From an optimization exercise on the open Yosys and OpenROAD flow, aimed at small area; shortcuts taken in it are not production practice.
RTL that was checked went through simulation tests only; none was proved equivalent to the original.
The series may have gaps, and a smaller design here may also do less where the tests do not look.
No functional check of the RTL was part of runs 2 to 6, 9 and 10.
The clock cells of runs 7 to 10 come from the design's own scripts or RTL, not from TritonCTS.
The clock input has no modelled driver; a real chip could not lean on it and would need a root buffer or a full tree.

Figure 1. Cell sizes after repair (run 1).
(3 px per µm)
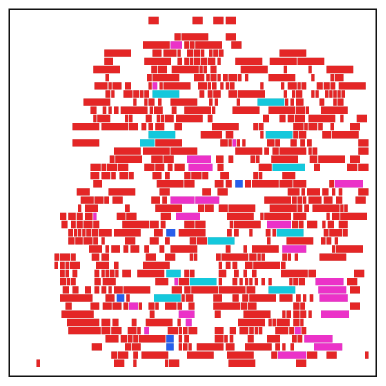
Figure 2. Signal wires on met3 (run 1).
(4 px per µm)
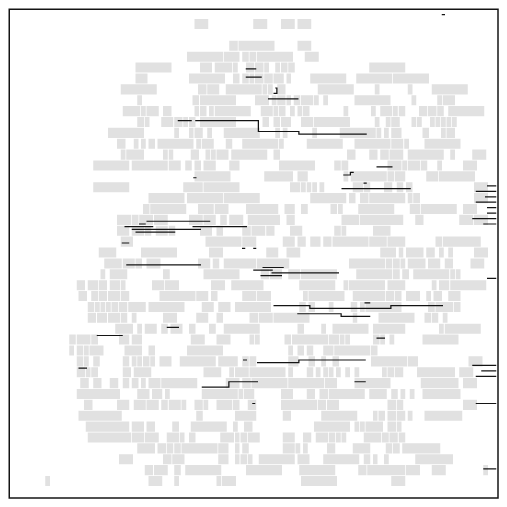
Figure 3. Sequential cells colored by netlist name (run 1).
(6 px per µm) Other sequential cells in the stronger gray, the rest of the logic in the fainter gray.
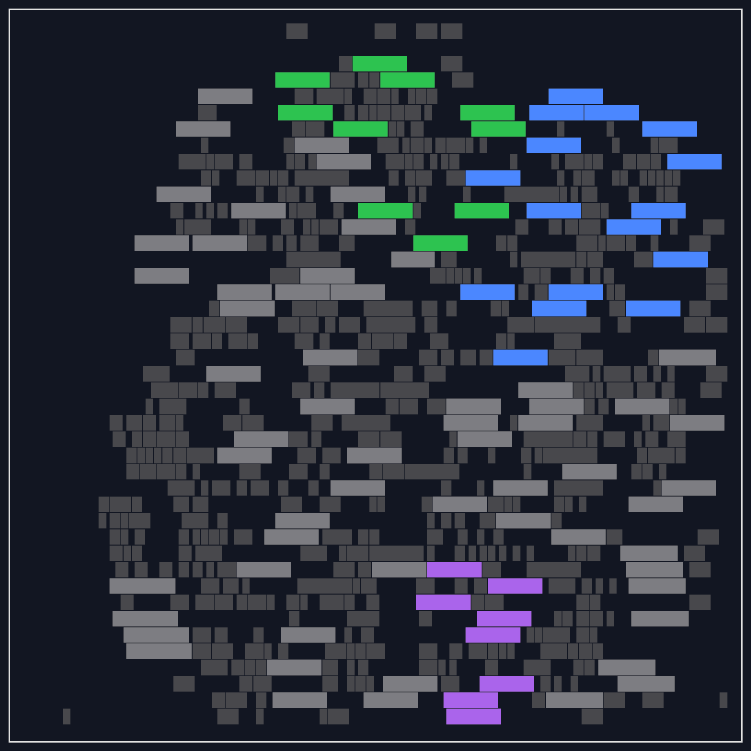
## flow/constraint.sdc

```tcl
create_clock -name core_clock -period 10.0 [get_ports {clk}]
set_input_delay 2.0000 -clock core_clock [delete_from_list [all_inputs] [get_ports {clk}]]
set_output_delay 2.0000 -clock core_clock [all_outputs]
set_load 0.01 [all_outputs]
```

## flow/config.mk

```make
export PLATFORM = sky130hd
export DESIGN_NAME = card_flip_game_top
export DESIGN_NICKNAME = card_flip_game_top
export VERILOG_FILES = /design/flow/design.v
export SDC_FILE = /design/flow/constraint.sdc
export NUM_CORES = 4
export LEC_CHECK = 0
export CAP_MARGIN = 20
export CORE_MARGIN = 2
export CORE_UTILIZATION = 40
export SLEW_MARGIN = 20
```

## flow/design.v

```verilog
module game_logic (
    input wire clk,                
    input wire reset,              
    input wire up_btn,             
    input wire down_btn,           
    input wire left_btn,           
    input wire right_btn,          
    input wire select_btn,         
    output reg [3:0] cursor_pos,   
    output reg [15:0] card_values, 
    output reg [15:0] card_states, 
    output reg [7:0] move_count,   
    output reg game_won,           
    output reg card_matched        
);
    localparam CARD_HIDDEN   = 2'b00;
    localparam CARD_FLIPPED  = 2'b01;
    localparam CARD_MATCHED  = 2'b10;
    reg [3:0] first_card_pos;
    reg first_card_selected;
    reg [3:0] selected_cards_count;
    always @(posedge clk or posedge reset) begin
        if (reset) begin
            cursor_pos <= 4'b0000;
            card_states <= 16'h0000;
            card_values <= 16'h0000;
            move_count <= 8'h00;
            game_won <= 1'b0;
            card_matched <= 1'b0;
            first_card_selected <= 1'b0;
            selected_cards_count <= 4'h0;
            card_values <= 16'b0101_0101_1010_1010;
        end else begin
            card_matched <= 1'b0;
            if (up_btn && cursor_pos[3:2] > 0)
                cursor_pos[3:2] <= cursor_pos[3:2] - 1;
            else if (down_btn && cursor_pos[3:2] < 3)
                cursor_pos[3:2] <= cursor_pos[3:2] + 1;
            else if (left_btn && cursor_pos[1:0] > 0)
                cursor_pos[1:0] <= cursor_pos[1:0] - 1;
            else if (right_btn && cursor_pos[1:0] < 3)
                cursor_pos[1:0] <= cursor_pos[1:0] + 1;
            if (select_btn) begin
                if (!first_card_selected) begin
                    if (card_states[cursor_pos] == CARD_HIDDEN) begin
                        card_states[cursor_pos] <= CARD_FLIPPED;
                        first_card_pos <= cursor_pos;
                        first_card_selected <= 1'b1;
                        selected_cards_count <= selected_cards_count + 1;
                    end
                end
                else begin
                    if (card_states[cursor_pos] == CARD_HIDDEN && cursor_pos != first_card_pos) begin
                        card_states[cursor_pos] <= CARD_FLIPPED;
                        selected_cards_count <= selected_cards_count + 1;
                        move_count <= move_count + 1;
                        if (card_values[first_card_pos] == card_values[cursor_pos]) begin
                            card_states[first_card_pos] <= CARD_MATCHED;
                            card_states[cursor_pos] <= CARD_MATCHED;
                            card_matched <= 1'b1;
                        end
                        first_card_selected <= 1'b0;
                    end
                end
            end
            if (&card_states[15:0]) begin
                game_won <= 1'b1;
            end
        end
    end
endmodule
module vga_display (
    input wire clk,               
    input wire reset,              
    input wire [15:0] card_states,  
    input wire [3:0] cursor_pos,   
    output wire hsync,             
    output wire vsync,             
    output wire [3:0] red,         
    output wire [3:0] green,       
    output wire [3:0] blue         
);
    localparam H_ACTIVE = 640;
    localparam H_FRONT_PORCH = 16;
    localparam H_SYNC = 96;
    localparam H_BACK_PORCH = 48;
    localparam V_ACTIVE = 480;
    localparam V_FRONT_PORCH = 10;
    localparam V_SYNC = 2;
    localparam V_BACK_PORCH = 33;
    reg [9:0] h_count;   
    reg [9:0] v_count;   
    reg video_on;        
    assign hsync = (h_count >= (H_ACTIVE + H_FRONT_PORCH)) && 
                   (h_count < (H_ACTIVE + H_FRONT_PORCH + H_SYNC));
    assign vsync = (v_count >= (V_ACTIVE + V_FRONT_PORCH)) && 
                   (v_count < (V_ACTIVE + V_FRONT_PORCH + V_SYNC));
    always @(posedge clk or posedge reset) begin
        if (reset) begin
            h_count <= 0;
        end else begin
            if (h_count < (H_ACTIVE + H_FRONT_PORCH + H_SYNC + H_BACK_PORCH - 1)) begin
                h_count <= h_count + 1;
            end else begin
                h_count <= 0;
            end
        end
    end
    always @(posedge clk or posedge reset) begin
        if (reset) begin
            v_count <= 0;
        end else begin
            if (h_count == (H_ACTIVE + H_FRONT_PORCH + H_SYNC + H_BACK_PORCH - 1)) begin
                if (v_count < (V_ACTIVE + V_FRONT_PORCH + V_SYNC + V_BACK_PORCH - 1)) begin
                    v_count <= v_count + 1;
                end else begin
                    v_count <= 0;
                end
            end
        end
    end
    always @(posedge clk) begin
        video_on <= (h_count < H_ACTIVE) && (v_count < V_ACTIVE);
    end
    wire [3:0] card_x, card_y;
    assign card_x = h_count[9:6];   
    assign card_y = v_count[9:6];   
    reg [3:0] r, g, b;
    always @(*) begin
        if (!video_on) begin
            {r, g, b} = 12'h000;
        end else begin
            case (card_states[{card_y[1:0], card_x[1:0]}])
                2'b00: begin   
                    {r, g, b} = 12'h555;   
                end
                2'b01: begin   
                    {r, g, b} = 12'hAAA;   
                end
                2'b10: begin   
                    {r, g, b} = 12'h0F0;   
                end
                default: begin
                    {r, g, b} = 12'h000;   
                end
            endcase
            if ({card_y[1:0], card_x[1:0]} == cursor_pos) begin
                {r, g, b} = 12'hF00;   
            end
        end
    end
    assign red = r;
    assign green = g;
    assign blue = b;
endmodule
module uart_logger (
    input wire clk,                
    input wire reset,              
    input wire [3:0] card_pos,     
    input wire card_flipped,       
    input wire card_matched,       
    input wire game_won,           
    input wire [7:0] move_count,   
    output reg uart_tx,            
    output wire tx_done            
);
    localparam BAUD_RATE = 115200;
    localparam CLOCK_FREQ = 100_000_000;   
    localparam BAUD_DIV = CLOCK_FREQ / BAUD_RATE;
    reg [3:0] tx_state;
    reg [7:0] tx_data;
    reg [15:0] baud_counter;
    reg [3:0] bit_count;
    localparam IDLE = 4'b0000;
    localparam START = 4'b0001;
    localparam DATA = 4'b0010;
    localparam STOP = 4'b0011;
    always @(posedge clk or posedge reset) begin
        if (reset) begin
            uart_tx <= 1'b1;   
            tx_state <= IDLE;
            tx_data <= 8'h00;
            baud_counter <= 16'h0000;
            bit_count <= 4'h0;
        end else begin
            case (tx_state)
                IDLE: begin
                    uart_tx <= 1'b1;   
                    if (card_flipped) begin
                        tx_data <= {4'h0, card_pos};   
                        tx_state <= START;
                    end else if (card_matched) begin
                        tx_data <= 8'hAA;   
                        tx_state <= START;
                    end else if (game_won) begin
                        tx_data <= move_count;   
                        tx_state <= START;
                    end
                end
                START: begin
                    uart_tx <= 1'b0;
                    bit_count <= 4'h0;
                    if (baud_counter < BAUD_DIV) begin
                        baud_counter <= baud_counter + 1;
                    end else begin
                        baud_counter <= 16'h0000;
                        tx_state <= DATA;
                    end
                end
                DATA: begin
                    uart_tx <= tx_data[bit_count];
                    if (baud_counter < BAUD_DIV) begin
                        baud_counter <= baud_counter + 1;
                    end else begin
                        baud_counter <= 16'h0000;
                        if (bit_count < 4'd7) begin
                            bit_count <= bit_count + 1;
                        end else begin
                            tx_state <= STOP;
                        end
                    end
                end
                STOP: begin
                    uart_tx <= 1'b1;
                    if (baud_counter < BAUD_DIV) begin
                        baud_counter <= baud_counter + 1;
                    end else begin
                        baud_counter <= 16'h0000;
                        tx_state <= IDLE;
                    end
                end
                default: tx_state <= IDLE;
            endcase
        end
    end
    assign tx_done = (tx_state == IDLE);
endmodule
module card_flip_game_top (
    input wire clk,            
    input wire reset,          
    input wire up_btn,
    input wire down_btn,
    input wire left_btn,
    input wire right_btn,
    input wire select_btn,
    output wire hsync,
    output wire vsync,
    output wire [3:0] red,
    output wire [3:0] green,
    output wire [3:0] blue,
    output wire [6:0] seg_display,
    output wire [3:0] seg_select,
    output wire uart_tx
);
    wire [3:0] cursor_pos;
    wire [15:0] card_values;
    wire [15:0] card_states;
    wire [7:0] move_count;
    wire game_won;
    wire card_matched;
    game_logic game_controller (
        .clk(clk),
        .reset(reset),
        .up_btn(up_btn),
        .down_btn(down_btn),
        .left_btn(left_btn),
        .right_btn(right_btn),
        .select_btn(select_btn),
        .cursor_pos(cursor_pos),
        .card_values(card_values),
        .card_states(card_states),
        .move_count(move_count),
        .game_won(game_won),
        .card_matched(card_matched)
    );
    vga_display display (
        .clk(clk),
        .reset(reset),
        .card_states(card_states),
        .cursor_pos(cursor_pos),
        .hsync(hsync),
        .vsync(vsync),
        .red(red),
        .green(green),
        .blue(blue)
    );
    seven_segment_driver seg_driver (
        .clk(clk),
        .reset(reset),
        .move_count(move_count),
        .game_won(game_won),
        .seg_display(seg_display),
        .seg_select(seg_select)
    );
    uart_logger game_logger (
        .clk(clk),
        .reset(reset),
        .card_pos(cursor_pos),
        .card_flipped(select_btn),
        .card_matched(card_matched),
        .game_won(game_won),
        .move_count(move_count),
        .uart_tx(uart_tx)
    );
endmodule
module seven_segment_driver (
    input wire clk,
    input wire reset,
    input wire [7:0] move_count,
    input wire game_won,
    output reg [6:0] seg_display,
    output reg [3:0] seg_select
);
    always @(posedge clk or posedge reset) begin
        if (reset) begin
            seg_display <= 7'b1111111;   
            seg_select <= 4'b1110;       
        end else begin
            if (game_won) begin
                seg_display <= 7'b0010101;
            end else begin
                case (move_count[3:0])
                    4'h0: seg_display <= 7'b1000000;  
                    4'h1: seg_display <= 7'b1111001;  
                    4'h2: seg_display <= 7'b0100100;  
                    4'h3: seg_display <= 7'b0110000;  
                    4'h4: seg_display <= 7'b0011001;  
                    4'h5: seg_display <= 7'b0010010;  
                    4'h6: seg_display <= 7'b0000010;  
                    4'h7: seg_display <= 7'b1111000;  
                    4'h8: seg_display <= 7'b0000000;  
                    4'h9: seg_display <= 7'b0010000;  
                    default: seg_display <= 7'b1111111;  
                endcase
            end
        end
    end
endmodule
```

## flow/run.sh

```bash
#!/bin/bash
# synth_recipe.tcl (not shown) runs the flow's synth.tcl, then flattens the netlist and writes it again
# the make line also repeats each setting of config.mk as NAME=value (left out here)
make -C /OpenROAD-flow-scripts/flow DESIGN_CONFIG=/design/flow/config.mk WORK_HOME=/design/flow/orfs CLKGATE_MAP_FILE= SYNTH_SCRIPT=/design/flow/synth_recipe.tcl finish
```

==> results.cfg, run 1 <==
[worst_setup_path]
cp-end-kind = output pin
critical_path_start_type = register
worst-setup-path-type = reg2out
critical_path.reg2reg.startpoint = game_controller.cursor_pos[3]
worst_ep_arrival_ns = 2.87
worstSetupStartpoint = display.h_count[6]
crit_chain = mux4_2, nor2b_1, a211oi_1, a21oi_1, nor2_1, clkdlybuf4s50_1
timing.critical_path.slowest_stage_cell = clkdlybuf4s50_1
worstPathRequired_ns = 8.00

[global_route]
vias_in_the_first_global_route = 4131
gr-total-overflow = 0
first_pass_grt_wire_length_mm = 20.5
largest_net_degree_at_the_start_of_global_routing = 66
grt_util_met2_pct = 28.0
gr-usage-met1_pct = 23.2
busiest_layer = met2
grt_util_all_layers_pct = 17.3

[clocking]
cts_tree = yes
number_of_buffers_inserted_by_post_cts_setup_repair = 0
worst_skew_pair.late_latency_ns = 0.34
post_cts.resized_instances = 0
clk_path_buf_depth = 2
clock_sinks = 94
clock_tree.htree_level_count = 3
path_clk_slew_ns = 0.06
cts_root_buffer = clkbuf_16
hold_buffers = 0

[layout]
n_antenna_cell = 0
layout-drive-gt1-share_pct = 7.00

[drt]
avgRoutedWirePerCell_um = 15.4
detail_route.first_pass.iterations = 4
avgViaCountPerCell = 5.56
antenna_left = 0
drt_first_iter_violations = 406

[placed_design]
port_buffers = 28
globalplace.congestion = 0.810
dp_hpwl_mm = 8.41
dp_slack_ns = 5.27
detailed_place.area_um2 = 5860

[yosys]
yosys_warnings = 4
post-synth-top-count-cell = dfrtp_1
seq_area_frac_synth_pct = 42.8
most_used_dff_post_synth = dfrtp_1
asyncSetResetFlopFracSynth_pct = 94.7
synth_area_leaders = dfrtp_1 (36%), ha_1 (5.4%), nor2_1 (4.3%), dfstp_2 (3.8%), nand2_1 (3.5%)
netlist.area_leader.share_pct = 36.5
count_of_flip_flops_with_a_built_in_enable_after_synthesis = 4
yosys.area_share.xor_xnor_pct = 4.89
synth_commonest_cells = dfrtp_1 (81), nor2_1 (64), nand2_1 (52), nand3_1 (32), o21ai_1 (26)
ys_ff_latch = 94
synth_top_family_by_area = simple AND/OR/NAND/NOR gates
post_synth_and_or_nand_nor_area_fraction_pct = 19.6
yosys.cell_types.count = 60

[die]
fp-row-count = 43
core-area_um2 = 13700
die-area_um2 = 14800
fp.dieW_um = 122
start_util_pct = 40.5
floorplan.die.height_um = 122

[hold_path]
worst_hold_path_type = reg2reg
timing.hold.worst.start = game_logger.uart_tx

[timing]
hold_ws_ns = 0.461
rsz0062_at_grt = no
fmaxAchievable_ghz = 0.205
setup_ws_ns = 5.13
finClkSkew_ns = 0.00611
timing.final.max_slew_violations = 0
timing.final.crit_period_ns = 4.87
max_slew.worst_pin.slew_ns = 1.03
final_hold_viol_count = 0
slew-limit-headroom_pct = 30.6

[outcome]
run_status = timing/DRC/antenna clean

[job]
maxCapViolCount = 0
## Picture notes: Figure 1
- blue: drive 3 to 4 (cells 5; share 0.83%)
- magenta: drive 2 (cells 25; share 4.2%)
- red: drive 1 or less (cells 558; share 93%)
- cyan: drive 6 and up (cells 12; share 2.0%)
synth-to-layout area growth: 11.0%
area of all placed cells without fillers: 6170 µm²

## Picture notes: Figure 2
- share of all routed wire: 3.1%
- nets with wire on the layer: 39
- longest straight run: 20.2 µm
- wire length on this layer: 378 µm
grt met3 use: 2.95%
overall routed net length: 12.0 mm
total via count after detailed routing: 4336

## Picture notes: Figure 3
- blue: game_logger.baud_counter (sequential cells 16)
- green: display.v_count (sequential cells 10; where top center)
- purple: game_controller.move_count (sequential cells 8)
- not colored: 60
combined flip-flop and latch cell area: 2380 µm²
proportion of cell area occupied by registers: 38.5%

==> run 1: final cells by class <==
class	count	area, µm²
Timing Repair Buffer	32	310
Clock inverter	3	43.8
Inverter	20	76.3
Fill cell	1306	7550
Sequential cell	94	2380
Clock buffer	13	260
Tap cell	180	225
Multi-Input combinational cell	438	2870
==> run 1: cells by family (layout without fill, tap and decap cells) <==
kind of cell,Yosys count,after routing
AOI/OAI and AO/OA,134,134
xor gates and xnor gates,31,31
adders and majority gates,24,24
buffers and inverters,61,68
DFF,94,94
muxes,19,19
other,2,4
and+or+nand+nor,226,226
==> run 1: state kept, by name, summed over array words and instances (netlist names), 2 cells and up <==
name,count
seg_driver.seg_display,7
game_logger.baud_counter,16
game_logger.tx_data,8
game_controller.cursor_pos,4
game_logger.tx_state,2
game_logger.bit_count,4
game_controller.card_states,16
display.v_count,10
game_controller.first_card_pos,4
game_controller.move_count,8
display.h_count,10
==> run 1: path summary, 6_finish.rpt <==
| kind | endpoint | slack [ns] | cells after the start |
|---|---|---|---|
| min in group asynchronous | game_controller.cursor_pos[1] | 2.02 | 2 |
| hold reg to reg | game_logger.uart_tx | 0.46 | 2 |
| setup reg to reg | game_controller.card_states[13] | 6.94 | 6 |
| setup / recovery | blue[2] | 5.13 | 6 |
| max in group asynchronous | game_controller.card_matched | 6.80 | 3 |
| hold / removal | game_logger.uart_tx | 0.46 | 2 |
==> run 1: placed cells by master (no fill, tap or decap), drive strengths merged, types with 2 or more instances in the layout <==
cell           count
and3              11
clkinv             4
xor2               9
nand2b             8
nor2b             15
clkbuf            13
clkdlybuf4s50     28
xnor2             22
a31oi              3
or4                2
mux4               7
buf                4
dfstp              8
nand4b             2
mux2               3
or2                5
mux2i              9
dfrtp             81
nor4bb             2
nor4               2
edfxtp             4
and2               5
nand4             13
a41oi              3
a32o              14
nor3              11
a22o              17
a21oi             26
inv               18
ha                24
o22ai              6
o21ai             39
o31ai              9
nand2             52
o21a               2
a21boi             3
a211oi             3
nor2              64
conb               4
nand3             32
==> run 1: routing by layer <==
layer,wire (µm),up-vias
li1,-,2114
met1,5610,2129
met2,5810,79
met3,377,14
met4,226,0
met5,0,-
==> run 1: worst max-delay path, delay by kind of cell, from the launching register on <==
kind                   cells  cell delay [ns]
AOI/OAI and AO/OA          2             0.33
and+or+nand+nor            2             0.46
DFF                        1             0.59
buffers and inverters      1             0.61
muxes                      1             0.54
## Run 2: files that changed since run 1, shown whole
==> flow/design.v <==
module game_logic (
    input wire clk,
    input wire reset,
    input wire up_btn,
    input wire down_btn,
    input wire left_btn,
    input wire right_btn,
    input wire select_btn,
    output reg [3:0] cursor_pos,    
    output reg [15:0] card_states,  
    output reg [7:0] move_count_d,  
    output wire game_won,           
    output reg game_won_d,          
    output reg card_matched,        
    output reg first_cycle          
);
    reg [3:0] first_card_pos;
    reg first_card_selected;
    reg move_inc;
    wire [1:0] row = cursor_pos[3:2];
    wire [1:0] col = cursor_pos[1:0];
    wire cur_up = card_states[cursor_pos];
    wire same_value = (first_card_pos[0] ^ first_card_pos[3]) == (cursor_pos[0] ^ cursor_pos[3]);
    wire pick = select_btn && !cur_up;
    wire second = pick && first_card_selected;
    wire is_match = second && same_value;
    assign game_won = (&card_states) && !move_inc;
    always @(posedge clk) begin
        first_cycle <= reset;
        if (reset) begin
            cursor_pos <= 4'b0000;
            card_states <= 16'h0000;
            move_count_d <= 8'h00;
            move_inc <= 1'b0;
            game_won_d <= 1'b0;
            card_matched <= 1'b0;
            first_card_selected <= 1'b0;
        end else begin
            if (up_btn && row != 2'd0)
                cursor_pos[3:2] <= row - 2'd1;
            else if (down_btn && row != 2'd3)
                cursor_pos[3:2] <= row + 2'd1;
            else if (left_btn && col != 2'd0)
                cursor_pos[1:0] <= col - 2'd1;
            else if (right_btn && col != 2'd3)
                cursor_pos[1:0] <= col + 2'd1;
            move_count_d <= move_count_d + {7'd0, move_inc};
            move_inc <= second;
            card_matched <= is_match;
            game_won_d <= game_won;
            if (pick) begin
                first_card_selected <= !first_card_selected;
                if (is_match)
                    card_states[first_card_pos] <= 1'b0;
                else
                    card_states[cursor_pos] <= 1'b1;
            end
        end
        if (pick && !first_card_selected)
            first_card_pos <= cursor_pos;
    end
endmodule
module vga_display (
    input wire clk,
    input wire reset,
    input wire [15:0] card_states,
    input wire [3:0] cursor_pos,
    output wire hsync,
    output wire vsync,
    output wire [3:0] red,
    output wire [3:0] green,
    output wire [3:0] blue
);
    reg [9:0] h_count;   
    reg [9:0] v_count;   
    reg video_on;
    wire h_end = h_count[9] & h_count[8] & (&h_count[4:0]);            
    wire v_end = v_count[9] & v_count[3] & v_count[2];                 
    assign hsync = h_count[9] & !h_count[8] & h_count[7] &
                   (h_count[6:4] != 3'b000) & (h_count[6:4] != 3'b111);
    assign vsync = (v_count[8:1] == 8'b11110101);
    wire h_act = !(h_count[9] & (h_count[8] | h_count[7]));            
    wire v_act = !v_count[9] & !(&v_count[8:5]);                       
    always @(posedge clk) begin
        if (reset || h_end)
            h_count <= 10'd0;
        else
            h_count <= h_count + 10'd1;
        if (reset || (h_end && v_end))
            v_count <= 10'd0;
        else if (h_end)
            v_count <= v_count + 10'd1;
        video_on <= h_act && v_act;
    end
    wire [3:0] grid_cell = {v_count[7:6], h_count[7:6]};
    wire hit = (grid_cell == cursor_pos);
    wire up = card_states[grid_cell];
    wire a = video_on & (hit | up);    
    wire b = video_on & (hit | !up);   
    wire c = video_on & !hit & up;     
    wire d = video_on & !hit & !up;    
    assign red = {a, b, a, b};
    assign green = {c, d, c, d};
    assign blue = {c, d, c, d};
endmodule
module uart_logger (
    input wire clk,
    input wire reset,
    input wire [3:0] card_pos,
    input wire card_flipped,
    input wire card_matched,
    input wire game_won,
    input wire [7:0] move_count,
    output reg uart_tx
);
    reg [3:0] phase;
    reg [9:0] baud;
    reg src_pos;         
    reg src_match;       
    reg [3:0] pos;
    wire idle = !phase[3] && !phase[1] && phase[0];
    wire event_in = card_flipped || card_matched || game_won;
    wire load = idle && event_in;
    wire bit_end = baud[9] & (&baud[6:0]);
    wire [2:0] k = phase[2:0];
    wire data_bit = src_pos ? (!k[2] && pos[k[1:0]]) :
                    src_match ? k[0] : move_count[k];
    always @(posedge clk) begin
        if (reset || idle || bit_end)
            baud <= 10'd0;
        else
            baud <= {baud[8:0], !(baud[9] ^ baud[0])};
        if (reset) begin
            phase <= 4'b0001;
            uart_tx <= 1'b1;
        end else begin
            if (load)
                phase <= 4'b0111;
            else if (bit_end) begin
                phase[2:0] <= phase[2:0] + 3'd1;
                phase[3] <= phase[3] ? !(&phase[2:0]) : phase[2];
            end
            uart_tx <= phase[3] ? data_bit : !phase[2];
        end
        if (load) begin
            src_pos <= card_flipped;
            src_match <= !card_flipped && card_matched;
            pos <= card_pos;
        end
    end
endmodule
module card_flip_game_top (
    input wire clk,            
    input wire reset,          
    input wire up_btn,
    input wire down_btn,
    input wire left_btn,
    input wire right_btn,
    input wire select_btn,
    output wire hsync,
    output wire vsync,
    output wire [3:0] red,
    output wire [3:0] green,
    output wire [3:0] blue,
    output wire [6:0] seg_display,
    output wire [3:0] seg_select,
    output wire uart_tx
);
    wire [3:0] cursor_pos;
    wire [15:0] card_states;
    wire [7:0] move_count_d;
    wire game_won;
    wire game_won_d;
    wire card_matched;
    wire first_cycle;
    game_logic game_controller (
        .clk(clk),
        .reset(reset),
        .up_btn(up_btn),
        .down_btn(down_btn),
        .left_btn(left_btn),
        .right_btn(right_btn),
        .select_btn(select_btn),
        .cursor_pos(cursor_pos),
        .card_states(card_states),
        .move_count_d(move_count_d),
        .game_won(game_won),
        .game_won_d(game_won_d),
        .card_matched(card_matched),
        .first_cycle(first_cycle)
    );
    vga_display display (
        .clk(clk),
        .reset(reset),
        .card_states(card_states),
        .cursor_pos(cursor_pos),
        .hsync(hsync),
        .vsync(vsync),
        .red(red),
        .green(green),
        .blue(blue)
    );
    seven_segment_driver seg_driver (
        .move_count_d(move_count_d[3:0]),
        .game_won_d(game_won_d),
        .first_cycle(first_cycle),
        .seg_display(seg_display),
        .seg_select(seg_select)
    );
    uart_logger game_logger (
        .clk(clk),
        .reset(reset),
        .card_pos(cursor_pos),
        .card_flipped(select_btn),
        .card_matched(card_matched),
        .game_won(game_won),
        .move_count(move_count_d),
        .uart_tx(uart_tx)
    );
endmodule
module seven_segment_driver (
    input wire [3:0] move_count_d,
    input wire game_won_d,
    input wire first_cycle,
    output reg [6:0] seg_display,
    output wire [3:0] seg_select
);
    assign seg_select = 4'b1110;
    always @(*) begin
        if (first_cycle)
            seg_display = 7'b1111111;
        else if (game_won_d)
            seg_display = 7'b0010101;
        else begin
            case (move_count_d)
                4'h0: seg_display = 7'b1000000;
                4'h1: seg_display = 7'b1111001;
                4'h2: seg_display = 7'b0100100;
                4'h3: seg_display = 7'b0110000;
                4'h4: seg_display = 7'b0011001;
                4'h5: seg_display = 7'b0010010;
                4'h6: seg_display = 7'b0000010;
                4'h7: seg_display = 7'b1111000;
                4'h8: seg_display = 7'b0000000;
                4'h9: seg_display = 7'b0010000;
                default: seg_display = 7'b1111111;
            endcase
        end
    end
endmodule
==> results.cfg, run 2 <==
[worst_setup_path]
worstPathRequired_ns = 8.00
cp-end-kind = output pin
critical_path_start_type = register
cp_max_fo = 8
worst-setup-path-type = reg2out
worst_ep_arrival_ns = 2.80

[yosys]
yosys_warnings = 4
netlist_area_um2 = 4650
netlist.area_leader.share_pct = 32.7
avgSynthCellArea_um2 = 9.48
most_used_dff_post_synth = dfxtp_1
synth_area_leader_cell = dfxtp_1
synth_commonest_cells = dfxtp_1 (76), nor2_1 (39), inv_1 (31), nand2_1 (28), xor2_1 (23)
synth_cells = 490
asyncSetResetFlopFracSynth_pct = 0
ys_ff_latch = 86
yosys.cell_types.count = 61
synth_area_leaders = dfxtp_1 (33%), edfxtp_1 (6.5%), ha_1 (5.7%), xor2_1 (4.3%), mux4_2 (3.9%)
count_of_flip_flops_with_a_built_in_enable_after_synthesis = 10
post-synth-top-count-cell = dfxtp_1
seq_area_frac_synth_pct = 39.2

[clocking]
cts_tree = yes
hold_buffers = 0
clk_path_buf_depth = 2
path_clk_slew_ns = 0.06
cts_buffers = 9
cts_root_buffer = clkbuf_16
clock_tree.htree_level_count = 3
worst_skew_pair.late_latency_ns = 0.34
post_cts.resized_instances = 0
number_of_buffers_inserted_by_post_cts_setup_repair = 0
clock_sinks = 86

[layout]
final.fill_count = 1111
multiInputGateArea_um2 = 2440
layout-area-overhead-vs-synth_pct = 10.6
n_antenna_cell = 0
layout-drive-gt1-share_pct = 7.95
nets = 526
post_layout_nonfiller_instances = 646
final_cell_mix = dfxtp_1 (76), nor2_1 (39), inv_1 (31)
final_common_cell = dfxtp_1
max_reg_flops = 16
combined_flip_flop_and_latch_cell_area_um2 = 1820
largest-register = game_controller.card_states

[outcome]
run_status = timing/DRC/antenna clean

[global_route]
grt_antenna_before_repair = 0
vias_in_the_first_global_route = 3335
largest_net_degree_at_the_start_of_global_routing = 42
grt_util_all_layers_pct = 16.2
first_pass_grt_wire_length_mm = 16.4
gr-total-overflow = 0

[timing]
final_min_period_over_clock_period_pct = 48.0
timing.final.crit_period_ns = 4.80
rsz0062_at_grt = no
final_hold_viol_count = 0
max_slew.worst_pin.slew_ns = 0.901
slew-limit-headroom_pct = 39.6
timing.final.max_slew_violations = 0
fmaxAchievable_ghz = 0.208
setup_tns_ns = 0
hold_ws_ns = 0.432
finClkSkew_ns = 0.00316
finalSetupViolCount = 0

[placed_design]
port_buffers = 28
globalplace.congestion = 0.887
place_inst = 630
dp_hpwl_mm = 7.01

[hold_path]
worst_hold_path_type = reg2reg

[drt]
antenna_left = 0
detail_route.first_pass.iterations = 5
avgRoutedWirePerCell_um = 15.3
avgViaCountPerCell = 5.54
drt_first_iter_violations = 263
detail_route.drc_violations = 0

[job]
maxCapViolCount = 0

[die]
fp-row-count = 39
die-area_um2 = 12500
floorplan.io_pins = 33
==> run 2: final timing paths <==
check / startpoint / slack (ns) / to / depth (start not counted)
worst max-delay path: display.h_count[6] / 5.20 / red[0] / 4
worst min-delay path: game_logger.baud[8] / 0.43 / game_logger.baud[9] / 1
worst max register to register: game_controller.cursor_pos[1] / 7.44 / game_controller.card_states[6] / 7
worst min register to register: game_logger.baud[8] / 0.43 / game_logger.baud[9] / 1
==> run 2: cell type report <==
class | count | share of cell area, %
well taps | 143 | 3.48
repair buffers | 31 | 5.89
inverters | 32 | 2.34
flip-flops and latches | 86 | 35.4
clock inverters | 6 | 0.852
multi-input cells | 338 | 47.6
clock buffers | 10 | 4.45
==> run 2: logic make-up (layout without fill, tap and decap cells) <==
group | after synthesis | count (layout) | share of synthesized area [%]
simple gates | 173 | 173 | 19.4
flops | 86 | 86 | 39.2
compound gates | 82 | 82 | 12.6
buf+inv | 68 | 79 | 8.35
xor+xnor | 37 | 37 | 7.54
fa+ha+maj | 21 | 21 | 5.65
mux | 21 | 21 | 7.11
other cells | 2 | 4 | 0.162
==> run 2: per-layer routing <==
| layer | global-route usage [%] | up-vias | share of wire [%] |
|---|---|---|---|
| li1 | - | 1751 | - |
| met1 | 21.5 | 1716 | 48 |
| met2 | 25.1 | 98 | 46 |
| met3 | 4.46 | 16 | 4.3 |
| met4 | 6.50 | 0 | 1.7 |
| met5 | 0 | - | 0 |
==> run 2: critical path, stage by stage, from the launching register on <==
cell	delay, ns
dfxtp_1	0.57
mux4_2	0.55
mux4_2	0.51
a21boi_0	0.24
clkdlybuf4s50_1	0.59
==> run 2: per-stage QoR <==
stage	setup slack [ns]	area [µm²]	util, %
2_1_floorplan	5.99	4650	-
3_3_place_gp	5.63	4870	42.8
3_5_place_dp	5.54	4870	42.8
4_1_cts	5.17	5140	45.2
5_1_grt	5.08	5140	45.2
6_report	5.20	5140	45.2
Figure 4. Cell sizes after repair (run 2).
(3 px per µm)
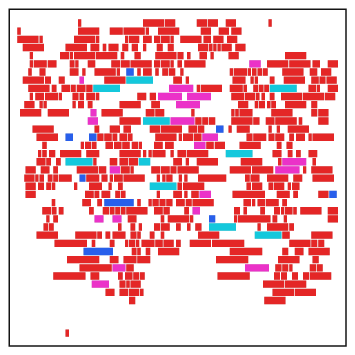
- cyan: drive 6 and up (cells 10; share 2.0%)
- magenta: drive 2 (cells 21; share 4.2%)
- blue: drive 3 to 4 (cells 9; share 1.8%)
- red: drive 1 or less (cells 463; share 92%)
area of all placed cells without fillers: 5140 µm²
Repair and plain buffers: 31
post-route worst setup slack: 5.20 ns

Figure 5. Placement density heat map (run 2).
(3 px per µm) 11 x 11 tiles, from dark purple (low) to yellow (high), 0 to 100% covered.
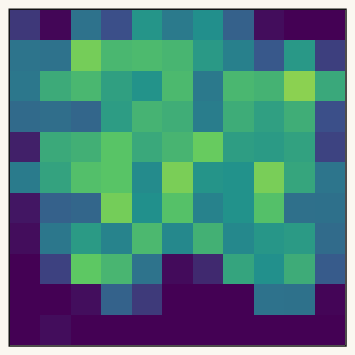
- densest ninth of the die: center
- nearly empty tiles: 17%
- fullest tile: 82%
- mean over tiles: 40%
placeable core region: 11400 µm²
initial standard-cell utilization of the core: 40.9%
Layout Utilization: 45.2%

Figure 6. Full-chip view from the flow's report step (run 2).
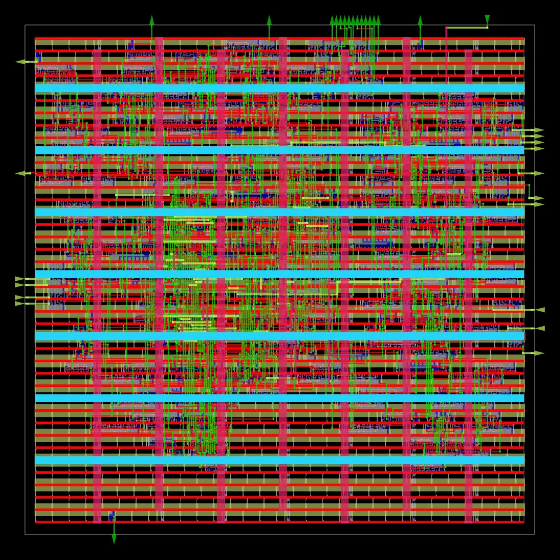
overall routed net length: 9.91 mm
die span in x: 112 µm

Figure 7. Signal wires on met3 (run 2).
(4 px per µm)
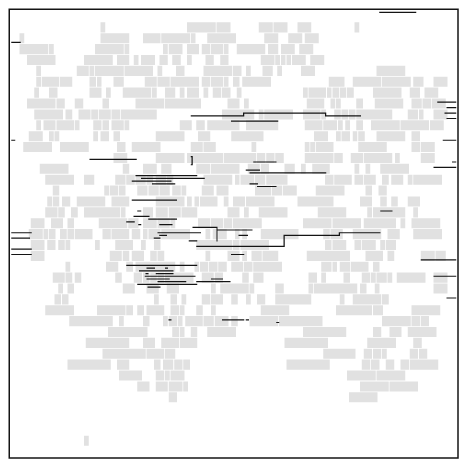
grt met3 use: 4.46%
total via count after detailed routing: 3581

==> run 3, diff against run 2 <==
--- a/flow/design.v
+++ b/flow/design.v
@@ -228,2 +228,12 @@
     assign seg_select = 4'b1110;
+    localparam [15:0] SEG0 = 16'hfc12;
+    localparam [15:0] SEG1 = 16'hfc60;
+    localparam [15:0] SEG2 = 16'hfc04;
+    localparam [15:0] SEG3 = 16'hfc92;
+    localparam [15:0] SEG4 = 16'hfeba;
+    localparam [15:0] SEG5 = 16'hfc8e;
+    localparam [15:0] SEG6 = 16'hfc83;
+    wire [6:0] digit = {SEG6[move_count_d], SEG5[move_count_d], SEG4[move_count_d],
+                        SEG3[move_count_d], SEG2[move_count_d], SEG1[move_count_d],
+                        SEG0[move_count_d]};
     always @(*) begin
@@ -233,18 +243,5 @@
             seg_display = 7'b0010101;
-        else begin
-            case (move_count_d)
-                4'h0: seg_display = 7'b1000000;
-                4'h1: seg_display = 7'b1111001;
-                4'h2: seg_display = 7'b0100100;
-                4'h3: seg_display = 7'b0110000;
-                4'h4: seg_display = 7'b0011001;
-                4'h5: seg_display = 7'b0010010;
-                4'h6: seg_display = 7'b0000010;
-                4'h7: seg_display = 7'b1111000;
-                4'h8: seg_display = 7'b0000000;
-                4'h9: seg_display = 7'b0010000;
-                default: seg_display = 7'b1111111;
-            endcase
-        end
-    end
-endmodule
+        else
+            seg_display = digit;
+    end
+endmodule
--- a/flow/config.mk
+++ b/flow/config.mk
@@ -10,2 +10,3 @@
 export CORE_UTILIZATION = 40
+export CTS_BUF_LIST = sky130_fd_sc_hd__clkbuf_8
 export SLEW_MARGIN = 20
==> results.cfg, run 3 <==
[outcome]
run_status = timing/DRC/antenna clean

[layout]
layout-drive-gt1-share_pct = 7.44
max_reg_flops = 16
largest-register = game_controller.card_states
final_cell_mix = dfxtp_1 (69), nor2_1 (46), inv_1 (30)
n_antenna_cell = 0
final_common_cell = dfxtp_1

[timing]
rsz0062_at_grt = no
final_min_period_over_clock_period_pct = 48.9
final_hold_viol_count = 0
max_slew.worst_pin.slew_ns = 0.740
timing.final.crit_period_ns = 4.89
finClkSkew_ns = 0.00815
slew-limit-headroom_pct = 50.6

[drt]
avgRoutedWirePerCell_um = 15.4
antenna_left = 0
drt_first_iter_violations = 231
detail_route.first_pass.iterations = 5
detail_route.drc_violations = 0
avgViaCountPerCell = 5.45

[worst_setup_path]
worst-setup-path-type = reg2out
crit_chain = mux4_2, mux4_2, a21boi_0, clkdlybuf4s50_1
timing.critical_path.slowest_stage_cell = clkdlybuf4s50_1
cp_max_fo = 10
critPathMostFrequentCell = mux4_2
critical_path_start_type = register
setup.reg_to_reg.worst_slack_ns = 7.09

[clocking]
worst_skew_pair.late_latency_ns = 0.35
clk_path_buf_depth = 2
post_cts.resized_instances = 0
cts_buffers = 9
number_of_buffers_inserted_by_post_cts_setup_repair = 0

[yosys]
post-synth-top-count-cell = dfxtp_1
netlist.area_leader.share_pct = 31.4
asyncSetResetFlopFracSynth_pct = 0
synth_commonest_cells = dfxtp_1 (69), nor2_1 (47), inv_1 (29), nand2_1 (28)
synth_area_leaders = dfxtp_1 (31%), edfxtp_1 (6.8%), ha_1 (5.7%), mux4_2 (5.1%), nor2_1 (4.0%)
synth_area_leader_cell = dfxtp_1
seq_area_frac_synth_pct = 38.2
most_used_dff_post_synth = dfxtp_1
ys_ff_latch = 79

[global_route]
largest_net_degree_at_the_start_of_global_routing = 38
gr-total-overflow = 0
vias_in_the_first_global_route = 3345

[hold_path]
worst_hold_path_type = reg2reg

[placed_design]
place_inst = 621

[die]
floorplan.io_pins = 33
core-area_um2 = 10800

[job]
maxCapViolCount = 0
## run 3: cell count changes after synthesis, sizes merged, moves of 5 or more
cell / previous run / this run
nor3: 18 / 7
nor4: 8 / 16
nor2b: 5 / 10
a41oi: 5 / 0
dfxtp: 76 / 69
o32ai: 5 / 11
nand2b: 1 / 7
xor2: 24 / 16
o41ai: 0 / 5
nor2: 39 / 47
clkbuf: 11 / 18
## run 3: layout make-up
type / instances / share of cell area, %
Clock buffer: 10 / 2.84
Clock inverter: 6 / 0.903
Inverter: 30 / 2.32
Multi-Input combinational cell: 340 / 49.3
Sequential cell: 79 / 34.7
Tap cell: 140 / 3.61
Timing Repair Buffer: 32 / 6.40
## run 3: stage by stage
stage | setup WS (ns) | hold WS [ns] | cell area, µm²
after floorplan | 5.93 | 0.406 | 4410
after global placement | 5.49 | 0.414 | 4670
after detailed placement | 5.44 | 0.416 | 4670
after CTS | 5.04 | 0.446 | 4850
after global routing | 4.94 | 0.474 | 4850
final | 5.11 | 0.447 | 4850
## run 3: logic make-up after synthesis
kind of cell | share of synthesized area, %
AND/OR/NAND/NOR | 22.2
flip-flops | 38.2
AO/OA/AOI/OAI | 12.0
XOR/XNOR | 7.08
buffers and inverters | 7.76
adder cells (fa/ha/maj) | 5.69
multiplexers | 6.94
other | 0.171
## run 3: metal layers
layer	vias up	global-route usage [%]	wire length, µm	share of wire, %
met1	1607	22.5	4570	47
met2	115	28.7	4460	45
met4	0	7.97	286	2.9
li1	1722	-	-	-
met3	27	4.00	506	5.2
met5	-	0	0	0
## run 3: final timing paths
path | start | to | depth (start not counted)
worst min register to register | display.h_count[0] | display.h_count[0] | 1
worst max-delay path | display.h_count[6] | red[0] | 4
worst max register to register | game_controller.cursor_pos[0] | game_controller.first_card_pos[3] | 6
worst min-delay path | display.h_count[0] | display.h_count[0] | 1
Figure 8. Signal wires on met3 (run 3).
(4 px per µm)
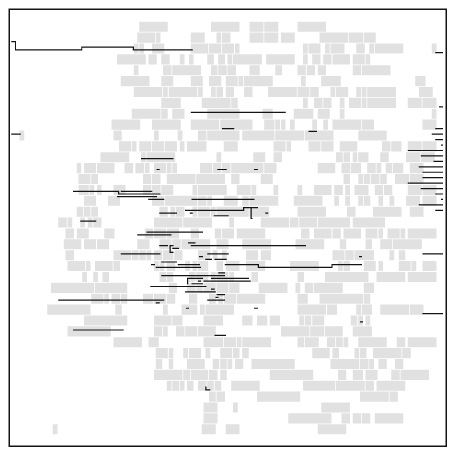
total via count after detailed routing: 3471
grt met3 use: 4.00%

Figure 9. Cell sizes after repair (run 3).
(3 px per µm)
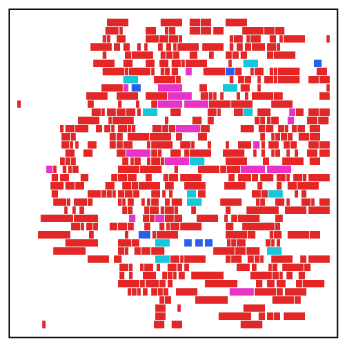
area of all placed cells without fillers: 4850 µm²
post-route worst setup slack: 5.11 ns

Figure 10. Full-chip view from the flow's report step (run 3).
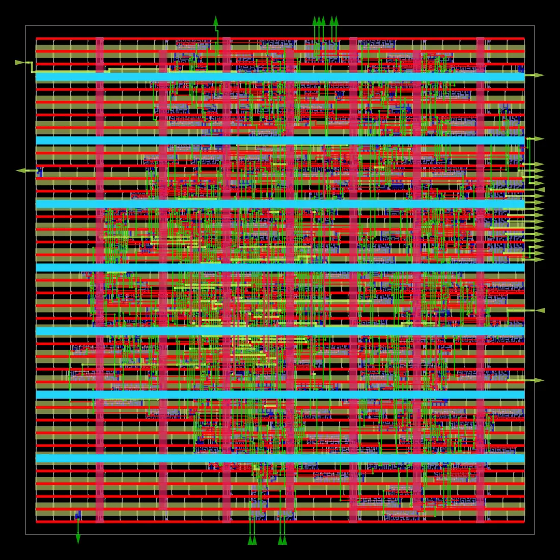
die span in x: 109 µm
final non-filler cell total: 637
Die ar.: 11900 µm²
floorplan row count: 38
die height: 109 µm

Figure 11. Sequential cells colored by netlist name (run 3).
(6 px per µm) Other sequential cells in the stronger gray, the rest of the logic in the fainter gray.
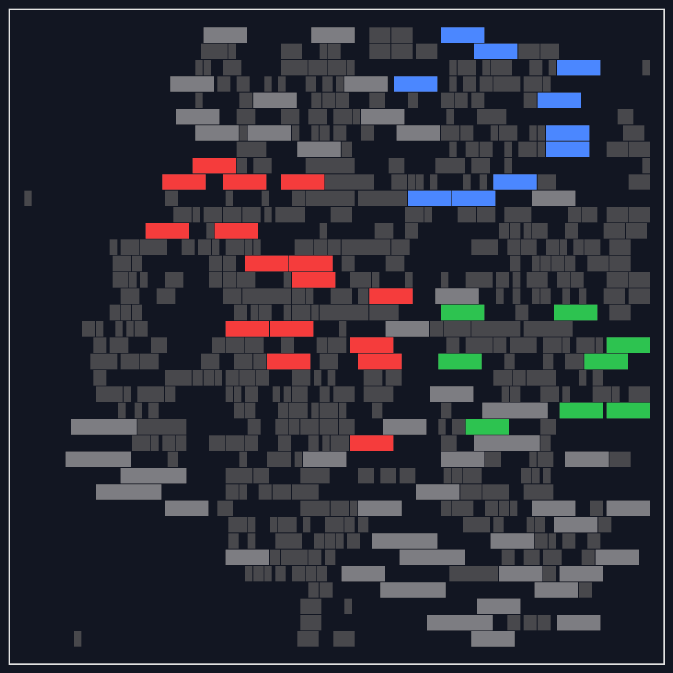
- red: game_controller.card_states (sequential cells 16; where center)
- blue: display.v_count (sequential cells 10; where upper right)
- green: game_controller.move_count_d (sequential cells 8; where middle right)
- not colored: 45
Layout Utilization: 44.9%
combined flip-flop and latch cell area: 1680 µm²
proportion of cell area occupied by registers: 34.7%

==> run 4, diff against run 3 <==
--- a/flow/config.mk
+++ b/flow/config.mk
@@ -10,3 +10,4 @@
 export CORE_UTILIZATION = 40
-export CTS_BUF_LIST = sky130_fd_sc_hd__clkbuf_8
+export CTS_BUF_LIST = sky130_fd_sc_hd__clkbuf_4 sky130_fd_sc_hd__clkbuf_8
+export CTS_CLUSTER_SIZE = 20
 export SLEW_MARGIN = 20
==> results.cfg, run 4 <==
[outcome]
run_status = timing/DRC/antenna clean

[clocking]
path_clk_slew_ns = 0.08
cts_tree = yes
post_cts.resized_instances = 0
clock_sinks = 79
cts_root_buffer = clkbuf_8
hold_buffers = 0
clk_path_buf_depth = 2
number_of_buffers_inserted_by_post_cts_setup_repair = 0
cts_buffers = 9
worst_skew_pair.late_latency_ns = 0.35
clock_tree.htree_level_count = 3

[timing]
timing.final.crit_period_ns = 4.89
finClkSkew_ns = 0.00815
timing.final.max_slew_violations = 0
slew-limit-headroom_pct = 51.5
finalSetupViolCount = 0
fmaxAchievable_ghz = 0.204
final_min_period_over_clock_period_pct = 48.9
rsz0062_at_grt = no
setup_tns_ns = 0
final_hold_viol_count = 0
max_slew.worst_pin.slew_ns = 0.722

[yosys]
yosys_warnings = 4
avgSynthCellArea_um2 = 9.04
seq_area_frac_synth_pct = 38.2
count_of_flip_flops_with_a_built_in_enable_after_synthesis = 10
synth_cells = 487
ys_ff_latch = 79
synth_area_leaders = dfxtp_1 (31%), edfxtp_1 (6.8%), ha_1 (5.7%), mux4_2 (5.1%), nor2_1 (4.0%)
netlist.area_leader.share_pct = 31.4
synth_area_leader_cell = dfxtp_1
netlist_area_um2 = 4400
asyncSetResetFlopFracSynth_pct = 0
yosys.cell_types.count = 56
most_used_dff_post_synth = dfxtp_1
post-synth-top-count-cell = dfxtp_1
synth_commonest_cells = dfxtp_1 (69), nor2_1 (47), inv_1 (29), nand2_1 (28)

[layout]
largest-register = game_controller.card_states
final.fill_count = 1011
final_cell_mix = dfxtp_1 (69), nor2_1 (46), inv_1 (29)
layout-drive-gt1-share_pct = 7.65
final_common_cell = dfxtp_1
n_antenna_cell = 0
nets = 519
max_reg_flops = 16
layout-area-overhead-vs-synth_pct = 10.3

[global_route]
grt_util_all_layers_pct = 17.7
largest_net_degree_at_the_start_of_global_routing = 38
grt_antenna_before_repair = 0
first_pass_grt_wire_length_mm = 16.3
vias_in_the_first_global_route = 3345
gr-total-overflow = 0

[drt]
antenna_left = 0
avgViaCountPerCell = 5.46
avgRoutedWirePerCell_um = 15.4
detail_route.first_pass.iterations = 5
drt_first_iter_violations = 231
detail_route.drc_violations = 0

[die]
die-area_um2 = 11900
fp-row-count = 38
floorplan.die.height_um = 109
fp.dieW_um = 109

[worst_setup_path]
worstPathRequired_ns = 8.00
critical_path_start_type = register
worst_ep_arrival_ns = 2.89
cp-end-kind = output pin
worst-setup-path-type = reg2out
cp_max_fo = 10

[hold_path]
worst_hold_path_type = reg2reg

[job]
maxCapViolCount = 0

[placed_design]
detailed_place.area_um2 = 4670
dp_hpwl_mm = 7.04
globalplace.congestion = 0.849
port_buffers = 28
[run 4: worst paths after layout]
check | from | endpoint | slack (ns) | cells after the start
max reg2reg | game_controller.cursor_pos[0] | game_controller.first_card_pos[3] | 7.10 | 6
min reg2reg | display.h_count[0] | display.h_count[0] | 0.45 | 1
max | display.h_count[6] | red[0] | 5.11 | 4
min | display.h_count[0] | display.h_count[0] | 0.45 | 1
[run 4: final cells by class]
class,count,area (µm²),area share (%)
multi-input cells,340,2390,49.2
clock buffers,11,145,2.99
repair buffers,32,310,6.39
flip-flops and latches,79,1680,34.6
well taps,140,175,3.61
inverters,30,113,2.32
clock inverters,5,40.0,0.825
[run 4: layer usage]
| layer | routed length, µm | share of wire [%] | global-route usage, % | vias up |
|---|---|---|---|---|
| met5 | 0 | 0 | 0 | - |
| met4 | 301 | 3.1 | 7.97 | 0 |
| met3 | 471 | 4.8 | 4.00 | 30 |
| met2 | 4450 | 45 | 28.7 | 115 |
| met1 | 4610 | 47 | 22.5 | 1615 |
| li1 | - | - | - | 1721 |
[run 4: cells by family after synthesis]
logic type                 after synthesis  synth area share (%)
and+or+nand+nor                        186                  22.2
buffers and inverters                   70                  7.76
xor gates and xnor gates                34                  7.08
muxes                                   18                  6.94
other                                    2                 0.171
DFF                                     79                  38.2
adders and majority gates               20                  5.69
AOI/OAI and AO/OA                       78                  12.0
[run 4: critical path: stages (launching register included)]
cell and delay [ns]:
dfxtp_1 0.59, mux4_2 0.55, mux4_2 0.50, a21boi_0 0.30, clkdlybuf4s50_1 0.60
[run 4: stage by stage]
step | worst slack (ns) | std cells | hold slack (ns)
6_report | 5.11 | 637 | 0.447
5_1_grt | 4.94 | 637 | 0.474
4_1_cts | 5.04 | 637 | 0.446
3_5_place_dp | 5.44 | 621 | 0.416
3_3_place_gp | 5.49 | 621 | 0.414
2_1_floorplan | 5.93 | 489 | 0.406
Figure 12. Sequential cells colored by netlist name (run 4).
(6 px per µm) Other sequential cells in the stronger gray, the rest of the logic in the fainter gray.
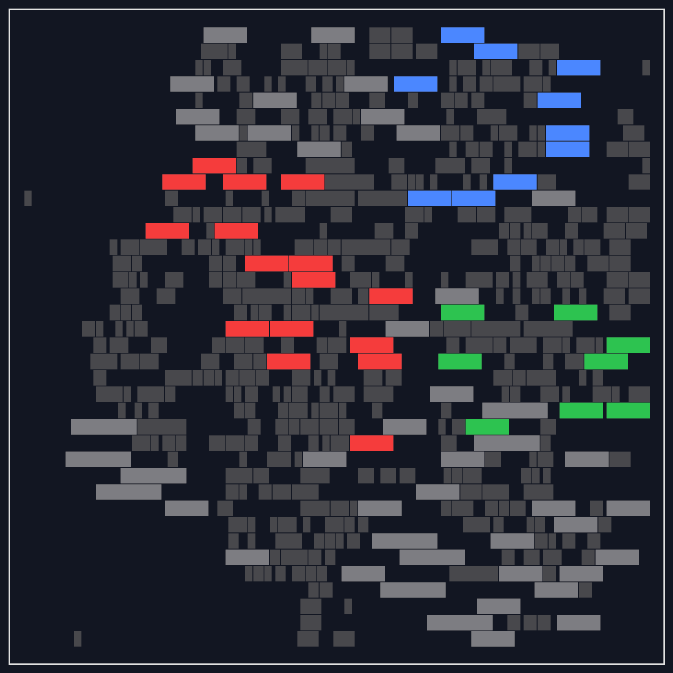
proportion of cell area occupied by registers: 34.6%
Layout Utilization: 45.0%

Figure 13. Placement density heat map (run 4).
(3 px per µm) 11 x 11 tiles, from dark purple (low) to yellow (high), 0 to 100% covered.
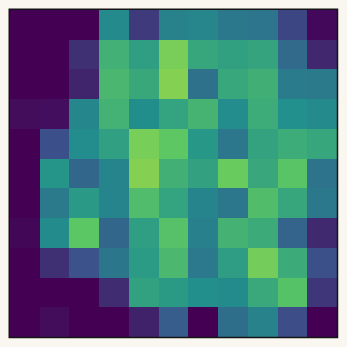
- densest ninth of the die: center
- mean over tiles: 39%
- tiles over 75% full: 5.0%
initial standard-cell utilization of the core: 40.8%
placeable core region: 10800 µm²

Figure 14. Full-chip view from the flow's report step (run 4).
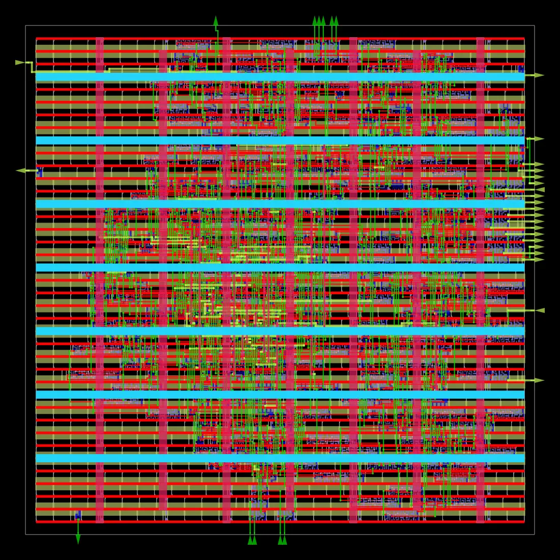
area of all placed cells without fillers: 4850 µm²
top-level port count: 33
overall routed net length: 9.83 mm

Figure 15. Signal wires on met3 (run 4).
(4 px per µm)
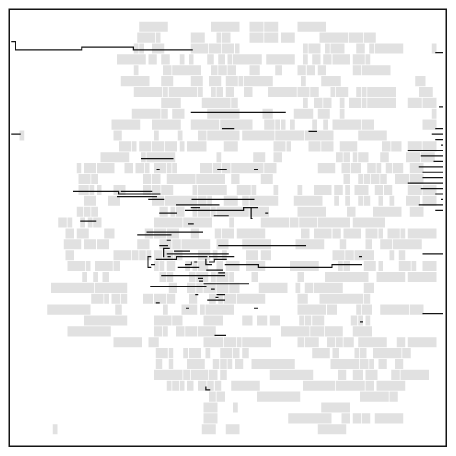
- longest straight run: 23.5 µm
- nets with wire on the layer: 59
- wire length on this layer: 471 µm
- main direction: horizontal
- share of all routed wire: 4.8%
total via count after detailed routing: 3481

==> run 5, diff against run 4 <==
--- a/flow/config.mk
+++ b/flow/config.mk
@@ -9,5 +9,6 @@
 export CORE_MARGIN = 2
-export CORE_UTILIZATION = 40
-export CTS_BUF_LIST = sky130_fd_sc_hd__clkbuf_4 sky130_fd_sc_hd__clkbuf_8
-export CTS_CLUSTER_SIZE = 20
+export CORE_UTILIZATION = 60
+export CTS_BUF_LIST = sky130_fd_sc_hd__clkbuf_8
+export CTS_CLUSTER_DIAMETER = 100
+export CTS_CLUSTER_SIZE = 30
 export SLEW_MARGIN = 20
==> results.cfg, run 5 <==
[outcome]
run_status = timing/DRC/antenna clean

[layout]
largest-register = game_controller.card_states
final_common_cell = dfxtp_1
final.fill_count = 599
final_cell_mix = dfxtp_1 (69), nor2_1 (47), inv_1 (30)
n_antenna_cell = 0
nets = 519
max_reg_flops = 16
layout-drive-gt1-share_pct = 7.24

[clocking]
cts_tree = yes
clock_tree.htree_level_count = 3
clk_path_buf_depth = 2
clock_sinks = 79
path_clk_slew_ns = 0.09
hold_buffers = 0
number_of_buffers_inserted_by_post_cts_setup_repair = 0
worst_skew_pair.late_latency_ns = 0.35
cts_buffers = 9
post_cts.resized_instances = 0
cts_root_buffer = clkbuf_8

[die]
core-area_um2 = 7180
fp-row-count = 31
start_util_pct = 61.3
die-area_um2 = 8040
floorplan.io_pins = 33
fp.dieW_um = 89.7
floorplan.die.height_um = 89.7

[drt]
avgViaCountPerCell = 5.85
drt_first_iter_violations = 282
avgRoutedWirePerCell_um = 15.6
antenna_left = 0
detail_route.first_pass.iterations = 4
detail_route.drc_violations = 0

[yosys]
synth_mux_area_share_pct = 6.94
ys_ff_latch = 79
synth_area_leaders = dfxtp_1 (31%), edfxtp_1 (6.8%), ha_1 (5.7%), mux4_2 (5.1%), nor2_1 (4.0%)
avgSynthCellArea_um2 = 9.04
count_of_flip_flops_with_a_built_in_enable_after_synthesis = 10
synth_commonest_cells = dfxtp_1 (69), nor2_1 (47), inv_1 (29), nand2_1 (28)
yosys.cell_types.count = 56
netlist.area_leader.share_pct = 31.4
most_used_dff_post_synth = dfxtp_1
post_synth_and_or_nand_nor_area_fraction_pct = 22.2
synth_top_family_by_area = simple AND/OR/NAND/NOR gates
yosys_warnings = 4
synth-compound-area-share_pct = 12.0
seq_area_frac_synth_pct = 38.2
synth_cells = 487
post-synth-top-count-cell = dfxtp_1
asyncSetResetFlopFracSynth_pct = 0
synth_area_leader_cell = dfxtp_1
synth_adder_area_share_pct = 5.69
yosys.area_share.xor_xnor_pct = 7.08
netlist_area_um2 = 4400

[worst_setup_path]
worstPathRequired_ns = 8.00
cp_max_fo = 10
critPathMostFrequentCell = mux4_2
cp-end-kind = output pin
critical_path.top_delay_family = multiplexers
worst_ep_arrival_ns = 2.87
critical_path_start_type = register
timing.critical_path.slowest_stage_cell = dfxtp_1
crit_chain = mux4_2, mux4_2, a21boi_0, clkdlybuf4s50_1
critPathBufInv = 1
worst-setup-path-type = reg2out
critPathMaxStageDelay_ns = 0.62

[global_route]
gr-total-overflow = 0
first_pass_grt_wire_length_mm = 15.3
grt_antenna_before_repair = 0
grt_util_all_layers_pct = 24.7
largest_net_degree_at_the_start_of_global_routing = 38
vias_in_the_first_global_route = 3221

[timing]
final_min_period_over_clock_period_pct = 48.7
fmaxAchievable_ghz = 0.205
finalSetupViolCount = 0
slew-limit-headroom_pct = 52.9
max_slew.worst_pin.slew_ns = 0.706
timing.final.max_slew_violations = 0
setup_tns_ns = 0
rsz0062_at_grt = no
finClkSkew_ns = 0.0178
final_hold_viol_count = 0
timing.final.crit_period_ns = 4.87

[placed_design]
dp_hpwl_mm = 6.61
detailed_place.area_um2 = 4610
globalplace.congestion = 0.870
port_buffers = 28
dp_slack_ns = 5.49

[job]
maxCapViolCount = 0

[hold_path]
worst_hold_path_type = reg2reg
[run 5: cell type report]
| type | instances | area [µm²] | share of cell area [%] |
|---|---|---|---|
| well taps | 99 | 124 | 2.56 |
| flip-flops and latches | 79 | 1680 | 34.8 |
| clock inverters | 7 | 93.8 | 1.94 |
| multi-input cells | 340 | 2390 | 49.4 |
| clock buffers | 9 | 124 | 2.56 |
| inverters | 30 | 113 | 2.33 |
| repair buffers | 32 | 310 | 6.42 |
[run 5: worst paths after layout]
check                                startpoint                        endpoint  slack [ns]  cells past startpoint
setup reg to reg  game_controller.cursor_pos[1]  game_controller.card_states[4]        7.07                      6
hold reg to reg              display.h_count[0]              display.h_count[0]        0.45                      1
hold / removal               display.h_count[0]              display.h_count[0]        0.45                      1
setup / recovery             display.h_count[6]                          red[2]        5.13                      4
[run 5: layer usage]
metal  up-vias  wire length, µm  track usage [%]
li1       1728                -                -
met1      1657             4270             34.7
met2        89             4390             38.8
met3        12              548             5.21
met4         0              112             7.19
met5         -                0                0
[run 5: through the flow]
step / cells / utilization [%] / hold slack, ns
after CTS: 596 / 67.3 / 0.453
after floorplan: 489 / - / 0.406
after detailed placement: 580 / 64.3 / 0.438
final: 596 / 67.3 / 0.449
after global placement: 580 / 64.3 / 0.413
after global routing: 596 / 67.3 / 0.476
[run 5: logic make-up after synthesis]
family	after synthesis
flip-flops	79
other	2
AO/OA/AOI/OAI	78
adder cells (fa/ha/maj)	20
AND/OR/NAND/NOR	186
XOR/XNOR	34
multiplexers	18
buffers and inverters	70
Figure 16. Signal wires on met3 (run 5).
(6 px per µm)
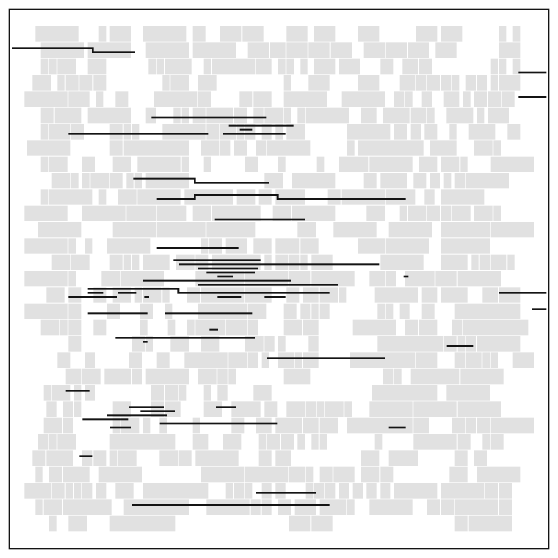
overall routed net length: 9.32 mm
total via count after detailed routing: 3486
grt met3 use: 5.21%

Figure 17. Cell sizes after repair (run 5).
(4 px per µm)
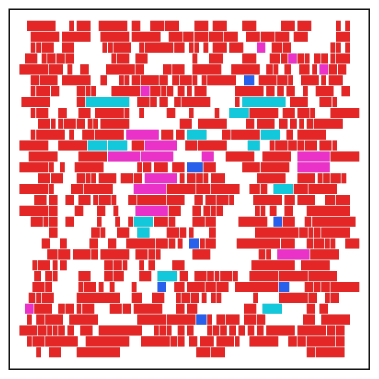
- blue: drive 3 to 4 (cells 7; share 1.4%)
- magenta: drive 2 (cells 16; share 3.2%)
- red: drive 1 or less (cells 461; share 93%)
- cyan: drive 6 and up (cells 13; share 2.6%)
Repair and plain buffers: 32
post-route worst setup slack: 5.13 ns
synth-to-layout area growth: 9.78%
area of all placed cells without fillers: 4830 µm²

Figure 18. Full-chip view from the flow's report step (run 5).
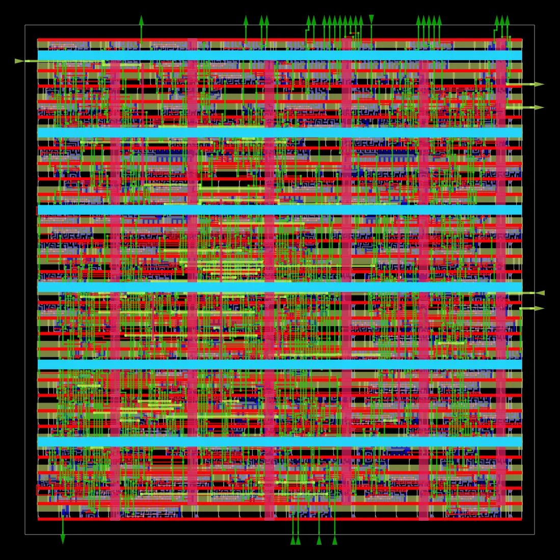
final non-filler cell total: 596
Layout Utilization: 67.3%

Figure 19. Sequential cells colored by netlist name (run 5).
(8 px per µm) Other sequential cells in the stronger gray, the rest of the logic in the fainter gray.
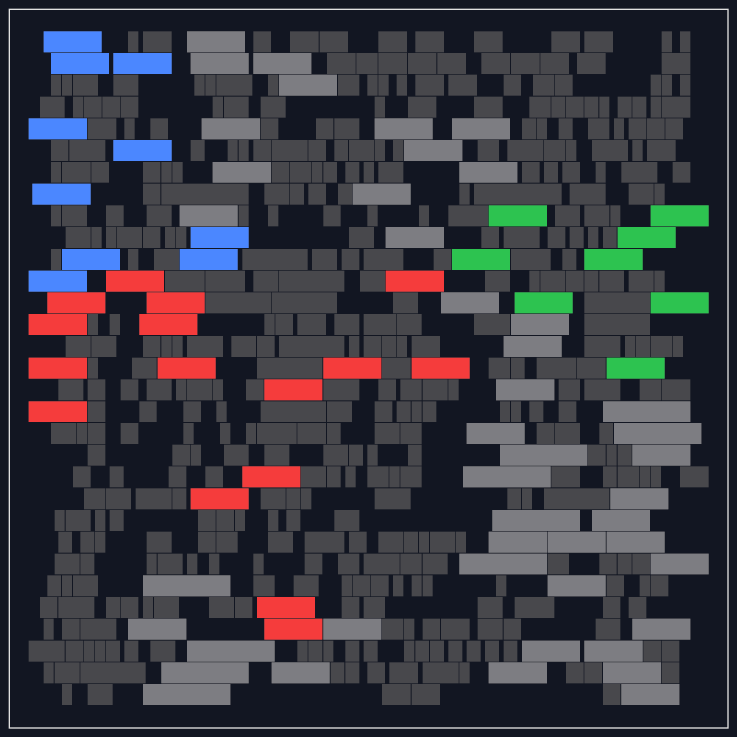
proportion of cell area occupied by registers: 34.8%

==> run 6, diff against run 5 <==
==> flow/flow/run.sh (new file) <==
#!/bin/bash
# Layout flow: the standard ORFS flow, with 1x port buffers and a
# clock tree without dummy loads. Each tool's output goes to a log here.
set -euo pipefail
CTS="-sink_clustering_enable -repair_clock_nets -dont_use_dummy_load"
CTS="$CTS -buf_list ${CTS_BUFS:-sky130_fd_sc_hd__clkbuf_8}"
CTS="$CTS -sink_clustering_size ${CTS_SIZE:-30} -sink_clustering_max_diameter ${CTS_DIAM:-100}"
bash standard.sh "BUFFER_PORTS_ARGS=-buffer_cell sky130_fd_sc_hd__buf_1" "CTS_ARGS=$CTS" finish > standard_flow.log 2>&1
==> flow/standard.sh (new file) <==
#!/bin/bash
# synth_recipe.tcl (not shown) runs the flow's synth.tcl, then flattens the netlist and writes it again
# the make line also repeats each setting of config.mk as NAME=value (left out here)
make -C /OpenROAD-flow-scripts/flow DESIGN_CONFIG=/design/flow/config.mk WORK_HOME=/design/flow/orfs CLKGATE_MAP_FILE= SYNTH_SCRIPT=/design/flow/synth_recipe.tcl "${@:-finish}"
--- a/flow/config.mk
+++ b/flow/config.mk
@@ -10,5 +10,2 @@
 export CORE_UTILIZATION = 60
-export CTS_BUF_LIST = sky130_fd_sc_hd__clkbuf_8
-export CTS_CLUSTER_DIAMETER = 100
-export CTS_CLUSTER_SIZE = 30
 export SLEW_MARGIN = 20
removed: flow/run.sh
==> results.cfg, run 6 <==
[yosys]
synth-compound-area-share_pct = 12.0
ys_ff_latch = 79
netlist.area_leader.share_pct = 31.4
synth_commonest_cells = dfxtp_1 (69), nor2_1 (47), inv_1 (29), nand2_1 (28)
post-synth-top-count-cell = dfxtp_1
yosys.area_share.xor_xnor_pct = 7.08
synth_cells = 487
yosys_warnings = 4
asyncSetResetFlopFracSynth_pct = 0
netlist_area_um2 = 4400
post_synth_and_or_nand_nor_area_fraction_pct = 22.2
most_used_dff_post_synth = dfxtp_1
synth_mux_area_share_pct = 6.94
synth_adder_area_share_pct = 5.69
count_of_flip_flops_with_a_built_in_enable_after_synthesis = 10
seq_area_frac_synth_pct = 38.2
synth_area_leaders = dfxtp_1 (31%), edfxtp_1 (6.8%), ha_1 (5.7%), mux4_2 (5.1%), nor2_1 (4.0%)
synth_top_family_by_area = simple AND/OR/NAND/NOR gates
avgSynthCellArea_um2 = 9.04
synth_area_leader_cell = dfxtp_1
yosys.cell_types.count = 56

[job]
maxCapViolCount = 0

[timing]
timing.final.max_slew_violations = 0
fmaxAchievable_ghz = 0.226
setup_tns_ns = 0
final_min_period_over_clock_period_pct = 44.2
finClkSkew_ns = 0.0280
hold_ws_ns = 0.445
finalSetupViolCount = 0
max_slew.worst_pin.slew_ns = 0.680
final_hold_viol_count = 0
timing.final.crit_period_ns = 4.42
slew-limit-headroom_pct = 54.6
rsz0062_at_grt = no

[worst_setup_path]
worst-setup-path-type = reg2out
ff2ff_path_depth = 6
cp-end-kind = output pin
critical_path_start_type = register
worstPathRequired_ns = 8.00
worst_ep_arrival_ns = 2.42
cp_max_fo = 10

[drt]
routed-via-count = 3459
antenna_left = 0
detail_route.first_pass.iterations = 5
avgRoutedWirePerCell_um = 15.5
detail_route.wirelength_mm = 9.14
detail_route.drc_violations = 0
drt_first_iter_violations = 234
avgViaCountPerCell = 5.87

[global_route]
grt_met3_use_pct = 3.84
gr-usage-met1_pct = 35.3
vias_in_the_first_global_route = 3062
largest_net_degree_at_the_start_of_global_routing = 38
grt_util_all_layers_pct = 24.4
gr-total-overflow = 0
busiest_layer = met2
grt_antenna_before_repair = 0
first_pass_grt_wire_length_mm = 15.1
grt_util_met2_pct = 37.2

[placed_design]
dp_hpwl_mm = 6.58
port_buffers = 28
place_inst = 580
dp_slack_ns = 5.94
detailed_place.area_um2 = 4440
globalplace.congestion = 0.842

[clocking]
post_cts.resized_instances = 0
clock_sinks = 79
cts_root_buffer = clkbuf_8
clock_tree.htree_level_count = 3
cts_buffers = 9
path_clk_slew_ns = 0.08
hold_buffers = 0
clk_path_buf_depth = 2
number_of_buffers_inserted_by_post_cts_setup_repair = 0
worst_skew_pair.late_latency_ns = 0.35
cts_tree = yes

[layout]
largest-register = game_controller.card_states
final.fill_count = 648
final_common_cell = dfxtp_1
n_antenna_cell = 0
final_cell_mix = dfxtp_1 (69), nor2_1 (47), inv_1 (29)
multiInputGateArea_um2 = 2390
nets = 519
layout-drive-gt1-share_pct = 6.12
combined_flip_flop_and_latch_cell_area_um2 = 1680
max_reg_flops = 16

[hold_path]
worst_hold_path_type = reg2reg
cell_depth_of_the_worst_min_delay_path = 1

[die]
floorplan.io_pins = 33

[outcome]
run_status = timing/DRC/antenna clean
-- run 6: cell counts after synthesis --
Identical to the previous run, type by type.
-- run 6: per-layer routing --
| layer | vias to the layer above | share of wire (%) |
|---|---|---|
| met5 | - | 0 |
| met4 | 0 | 1.3 |
| met3 | 12 | 4.8 |
| met2 | 92 | 46 |
| met1 | 1639 | 48 |
| li1 | 1716 | - |
-- run 6: kinds of logic after synthesis --
group / count (synthesis)
and+or+nand+nor: 186
DFF: 79
AOI/OAI and AO/OA: 78
buffers and inverters: 70
xor gates and xnor gates: 34
adders and majority gates: 20
muxes: 18
other: 2
-- run 6: worst max-delay path: stages (launching register included) --
cell	delay [ns]
dfxtp_1	0.61
mux4_2	0.57
mux4_2	0.50
a21boi_0	0.22
buf_1	0.18
-- run 6: final timing paths --
| kind | from | end | slack (ns) |
|---|---|---|---|
| worst max-delay path | display.h_count[6] | red[2] | 5.58 |
| worst min-delay path | game_logger.baud[8] | game_logger.baud[9] | 0.44 |
| worst min register to register | game_logger.baud[8] | game_logger.baud[9] | 0.44 |
| worst max register to register | game_controller.cursor_pos[1] | game_controller.first_card_pos[2] | 7.02 |
-- run 6: layout make-up --
cell class	count	share of cell area, %
clock buffers	9	2.71
repair buffers	32	2.96
multi-input cells	340	52.3
inverters	30	2.47
well taps	99	2.71
flip-flops and latches	79	36.9
Figure 20. Sequential cells colored by netlist name (run 6).
(8 px per µm) Other sequential cells in the stronger gray, the rest of the logic in the fainter gray.
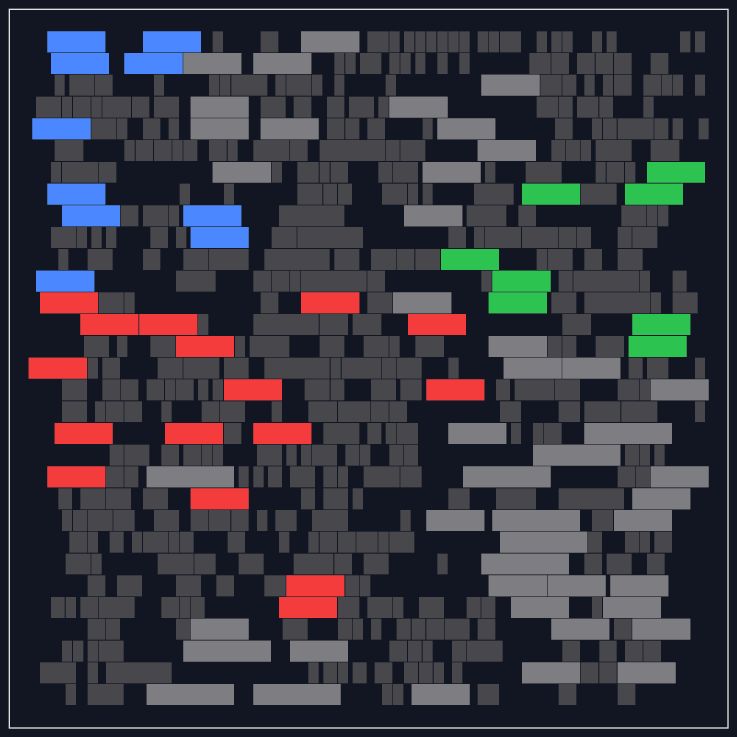
Layout Utilization: 63.6%
proportion of cell area occupied by registers: 36.9%

Figure 21. Cell sizes after repair (run 6).
(4 px per µm)
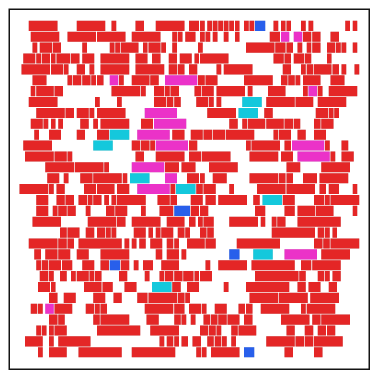
- blue: drive 3 to 4 (cells 5; share 1.0%)
- cyan: drive 6 and up (cells 9; share 1.8%)
- red: drive 1 or less (cells 460; share 94%)
- magenta: drive 2 (cells 16; share 3.3%)
synth-to-layout area growth: 3.67%
area of all placed cells without fillers: 4560 µm²
post-route worst setup slack: 5.58 ns

Figure 22. Placement density heat map (run 6).
(4 px per µm) 9 x 9 tiles, from dark purple (low) to yellow (high), 0 to 100% covered.
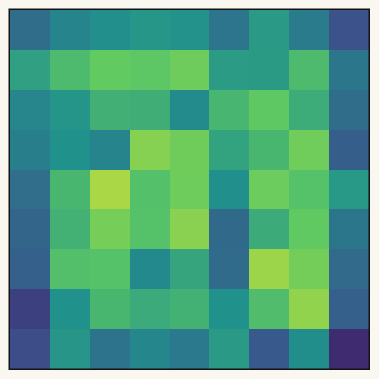
- fullest tile: 87%
- densest ninth of the die: center
- tiles over 75% full: 17%
- mean over tiles: 55%
initial standard-cell utilization of the core: 61.3%
placeable core region: 7180 µm²

Figure 23. Full-chip view from the flow's report step (run 6).
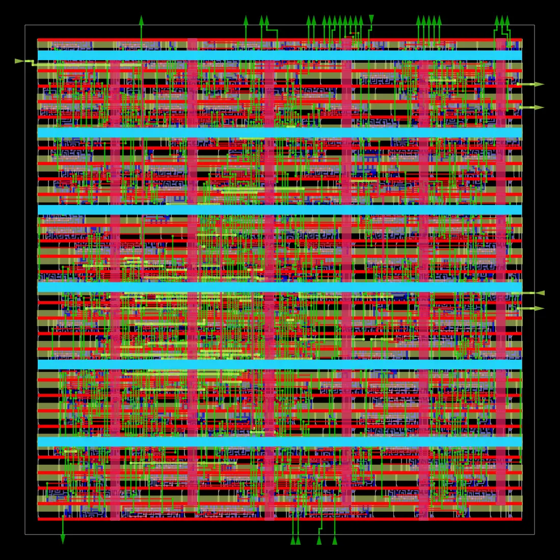
floorplan row count: 31
final non-filler cell total: 589
die span in x: 89.7 µm
Die ar.: 8040 µm²
die height: 89.7 µm

==> run 7, diff against run 6 <==
--- a/flow/design.v
+++ b/flow/design.v
@@ -13,4 +13,3 @@
     output reg game_won_d,          
-    output reg card_matched,        
-    output reg first_cycle          
+    output reg card_matched         
 );
@@ -27,9 +26,21 @@
     assign game_won = (&card_states) && !move_inc;
+    wire turn_up = pick && !is_match;
+    wire [3:0] up_row = turn_up ? (4'b0001 << cursor_pos[3:2]) : 4'b0000;
+    wire [3:0] up_col = 4'b0001 << cursor_pos[1:0];
+    wire [3:0] dn_row = is_match ? (4'b0001 << first_card_pos[3:2]) : 4'b0000;
+    wire [3:0] dn_col = 4'b0001 << first_card_pos[1:0];
+    wire [15:0] card_states_next;
+    genvar i;
+    generate
+        for (i = 0; i < 16; i = i + 1) begin : card
+            assign card_states_next[i] = !(reset || (dn_row[i / 4] && dn_col[i % 4])) &&
+                                         (card_states[i] || (up_row[i / 4] && up_col[i % 4]));
+        end
+    endgenerate
     always @(posedge clk) begin
-        first_cycle <= reset;
+        card_states <= card_states_next;
         if (reset) begin
             cursor_pos <= 4'b0000;
-            card_states <= 16'h0000;
-            move_count_d <= 8'h00;
-            move_inc <= 1'b0;
+            move_count_d <= 8'hFF;
+            move_inc <= 1'b1;
             game_won_d <= 1'b0;
@@ -50,9 +61,4 @@
             game_won_d <= game_won;
-            if (pick) begin
+            if (pick)
                 first_card_selected <= !first_card_selected;
-                if (is_match)
-                    card_states[first_card_pos] <= 1'b0;
-                else
-                    card_states[cursor_pos] <= 1'b1;
-            end
         end
@@ -174,3 +180,2 @@
     wire card_matched;
-    wire first_cycle;
     game_logic game_controller (
@@ -188,4 +193,3 @@
         .game_won_d(game_won_d),
-        .card_matched(card_matched),
-        .first_cycle(first_cycle)
+        .card_matched(card_matched)
     );
@@ -205,3 +209,2 @@
         .game_won_d(game_won_d),
-        .first_cycle(first_cycle),
         .seg_display(seg_display),
@@ -223,3 +226,2 @@
     input wire game_won_d,
-    input wire first_cycle,
     output reg [6:0] seg_display,
@@ -239,5 +241,3 @@
     always @(*) begin
-        if (first_cycle)
-            seg_display = 7'b1111111;
-        else if (game_won_d)
+        if (game_won_d)
             seg_display = 7'b0010101;
==> flow/flow/run.sh (replaced) <==
#!/bin/bash
# Layout flow: the standard ORFS flow (standard.sh) with
#  - synthesis: synth_recipe.tcl, but abc maps with an area script and no
#    adder cells (same registers, names and cell types);
#  - 1x buffers on the ports;
#  - a one-level clock tree: CTS_NBUF clock buffers fed by the clock port,
#    each driving one cluster of registers, built before global placement
#    (flow/gpl_hook.tcl, flow/clock_tree.tcl, flow/cts_hook.tcl).
# Each tool's output goes to standard_flow.log here (ORFS's own logs are
# under orfs/logs).
set -euo pipefail
F=$PWD/flow
export FLOW_ABC_SCRIPT=$F/area.script
export CTS_NBUF=${CTS_NBUF:-4}
export CTS_MASTER=${CTS_MASTER:-sky130_fd_sc_hd__clkbuf_8}
bash standard.sh \
  "SYNTH_SCRIPT=$F/synth_area.tcl" \
  "ADDER_MAP_FILE=" \
  "BUFFER_PORTS_ARGS=-buffer_cell sky130_fd_sc_hd__buf_1" \
  "PRE_GLOBAL_PLACE_TCL=$F/gpl_hook.tcl" \
  "PRE_CTS_TCL=$F/cts_hook.tcl" \
  finish > standard_flow.log 2>&1
==> flow/flow/area.script (new file) <==
strash
dch
map -a
&get -n
&st
&dch
&nf -R 1000 -p
&put
==> flow/flow/clock_tree.tcl (new file) <==
proc manual_clock_tree {nbuf master} {
  set block [ord::get_db_block]
  set clk [$block findNet clk]
  set sinks [$clk getITerms]
  set pts {}
  foreach it $sinks {
    set box [[$it getInst] getBBox]
    lappend pts [list [expr {([$box xMin] + [$box xMax]) / 2}] [expr {([$box yMin] + [$box yMax]) / 2}]]
  }
  set n [llength $pts]
  # k-means, seeded along the sinks sorted by x then y
  set order [lsort -integer -indices [lmap p $pts {expr {[lindex $p 0] * 4 + [lindex $p 1]}}]]
  set cent {}
  for {set k 0} {$k < $nbuf} {incr k} {
    lappend cent [lindex $pts [lindex $order [expr {($k * 2 + 1) * $n / (2 * $nbuf)}]]]
  }
  for {set iter 0} {$iter < 50} {incr iter} {
    set asg {}
    foreach p $pts {
      set best 0; set bd -1
      for {set k 0} {$k < $nbuf} {incr k} {
        set c [lindex $cent $k]
        set d [expr {abs([lindex $p 0] - [lindex $c 0]) + abs([lindex $p 1] - [lindex $c 1])}]
        if {$bd < 0 || $d < $bd} { set bd $d; set best $k }
      }
      lappend asg $best
    }
    set new {}
    for {set k 0} {$k < $nbuf} {incr k} {
      set sx 0; set sy 0; set m 0
      foreach p $pts a $asg { if {$a == $k} { incr sx [lindex $p 0]; incr sy [lindex $p 1]; incr m } }
      if {$m == 0} { lappend new [lindex $cent $k] } else { lappend new [list [expr {$sx / $m}] [expr {$sy / $m}]] }
    }
    set cent $new
  }
  set mst [[ord::get_db] findMaster $master]
  for {set k 0} {$k < $nbuf} {incr k} {
    set inst [odb::dbInst_create $block $mst "clkbuf_leaf_$k"]
    set onet [odb::dbNet_create $block "clknet_leaf_$k"]
    $onet setSigType CLOCK
    [$inst findITerm A] connect $clk
    [$inst findITerm X] connect $onet
    set c [lindex $cent $k]
    $inst setLocation [lindex $c 0] [lindex $c 1]
    $inst setPlacementStatus PLACED
    set cnt 0
    foreach it $sinks a $asg {
      if {$a == $k} { $it disconnect; $it connect $onet; incr cnt }
    }
    puts "manual clock tree: $master clkbuf_leaf_$k at $c drives $cnt registers"
  }
}

==> flow/flow/cts_hook.tcl (new file) <==
# PRE_CTS hook: the clock tree was built before global placement
# (flow/gpl_hook.tcl), so clock_tree_synthesis only propagates the clock.
rename clock_tree_synthesis orfs_clock_tree_synthesis
proc clock_tree_synthesis {args} {
  set_propagated_clock [all_clocks]
}
==> flow/flow/gpl_hook.tcl (new file) <==
# PRE_GLOBAL_PLACE hook: builds the clock tree (flow/clock_tree.tcl) right
# after the ports are buffered, from the positions of the placement that
# skipped the IOs, so global placement pulls each cluster to its buffer.
source [file join [file dirname [info script]] clock_tree.tcl]
rename buffer_ports orfs_buffer_ports
proc buffer_ports {args} {
  orfs_buffer_ports {*}$args
  manual_clock_tree $::env(CTS_NBUF) $::env(CTS_MASTER)
}
==> flow/flow/synth_area.tcl (new file) <==
# synth_recipe.tcl with one change: abc maps with the area script named by FLOW_ABC_SCRIPT.
proc synth {args} { yosys synth -nofsm -noshare {*}$args }
proc abc {args} {
  set i [lsearch -exact $args -script]
  if {$i >= 0 && [info exists ::env(FLOW_ABC_SCRIPT)]} { lset args [expr {$i + 1}] $::env(FLOW_ABC_SCRIPT) }
  yosys abc {*}$args
}
source $::env(SCRIPTS_DIR)/synth.tcl
# left out here: clear keep_hierarchy, flatten, clean up, hide names made inside functions, write 1_2_yosys.v
==> results.cfg, run 7 <==
[outcome]
run_status = timing/DRC/antenna clean

[worst_setup_path]
worstSetupStartpoint = display.h_count[7]
critical_path_start_type = register
timing.critical_path.slowest_stage_cell = dfxtp_1
critical_path.top_delay_family = multiplexers
worst_setup_path_endpoint = green[0]
cp-end-kind = output pin
ff2ff_path_depth = 10
critPathMaxStageDelay_ns = 0.59
setup.reg_to_reg.worst_slack_ns = 6.80
critPathBufInv = 2
critical_path.reg2reg.startpoint = game_controller.cursor_pos[0]
worst-setup-path-type = reg2out
worst_ep_arrival_ns = 2.10
worstPathRequired_ns = 8.00
crit_chain = mux4_2, mux2i_1, o211ai_1, clkinv_1, and3_1, buf_1
critical_path.reg2reg.endpoint = game_controller.card_states[9]

[layout]
nets = 413
final_common_cell = dfxtp_1
n_antenna_cell = 0
largest-register = game_controller.card_states
final_cell_mix = dfxtp_1 (68), nor2_1 (46), a21oi_1 (42)
layout-drive-gt1-share_pct = 2.72

[drt]
detail_route.first_pass.iterations = 5
avgRoutedWirePerCell_um = 14.3
detail_route.drc_violations = 0
antenna_left = 0
avgViaCountPerCell = 5.87

[die]
floorplan.io_pins = 33
die-area_um2 = 6460

[yosys]
count_of_flip_flops_with_a_built_in_enable_after_synthesis = 10
synth_cells = 385
synth_area_leaders = dfxtp_1 (39%), edfxtp_1 (8.6%), a21oi_1 (6.0%), nor3_1 (5.2%), nor2_1 (4.9%)
netlist_area_um2 = 3500
asyncSetResetFlopFracSynth_pct = 0
most_used_dff_post_synth = dfxtp_1
yosys_warnings = 4
synth_commonest_cells = dfxtp_1 (68), nor2_1 (46), a21oi_1 (42), nor3_1 (36), nand2_1 (25)
netlist.area_leader.share_pct = 38.9
seq_area_frac_synth_pct = 47.5
synth_area_leader_cell = dfxtp_1
ys_ff_latch = 78
yosys.cell_types.count = 40
post-synth-top-count-cell = dfxtp_1

[placed_design]
port_buffers = 28
place_inst = 476
dp_hpwl_mm = 5.03
globalplace.congestion = 0.840

[global_route]
largest_net_degree_at_the_start_of_global_routing = 43
vias_in_the_first_global_route = 2467
grt_antenna_before_repair = 0
grt_util_all_layers_pct = 21.7
gr-total-overflow = 0
first_pass_grt_wire_length_mm = 11.6

[clocking]
post_cts.resized_instances = 0
number_of_buffers_inserted_by_post_cts_setup_repair = 0
worst_skew_pair.late_latency_ns = 0.18
path_clk_slew_ns = 0.11
hold_buffers = 0

[timing]
setup_tns_ns = 0
timing.final.max_slew_violations = 0
finalSetupViolCount = 0
rsz0062_at_grt = no
finClkSkew_ns = 0.0240
fmaxAchievable_ghz = 0.244
slew-limit-headroom_pct = 53.1
final_hold_viol_count = 0
timing.final.crit_period_ns = 4.10
final_min_period_over_clock_period_pct = 41.0
max_slew.worst_pin.slew_ns = 0.701

[hold_path]
worst_hold_path_type = reg2reg

[job]
maxCapViolCount = 0
-- run 7: changes by cell type in the layout (fill, tap and decap cells not counted), sizes merged, moves of 7 or more --
cell,delta
nand3,-10
a21oi,+22
inv,-29
mux2i,-7
and2,-7
ha,-20
o32ai,-11
nor2b,+7
xor2,-12
nor4,-13
nor3,+29
-- run 7: kinds of logic after synthesis --
| kind of cell | share of synthesized area (%) |
|---|---|
| xor gates and xnor gates | 4.01 |
| muxes | 4.15 |
| AOI/OAI and AO/OA | 14.0 |
| other | 0.215 |
| buffers and inverters | 3.86 |
| DFF | 47.5 |
| and+or+nand+nor | 26.3 |
-- run 7: final cells by class --
cell class,count,area (µm²)
buffer,4,55.1
fill,485,1930
inverter,4,15.0
multi-input combinational,289,1710
sequential,78,1660
tap,72,90.1
timing repair buffer,29,113
-- run 7: metrics by stage --
step	util, %	hold slack [ns]	setup slack (ns)
4_1_cts	65.4	0.468	5.89
5_1_grt	65.4	0.481	5.67
3_3_place_gp	65.4	0.438	6.14
2_1_floorplan	-	0.413	6.31
3_5_place_dp	65.4	0.446	6.10
6_report	65.4	0.463	5.90
-- run 7: per-layer routing --
layer	track usage (%)	part of all wire [%]	vias to the layer above
met2	37.3	46	89
met4	1.53	0.81	0
met3	1.12	5.3	7
met5	0	0	-
met1	31.6	48	1285
li1	-	-	1412
-- run 7: worst min-delay path by stage --
stage,start,cells after the start,endpoint
floorplan,display.v_count[9],1,display.video_on
global placement,game_logger.baud[8],1,game_logger.baud[9]
detailed placement,display.v_count[9],1,display.video_on
CTS,game_controller.first_card_selected,2,game_controller.first_card_selected
global route,game_logger.baud[7],1,game_logger.baud[8]
finish,game_logger.baud[7],1,game_logger.baud[8]
-- run 7: worst reg2reg max path, delay by kind of cell (launching register included) --
family	cells	cell delay (ns)
compound gates	5	1.12
simple gates	5	1.36
flops	1	0.64
Figure 24. Full-chip view from the flow's report step (run 7).
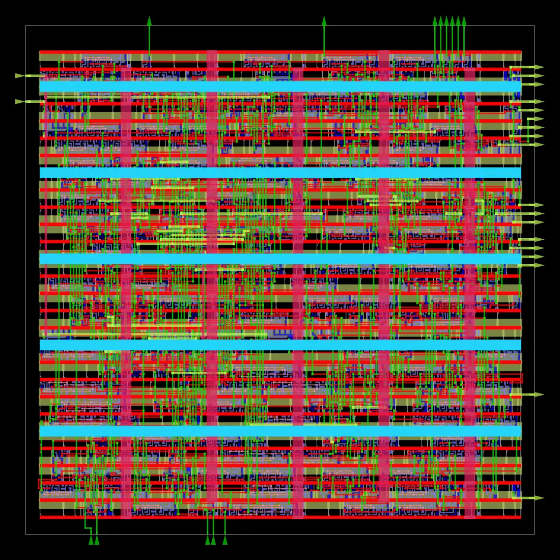
floorplan row count: 27
die height: 80.4 µm
final non-filler cell total: 476
die span in x: 80.4 µm

Figure 25. Signal wires on met3 (run 7).
(6 px per µm)
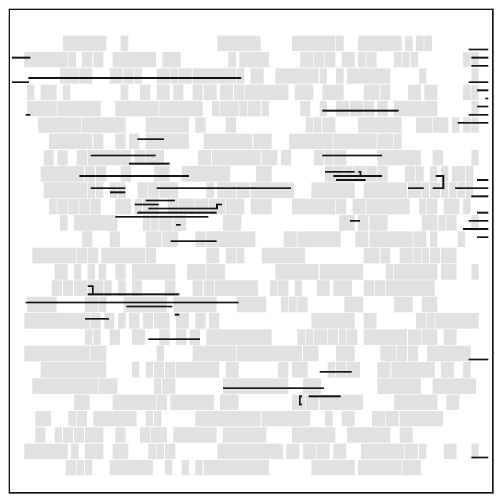
- nets with wire on the layer: 46
- share of all routed wire: 5.3%
- longest straight run: 35.2 µm
overall routed net length: 6.81 mm
grt met3 use: 1.12%

Figure 26. Cell sizes after repair (run 7).
(4 px per µm)
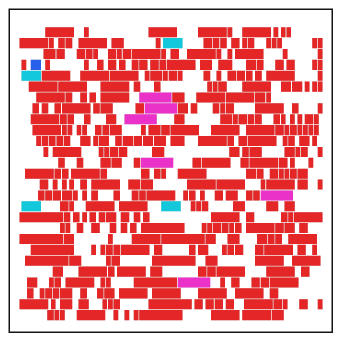
- red: drive 1 or less (cells 393; share 97%)
- blue: drive 3 to 4 (cells 1; share 0.25%)
- magenta: drive 2 (cells 6; share 1.5%)
- cyan: drive 6 and up (cells 4; share 0.99%)
synth-to-layout area growth: 4.15%
post-route worst setup slack: 5.90 ns
area of all placed cells without fillers: 3640 µm²

Figure 27. Placement density heat map (run 7).
(4 px per µm) 8 x 8 tiles, from dark purple (low) to yellow (high), 0 to 100% covered.
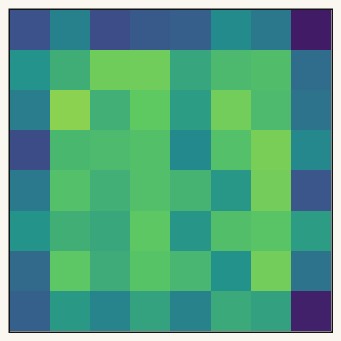
- fullest tile: 82%
- tiles over 75% full: 13%
- mean over tiles: 55%
initial standard-cell utilization of the core: 62.8%
placeable core region: 5570 µm²

==> run 8, diff against run 7 <==
--- a/flow/flow/run.sh
+++ b/flow/flow/run.sh
@@ -7,3 +7,4 @@
 #    each driving one cluster of registers, built before global placement
-#    (flow/gpl_hook.tcl, flow/clock_tree.tcl, flow/cts_hook.tcl).
+#    (flow/gpl_hook.tcl, flow/clock_tree.tcl) and sized after placement
+#    (flow/cts_hook.tcl).
 # Each tool's output goes to standard_flow.log here (ORFS's own logs are
@@ -15,2 +16,4 @@
 export CTS_MASTER=${CTS_MASTER:-sky130_fd_sc_hd__clkbuf_8}
+export CTS_SIZES=${CTS_SIZES:-"sky130_fd_sc_hd__clkbuf_8 sky130_fd_sc_hd__buf_8 sky130_fd_sc_hd__buf_12 sky130_fd_sc_hd__clkbuf_16"}
+export CTS_SLEW_NS=${CTS_SLEW_NS:-0.105}
 bash standard.sh \
==> flow/flow/cts_hook.tcl (replaced) <==
# PRE_CTS hook: the clock tree was built before global placement
# (flow/gpl_hook.tcl), so clock_tree_synthesis only propagates the clock
# and sizes each clock buffer: the smallest of CTS_SIZES whose output slew,
# estimated from the placement, is under CTS_SLEW_NS.
rename clock_tree_synthesis orfs_clock_tree_synthesis
proc clock_tree_synthesis {args} {
  set_propagated_clock [all_clocks]
  estimate_parasitics -placement
  foreach inst [get_cells clkbuf_leaf_*] {
    foreach m $::env(CTS_SIZES) {
      replace_cell $inst $m
      estimate_parasitics -placement
      set out [get_pins -of_objects $inst -filter "direction==output"]
      set s [get_property $out slew_max]
      if {$s < $::env(CTS_SLEW_NS)} { break }
    }
    puts "clock buffer [get_property $inst name]: $m, estimated slew $s"
  }
}
==> results.cfg, run 8 <==
[outcome]
run_status = timing/DRC/antenna clean

[die]
fp.dieW_um = 80.4
start_util_pct = 62.8
floorplan.io_pins = 33
core-area_um2 = 5570
fp-row-count = 27
floorplan.die.height_um = 80.4

[worst_setup_path]
worst-setup-path-type = reg2out
worstPathRequired_ns = 8.00
timing.critical_path.slowest_stage_cell = dfxtp_1
critical_path.reg2reg.startpoint = game_controller.cursor_pos[0]
ff2ff_path_depth = 10
cp_max_fo = 9
worst_ep_arrival_ns = 2.07
crit_chain = mux4_2, mux2i_1, o211ai_1, clkinv_1, and3_1, buf_1
critPathMaxStageDelay_ns = 0.59
setup.reg_to_reg.worst_slack_ns = 6.80

[clocking]
post_cts.resized_instances = 0
hold_buffers = 0
path_clk_slew_ns = 0.10
number_of_buffers_inserted_by_post_cts_setup_repair = 0
worst_skew_pair.late_latency_ns = 0.15

[timing]
timing.final.max_slew_violations = 0
fmaxAchievable_ghz = 0.246
rsz0062_at_grt = no
slew-limit-headroom_pct = 52.3
max_slew.worst_pin.slew_ns = 0.713
timing.final.crit_period_ns = 4.07
setup_tns_ns = 0
finClkSkew_ns = 0.0356
finalSetupViolCount = 0

[yosys]
synth_mux_area_share_pct = 4.15
synth_adder_area_share_pct = 0
netlist.area_leader.share_pct = 38.9
synth_area_leader_cell = dfxtp_1
synth_area_leaders = dfxtp_1 (39%), edfxtp_1 (8.6%), a21oi_1 (6.0%), nor3_1 (5.2%), nor2_1 (4.9%)
post_synth_and_or_nand_nor_area_fraction_pct = 26.3
yosys_warnings = 4
asyncSetResetFlopFracSynth_pct = 0
yosys.cell_types.count = 40
post-synth-top-count-cell = dfxtp_1
yosys.area_share.xor_xnor_pct = 4.01
count_of_flip_flops_with_a_built_in_enable_after_synthesis = 10
synth_commonest_cells = dfxtp_1 (68), nor2_1 (46), a21oi_1 (42), nor3_1 (36), nand2_1 (25)
most_used_dff_post_synth = dfxtp_1
ys_ff_latch = 78
synth_top_family_by_area = simple AND/OR/NAND/NOR gates
synth_cells = 385
synth-compound-area-share_pct = 14.0
seq_area_frac_synth_pct = 47.5
netlist_area_um2 = 3500

[layout]
final_common_cell = dfxtp_1
nets = 413
largest-register = game_controller.card_states
n_antenna_cell = 0
layout-drive-gt1-share_pct = 2.72
layout-area-overhead-vs-synth_pct = 4.54

[global_route]
first_pass_grt_wire_length_mm = 11.6
vias_in_the_first_global_route = 2478
grt_antenna_before_repair = 0
grt_util_all_layers_pct = 21.7
gr-total-overflow = 0
largest_net_degree_at_the_start_of_global_routing = 43

[drt]
antenna_left = 0
detail_route.drc_violations = 0
avgRoutedWirePerCell_um = 14.3
detail_route.first_pass.iterations = 5

[job]
maxCapViolCount = 0

[hold_path]
cell_depth_of_the_worst_min_delay_path = 1
hold-path-endpoint = display.video_on
worst_hold_path_type = reg2reg
timing.hold.worst.start = display.v_count[9]

[placed_design]
port_buffers = 28
globalplace.congestion = 0.840
dp_hpwl_mm = 5.03
run 8: cell counts after synthesis:
No cell type changed its count.
run 8: logic make-up (layout without fill, tap and decap cells):
logic type | Yosys count | count (layout)
AO/OA/AOI/OAI | 81 | 81
XOR/XNOR | 16 | 16
buffers and inverters | 20 | 37
flip-flops | 78 | 78
multiplexers | 7 | 7
other | 2 | 4
AND/OR/NAND/NOR | 181 | 181
run 8: area by class of cell:
| class | instances | area [µm²] |
|---|---|---|
| flip-flops and latches | 78 | 1660 |
| fillers | 482 | 1920 |
| well taps | 72 | 90.1 |
| plain buffers | 4 | 68.8 |
| repair buffers | 29 | 113 |
| inverters | 4 | 15.0 |
| multi-input cells | 289 | 1710 |
run 8: stage by stage:
| stage | util (%) | instance area, µm² | hold slack, ns | setup WS (ns) | cells |
|---|---|---|---|---|---|
| finish | 65.6 | 3660 | 0.440 | 5.93 | 476 |
| global route | 65.6 | 3660 | 0.466 | 5.71 | 476 |
| CTS | 65.6 | 3660 | 0.433 | 5.93 | 476 |
| detailed placement | 65.4 | 3640 | 0.446 | 6.10 | 476 |
| global placement | 65.4 | 3640 | 0.438 | 6.14 | 476 |
| floorplan | - | 3510 | 0.413 | 6.31 | 387 |
run 8: worst max path at each step:
stage	from	to	cells after the start
2_1_floorplan	display.h_count[7]	blue[0]	6
3_3_place_gp	display.h_count[7]	green[2]	6
3_5_place_dp	display.h_count[7]	green[0]	6
4_1_cts	display.h_count[7]	green[0]	6
5_1_grt	display.h_count[7]	green[0]	6
6_report	display.h_count[7]	green[0]	6
run 8: layer usage:
layer,global-route usage (%),share of wire (%),routed length [µm]
met5,0,0,0
met4,1.53,0.75,51
met3,1.12,4.3,290
met2,37.3,47,3180
met1,31.6,48,3270
run 8: worst max-delay path: cells and delay by family (launching register included):
kind	cells	cell delay (ns)
flops	1	0.59
compound gates	1	0.18
mux	2	0.72
buf+inv	2	0.25
simple gates	1	0.19
Figure 28. Signal wires on met3 (run 8).
(6 px per µm)
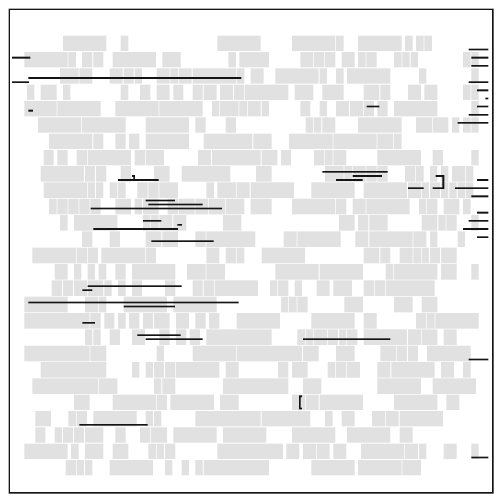
- wire length on this layer: 291 µm
- nets with wire on the layer: 38
- share of all routed wire: 4.3%
- main direction: horizontal
total via count after detailed routing: 2790
overall routed net length: 6.79 mm

Figure 29. Cell sizes after repair (run 8).
(4 px per µm)
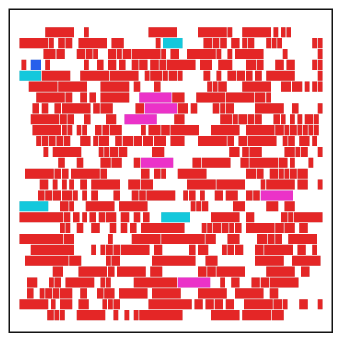
- red: drive 1 or less (cells 393; share 97%)
- cyan: drive 6 and up (cells 4; share 0.99%)
- blue: drive 3 to 4 (cells 1; share 0.25%)
- magenta: drive 2 (cells 6; share 1.5%)
area of all placed cells without fillers: 3660 µm²
post-route worst setup slack: 5.93 ns

Figure 30. Sequential cells colored by netlist name (run 8).
(8 px per µm) Other sequential cells in the stronger gray, the rest of the logic in the fainter gray.
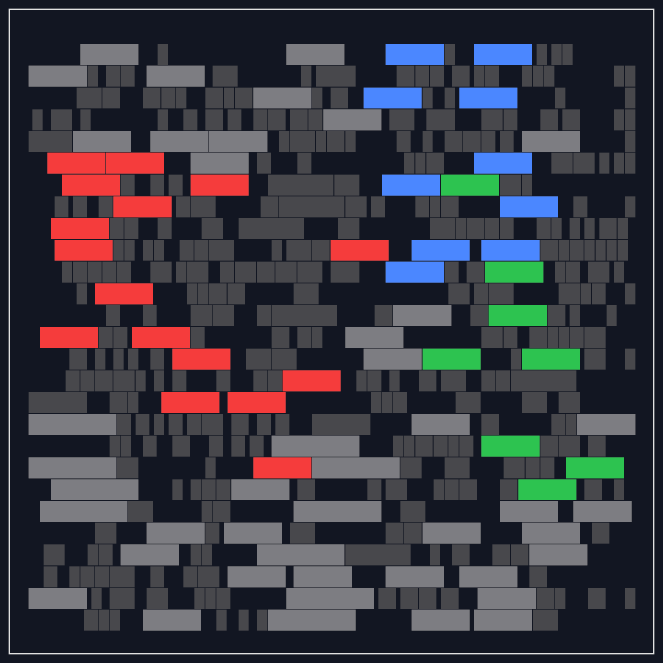
- red: game_controller.card_states (sequential cells 16)
- blue: display.v_count (sequential cells 10)
- green: game_controller.move_count_d (sequential cells 8; where middle right)
combined flip-flop and latch cell area: 1660 µm²
proportion of cell area occupied by registers: 45.4%
Layout Utilization: 65.6%

Figure 31. Placement density heat map (run 8).
(4 px per µm) 8 x 8 tiles, from dark purple (low) to yellow (high), 0 to 100% covered.
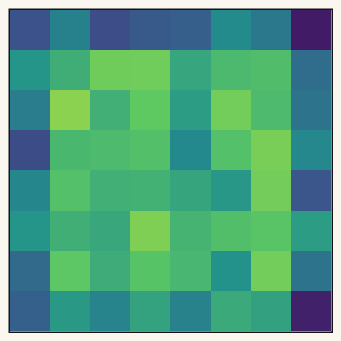

==> run 9, diff against run 8 <==
--- a/flow/design.v
+++ b/flow/design.v
@@ -20,2 +20,6 @@
     wire [1:0] col = cursor_pos[1:0];
+    wire go_up = up_btn && (row != 2'd0);
+    wire go_row = go_up || (down_btn && (row != 2'd3));
+    wire go_left = !go_row && left_btn && (col != 2'd0);
+    wire go_col = go_left || (!go_row && right_btn && (col != 2'd3));
     wire cur_up = card_states[cursor_pos];
@@ -49,10 +53,3 @@
         end else begin
-            if (up_btn && row != 2'd0)
-                cursor_pos[3:2] <= row - 2'd1;
-            else if (down_btn && row != 2'd3)
-                cursor_pos[3:2] <= row + 2'd1;
-            else if (left_btn && col != 2'd0)
-                cursor_pos[1:0] <= col - 2'd1;
-            else if (right_btn && col != 2'd3)
-                cursor_pos[1:0] <= col + 2'd1;
+            cursor_pos <= {row + {go_up, go_row}, col + {go_left, go_col}};
             move_count_d <= move_count_d + {7'd0, move_inc};
--- a/flow/config.mk
+++ b/flow/config.mk
@@ -9,3 +9,3 @@
 export CORE_MARGIN = 2
-export CORE_UTILIZATION = 60
+export CORE_UTILIZATION = 80
 export SLEW_MARGIN = 20
==> results.cfg, run 9 <==
[outcome]
run_status = timing/DRC/antenna clean

[placed_design]
globalplace.congestion = 0.914
port_buffers = 28
dp_slack_ns = 6.04
dp_hpwl_mm = 5.28
place_inst = 452

[clocking]
path_clk_slew_ns = 0.09
hold_buffers = 0
worst_skew_pair.late_latency_ns = 0.16
number_of_buffers_inserted_by_post_cts_setup_repair = 0
post_cts.resized_instances = 0

[die]
start_util_pct = 81.8
fp.dieW_um = 70.0
core-area_um2 = 4260
floorplan.io_pins = 33

[drt]
avgViaCountPerCell = 6.46
detail_route.drc_violations = 0
met2_length_mm = 3.52
antenna_left = 0
detail_route.first_pass.iterations = 5
top_layer_used = met4
dr_wl_met3_um = 427
avgRoutedWirePerCell_um = 15.8
drt_first_iter_violations = 255
route.layer.met1.wl_mm = 2.98

[yosys]
synth_area_leaders = dfxtp_1 (39%), edfxtp_1 (8.6%), a21oi_1 (5.7%), nor2_1 (5.4%), nor3_1 (5.0%)
ys_ff_latch = 78
count_of_flip_flops_with_a_built_in_enable_after_synthesis = 10
most_used_dff_post_synth = dfxtp_1
synth_cells = 381
synth_area_leader_cell = dfxtp_1
netlist_area_um2 = 3490
synth_commonest_cells = dfxtp_1 (68), nor2_1 (50), a21oi_1 (40), nor3_1 (35), and3_1 (25)
post-synth-top-count-cell = dfxtp_1
netlist.area_leader.share_pct = 39.0
asyncSetResetFlopFracSynth_pct = 0
seq_area_frac_synth_pct = 47.6
yosys.cell_types.count = 43
yosys_warnings = 4
avgSynthCellArea_um2 = 9.16

[layout]
largest-register = game_controller.card_states
final.fill_count = 246
final_common_cell = dfxtp_1
n_antenna_cell = 0
final_cell_mix = dfxtp_1 (68), nor2_1 (50), a21oi_1 (40)
max_reg_flops = 16
layout-drive-gt1-share_pct = 2.75
nets = 409

[global_route]
grt_antenna_before_repair = 0
gr-total-overflow = 0
vias_in_the_first_global_route = 2727
grt_util_all_layers_pct = 29.5
largest_net_degree_at_the_start_of_global_routing = 43
first_pass_grt_wire_length_mm = 12.2

[timing]
fmaxAchievable_ghz = 0.243
final_min_period_over_clock_period_pct = 41.1
finClkSkew_ns = 0.0379
max_slew.worst_pin.slew_ns = 0.832
finalSetupViolCount = 0
final_hold_viol_count = 0
setup_tns_ns = 0
timing.final.crit_period_ns = 4.11
slew-limit-headroom_pct = 44.5
rsz0062_at_grt = no
timing.final.max_slew_violations = 0
hold_ws_ns = 0.454

[worst_setup_path]
worst-setup-path-type = reg2out
cp_max_fo = 8
critical_path_start_type = register
cp-end-kind = output pin
worst_ep_arrival_ns = 2.11
worstPathRequired_ns = 8.00

[hold_path]
worst_hold_path_type = reg2reg

[job]
maxCapViolCount = 0
-- run 9: cell families (layout without fill, tap and decap cells) --
logic type | count (synthesis) | after routing | synth area share [%]
buffers and inverters | 20 | 37 | 3.87
DFF | 78 | 78 | 47.6
other | 2 | 4 | 0.215
AOI/OAI and AO/OA | 79 | 79 | 14.2
xor gates and xnor gates | 17 | 17 | 4.27
and+or+nand+nor | 178 | 178 | 25.7
muxes | 7 | 7 | 4.16
-- run 9: through the flow --
stage	util, %	area, µm²
3_5_place_dp	84.7	3610
2_1_floorplan	-	3500
3_3_place_gp	84.7	3610
4_1_cts	84.9	3620
6_report	84.9	3620
5_1_grt	84.9	3620
-- run 9: worst paths after layout --
kind,to,from,slack [ns],cells past startpoint
max,red[0],display.h_count[7],5.89,7
min reg2reg,display.video_on,display.v_count[9],0.45,1
max reg2reg,game_controller.card_states[11],game_controller.cursor_pos[1],6.90,9
min,display.video_on,display.v_count[9],0.45,1
-- run 9: cell type report --
type | instances | area (µm²) | share of cell area [%]
buffer | 4 | 67.6 | 1.87
multi-input combinational | 285 | 1700 | 46.9
timing repair buffer | 29 | 113 | 3.11
inverter | 4 | 15.0 | 0.415
sequential | 78 | 1660 | 45.9
tap | 52 | 65.1 | 1.80
-- run 9: critical path: stages (launching register included) --
cell and delay, ns:
dfxtp_1 0.55, mux4_2 0.54, nand2_1 0.07, nor2_1 0.04, a31oi_1 0.14, o21ai_0 0.18
a21boi_0 0.27, buf_1 0.19
-- run 9: metal layers --
metal | global-route usage (%) | vias up
li1 | - | 1413
met1 | 39.5 | 1366
met2 | 51.9 | 117
met3 | 2.02 | 24
met4 | 8.55 | 0
met5 | 0 | -
Figure 32. Cell sizes after repair (run 9).
(6 px per µm)
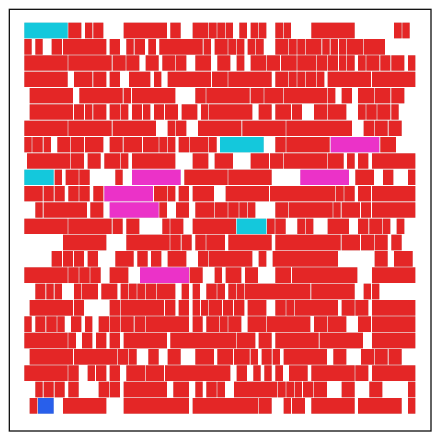
- red: drive 1 or less (cells 389; share 97%)
- magenta: drive 2 (cells 6; share 1.5%)
- blue: drive 3 to 4 (cells 1; share 0.25%)
- cyan: drive 6 and up (cells 4; share 1.0%)
post-route worst setup slack: 5.89 ns
synth-to-layout area growth: 3.80%
area of all placed cells without fillers: 3620 µm²

Figure 33. Full-chip view from the flow's report step (run 9).
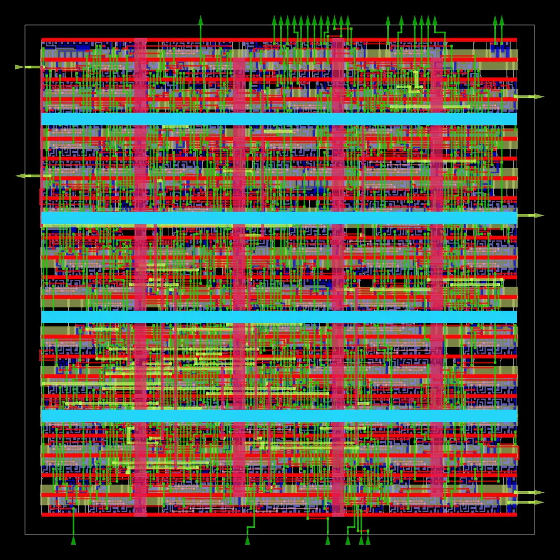
overall routed net length: 7.12 mm
Die ar.: 4910 µm²
final non-filler cell total: 452
die height: 70.0 µm
floorplan row count: 24

Figure 34. Sequential cells colored by netlist name (run 9).
(10 px per µm) Other sequential cells in the stronger gray, the rest of the logic in the fainter gray.
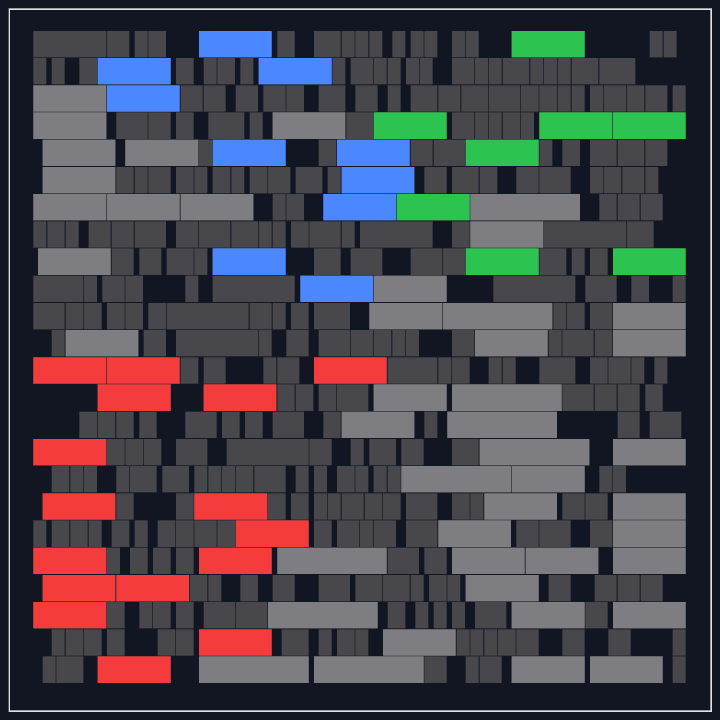
- green: game_controller.move_count_d (sequential cells 8)
- blue: display.v_count (sequential cells 10)
- red: game_controller.card_states (sequential cells 16)
proportion of cell area occupied by registers: 45.9%
Layout Utilization: 84.9%

Figure 35. Signal wires on met3 (run 9).
(6 px per µm)
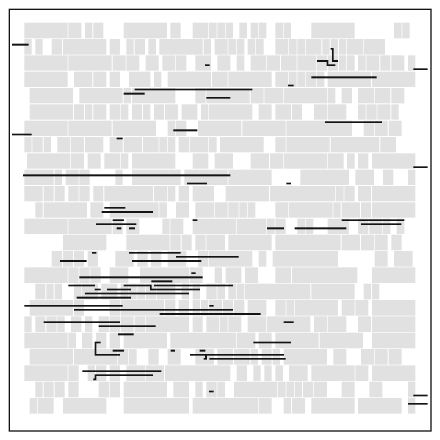
grt met3 use: 2.02%
total via count after detailed routing: 2920

==> run 10, diff against run 9 <==
--- a/flow/config.mk
+++ b/flow/config.mk
@@ -9,3 +9,3 @@
 export CORE_MARGIN = 2
-export CORE_UTILIZATION = 80
+export CORE_UTILIZATION = 70
 export SLEW_MARGIN = 20
==> results.cfg, run 10 <==
[outcome]
run_status = timing/DRC/antenna clean

[layout]
n_antenna_cell = 0
final_common_cell = dfxtp_1
nets = 409
layout-drive-gt1-share_pct = 2.75
final_cell_mix = dfxtp_1 (68), nor2_1 (50), a21oi_1 (40)
max_reg_flops = 16
largest-register = game_controller.card_states
final.fill_count = 380

[global_route]
gr-total-overflow = 0
vias_in_the_first_global_route = 2482
grt_antenna_before_repair = 0
largest_net_degree_at_the_start_of_global_routing = 43
grt_util_all_layers_pct = 25.4
first_pass_grt_wire_length_mm = 11.4

[yosys]
asyncSetResetFlopFracSynth_pct = 0
synth_area_leaders = dfxtp_1 (39%), edfxtp_1 (8.6%), a21oi_1 (5.7%), nor2_1 (5.4%), nor3_1 (5.0%)
synth_commonest_cells = dfxtp_1 (68), nor2_1 (50), a21oi_1 (40), nor3_1 (35), and3_1 (25)
yosys_warnings = 4
ys_ff_latch = 78
avgSynthCellArea_um2 = 9.16
synth_cells = 381
yosys.cell_types.count = 43
netlist_area_um2 = 3490
post-synth-top-count-cell = dfxtp_1
synth_area_leader_cell = dfxtp_1
count_of_flip_flops_with_a_built_in_enable_after_synthesis = 10
netlist.area_leader.share_pct = 39.0
most_used_dff_post_synth = dfxtp_1
seq_area_frac_synth_pct = 47.6

[worst_setup_path]
cp_max_fo = 8
critical_path_start_type = register
crit_chain = mux4_2, nand2_1, nor2_1, a31oi_1, o21ai_0, a21boi_0, buf_1
worst-setup-path-type = reg2out
critical_path.reg2reg.startpoint = game_controller.cursor_pos[0]
timing.critical_path.slowest_stage_cell = dfxtp_1
critPathMaxStageDelay_ns = 0.55
cp-end-kind = output pin
setup.reg_to_reg.worst_slack_ns = 6.91
ff2ff_path_depth = 9
worst_ep_arrival_ns = 2.14
worstPathRequired_ns = 8.00
critical_path.reg2reg.endpoint = game_controller.card_states[11]

[placed_design]
globalplace.congestion = 0.911
dp_hpwl_mm = 5.23
port_buffers = 28
place_inst = 467
detailed_place.area_um2 = 3630

[job]
maxCapViolCount = 0

[drt]
avgViaCountPerCell = 6.05
detail_route.first_pass.iterations = 4
drt_first_iter_violations = 146
detail_route.drc_violations = 0
antenna_left = 0
avgRoutedWirePerCell_um = 14.7
routed-via-count = 2827

[clocking]
hold_buffers = 0
number_of_buffers_inserted_by_post_cts_setup_repair = 0
path_clk_slew_ns = 0.09
post_cts.resized_instances = 0
worst_skew_pair.late_latency_ns = 0.16

[timing]
finClkSkew_ns = 0.0378
max_slew.worst_pin.slew_ns = 0.832
final_hold_viol_count = 0
rsz0062_at_grt = no
timing.final.max_slew_violations = 0
slew-limit-headroom_pct = 44.5
finalSetupViolCount = 0
hold_ws_ns = 0.451
timing.final.crit_period_ns = 4.14
setup_tns_ns = 0
fmaxAchievable_ghz = 0.242
final_min_period_over_clock_period_pct = 41.4

[die]
floorplan.io_pins = 33
fp.dieW_um = 74.6

[hold_path]
timing.hold.worst.start = game_logger.baud[8]
cell_depth_of_the_worst_min_delay_path = 1
worst_hold_path_type = reg2reg
hold-path-endpoint = game_logger.baud[9]
==> run 10: logic make-up after synthesis <==
kind of cell    count (synthesis)  synth area share [%]
buf+inv                        20                  3.87
compound gates                 79                  14.2
xor+xnor                       17                  4.27
simple gates                  178                  25.7
mux                             7                  4.16
other cells                     2                 0.215
flops                          78                  47.6
==> run 10: worst max-delay path by stage <==
stage,start,endpoint,slack [ns]
2_1_floorplan,display.h_count[7],blue[0],6.25
3_3_place_gp,display.h_count[7],blue[0],6.13
3_5_place_dp,display.h_count[7],red[0],6.02
4_1_cts,display.h_count[7],red[0],5.86
5_1_grt,display.h_count[7],red[0],5.65
6_report,display.h_count[7],red[0],5.86
==> run 10: cell type report <==
| type | count | area (µm²) | area share [%] |
|---|---|---|---|
| multi-input combinational | 285 | 1700 | 46.7 |
| sequential | 78 | 1660 | 45.6 |
| timing repair buffer | 29 | 113 | 3.09 |
| tap | 67 | 83.8 | 2.30 |
| buffer | 4 | 67.6 | 1.86 |
| inverter | 4 | 15.0 | 0.412 |
==> run 10: per-stage QoR <==
stage	setup slack (ns)
detailed placement	6.02
floorplan	6.25
global placement	6.13
finish	5.86
CTS	5.86
global route	5.65
==> run 10: critical path, delay by kind of cell, from the launching register on <==
family | cells | cell delay [ns]
AND/OR/NAND/NOR | 2 | 0.11
multiplexers | 1 | 0.54
AO/OA/AOI/OAI | 3 | 0.59
buffers and inverters | 1 | 0.21
flip-flops | 1 | 0.55
==> run 10: per-layer routing <==
layer  up-vias  routed length [µm]  part of all wire, %  track usage (%)
met5         -                   0                    0                0
met4         0                  66                 0.96             2.98
met3         8                 256                  3.7             1.36
li1       1413                   -                    -                -
met2        77                3430                   50             44.9
met1      1329                3120                   45             35.9
Figure 36. Placement density heat map (run 10).
(4 px per µm) 7 x 7 tiles, from dark purple (low) to yellow (high), 0 to 100% covered.
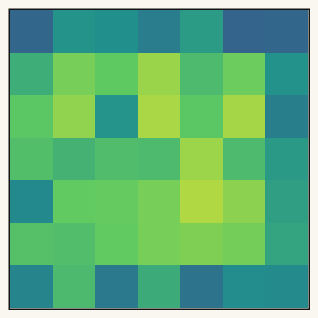
- tiles over 75% full: 35%
- emptiest ninth of the die: upper right
- mean over tiles: 64%
- fullest tile: 88%
- densest ninth of the die: center
initial standard-cell utilization of the core: 73.4%
placeable core region: 4750 µm²
Layout Utilization: 76.6%

Figure 37. Sequential cells colored by netlist name (run 10).
(10 px per µm) Other sequential cells in the stronger gray, the rest of the logic in the fainter gray.
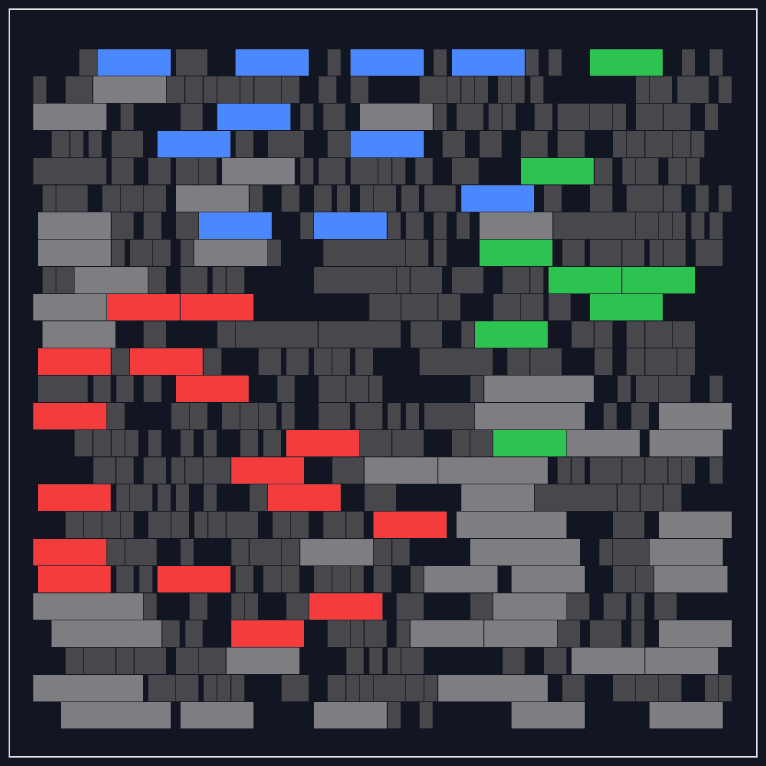
- blue: display.v_count (sequential cells 10)
- red: game_controller.card_states (sequential cells 16)
- green: game_controller.move_count_d (sequential cells 8)
proportion of cell area occupied by registers: 45.6%

Figure 38. Cell sizes after repair (run 10).
(4 px per µm)
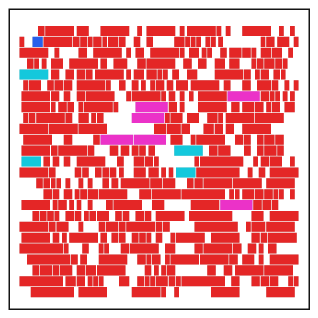
- red: drive 1 or less (cells 389; share 97%)
- magenta: drive 2 (cells 6; share 1.5%)
- blue: drive 3 to 4 (cells 1; share 0.25%)
- cyan: drive 6 and up (cells 4; share 1.0%)
post-route worst setup slack: 5.86 ns
area of all placed cells without fillers: 3640 µm²
synth-to-layout area growth: 4.34%

Figure 39. Full-chip view from the flow's report step (run 10).
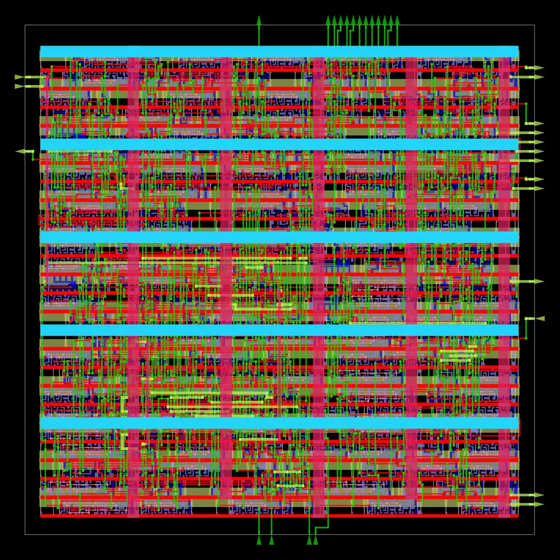
Die ar.: 5570 µm²
floorplan row count: 25
die height: 74.6 µm
final non-filler cell total: 467
overall routed net length: 6.87 mm


==> gallery <==
Placement density heat map.
(a)
(3 px per µm) 11 x 11 tiles, from dark purple (low) to yellow (high), 0 to 100% covered.
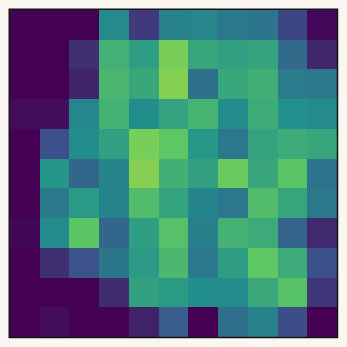
(b)
(3 px per µm) 12 x 12 tiles, from dark purple (low) to yellow (high), 0 to 100% covered.
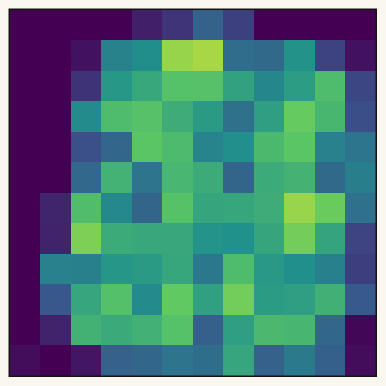
(c)
(6 px per µm) 7 x 7 tiles, from dark purple (low) to yellow (high), 0 to 100% covered.
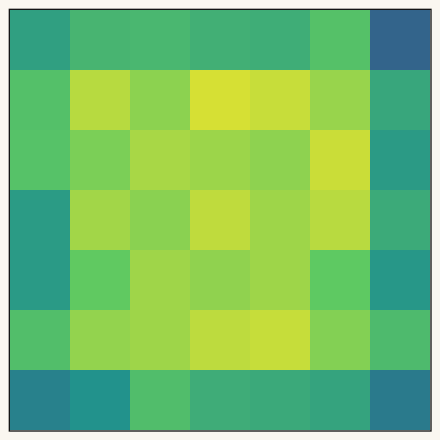
(d)
(4 px per µm) 9 x 9 tiles, from dark purple (low) to yellow (high), 0 to 100% covered.
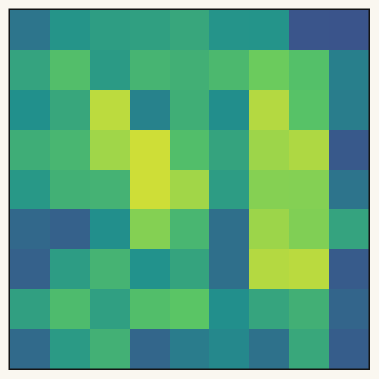
| from | picture |
|---|---|
| run 1 | (b) |
| run 3 | (a) |
| run 9 | (c) |
| run 5 | (d) |

Key to (b):
- nearly empty tiles: 17%
- mean over tiles: 40%
- emptiest ninth of the die: upper left
- tiles over 75% full: 6.2%

-- re-timing with driven ports --
The flow's constraints put no driver on any port. The routed layouts listed below were extracted and timed again, unchanged, in two steps.
Step 1, drivers: a clkbuf_16 drives clk and a buf_2 each remaining input, both assumed.
Step 2 moves the port delays by t, midway between the first and last clock arrival at a register: inputs arrive t later, outputs are due t later. That takes back most of the time a late clock gives input paths.
Slacks: no drivers / after step 1 / after step 2; pairs: no drivers / after step 1.
run | t, ns | setup slack, ns | cell pins on the clock port's net
run 1 | 0.381 | 5.131 / 5.089 / 5.205 | 1
run 2 | 0.377 | 5.201 / 5.160 / 5.537 | 1
run 3 | 0.384 | 5.106 / 5.071 / 5.455 | 1
run 4 | 0.385 | 5.106 / 5.071 / 5.455 | 1
run 5 | 0.373 | 5.132 / 5.103 / 5.476 | 1
run 6 | 0.364 | 5.576 / 5.544 / 5.908 | 1
run 7 | 0.216 | 5.899 / 5.845 / 6.061 | 4
run 8 | 0.203 | 5.930 / 5.861 / 6.064 | 4
run 9 | 0.197 | 5.892 / 5.834 / 6.031 | 4
run 10 | 0.199 | 5.860 / 5.799 / 5.998 | 4
After both steps every run listed still meets setup and hold.
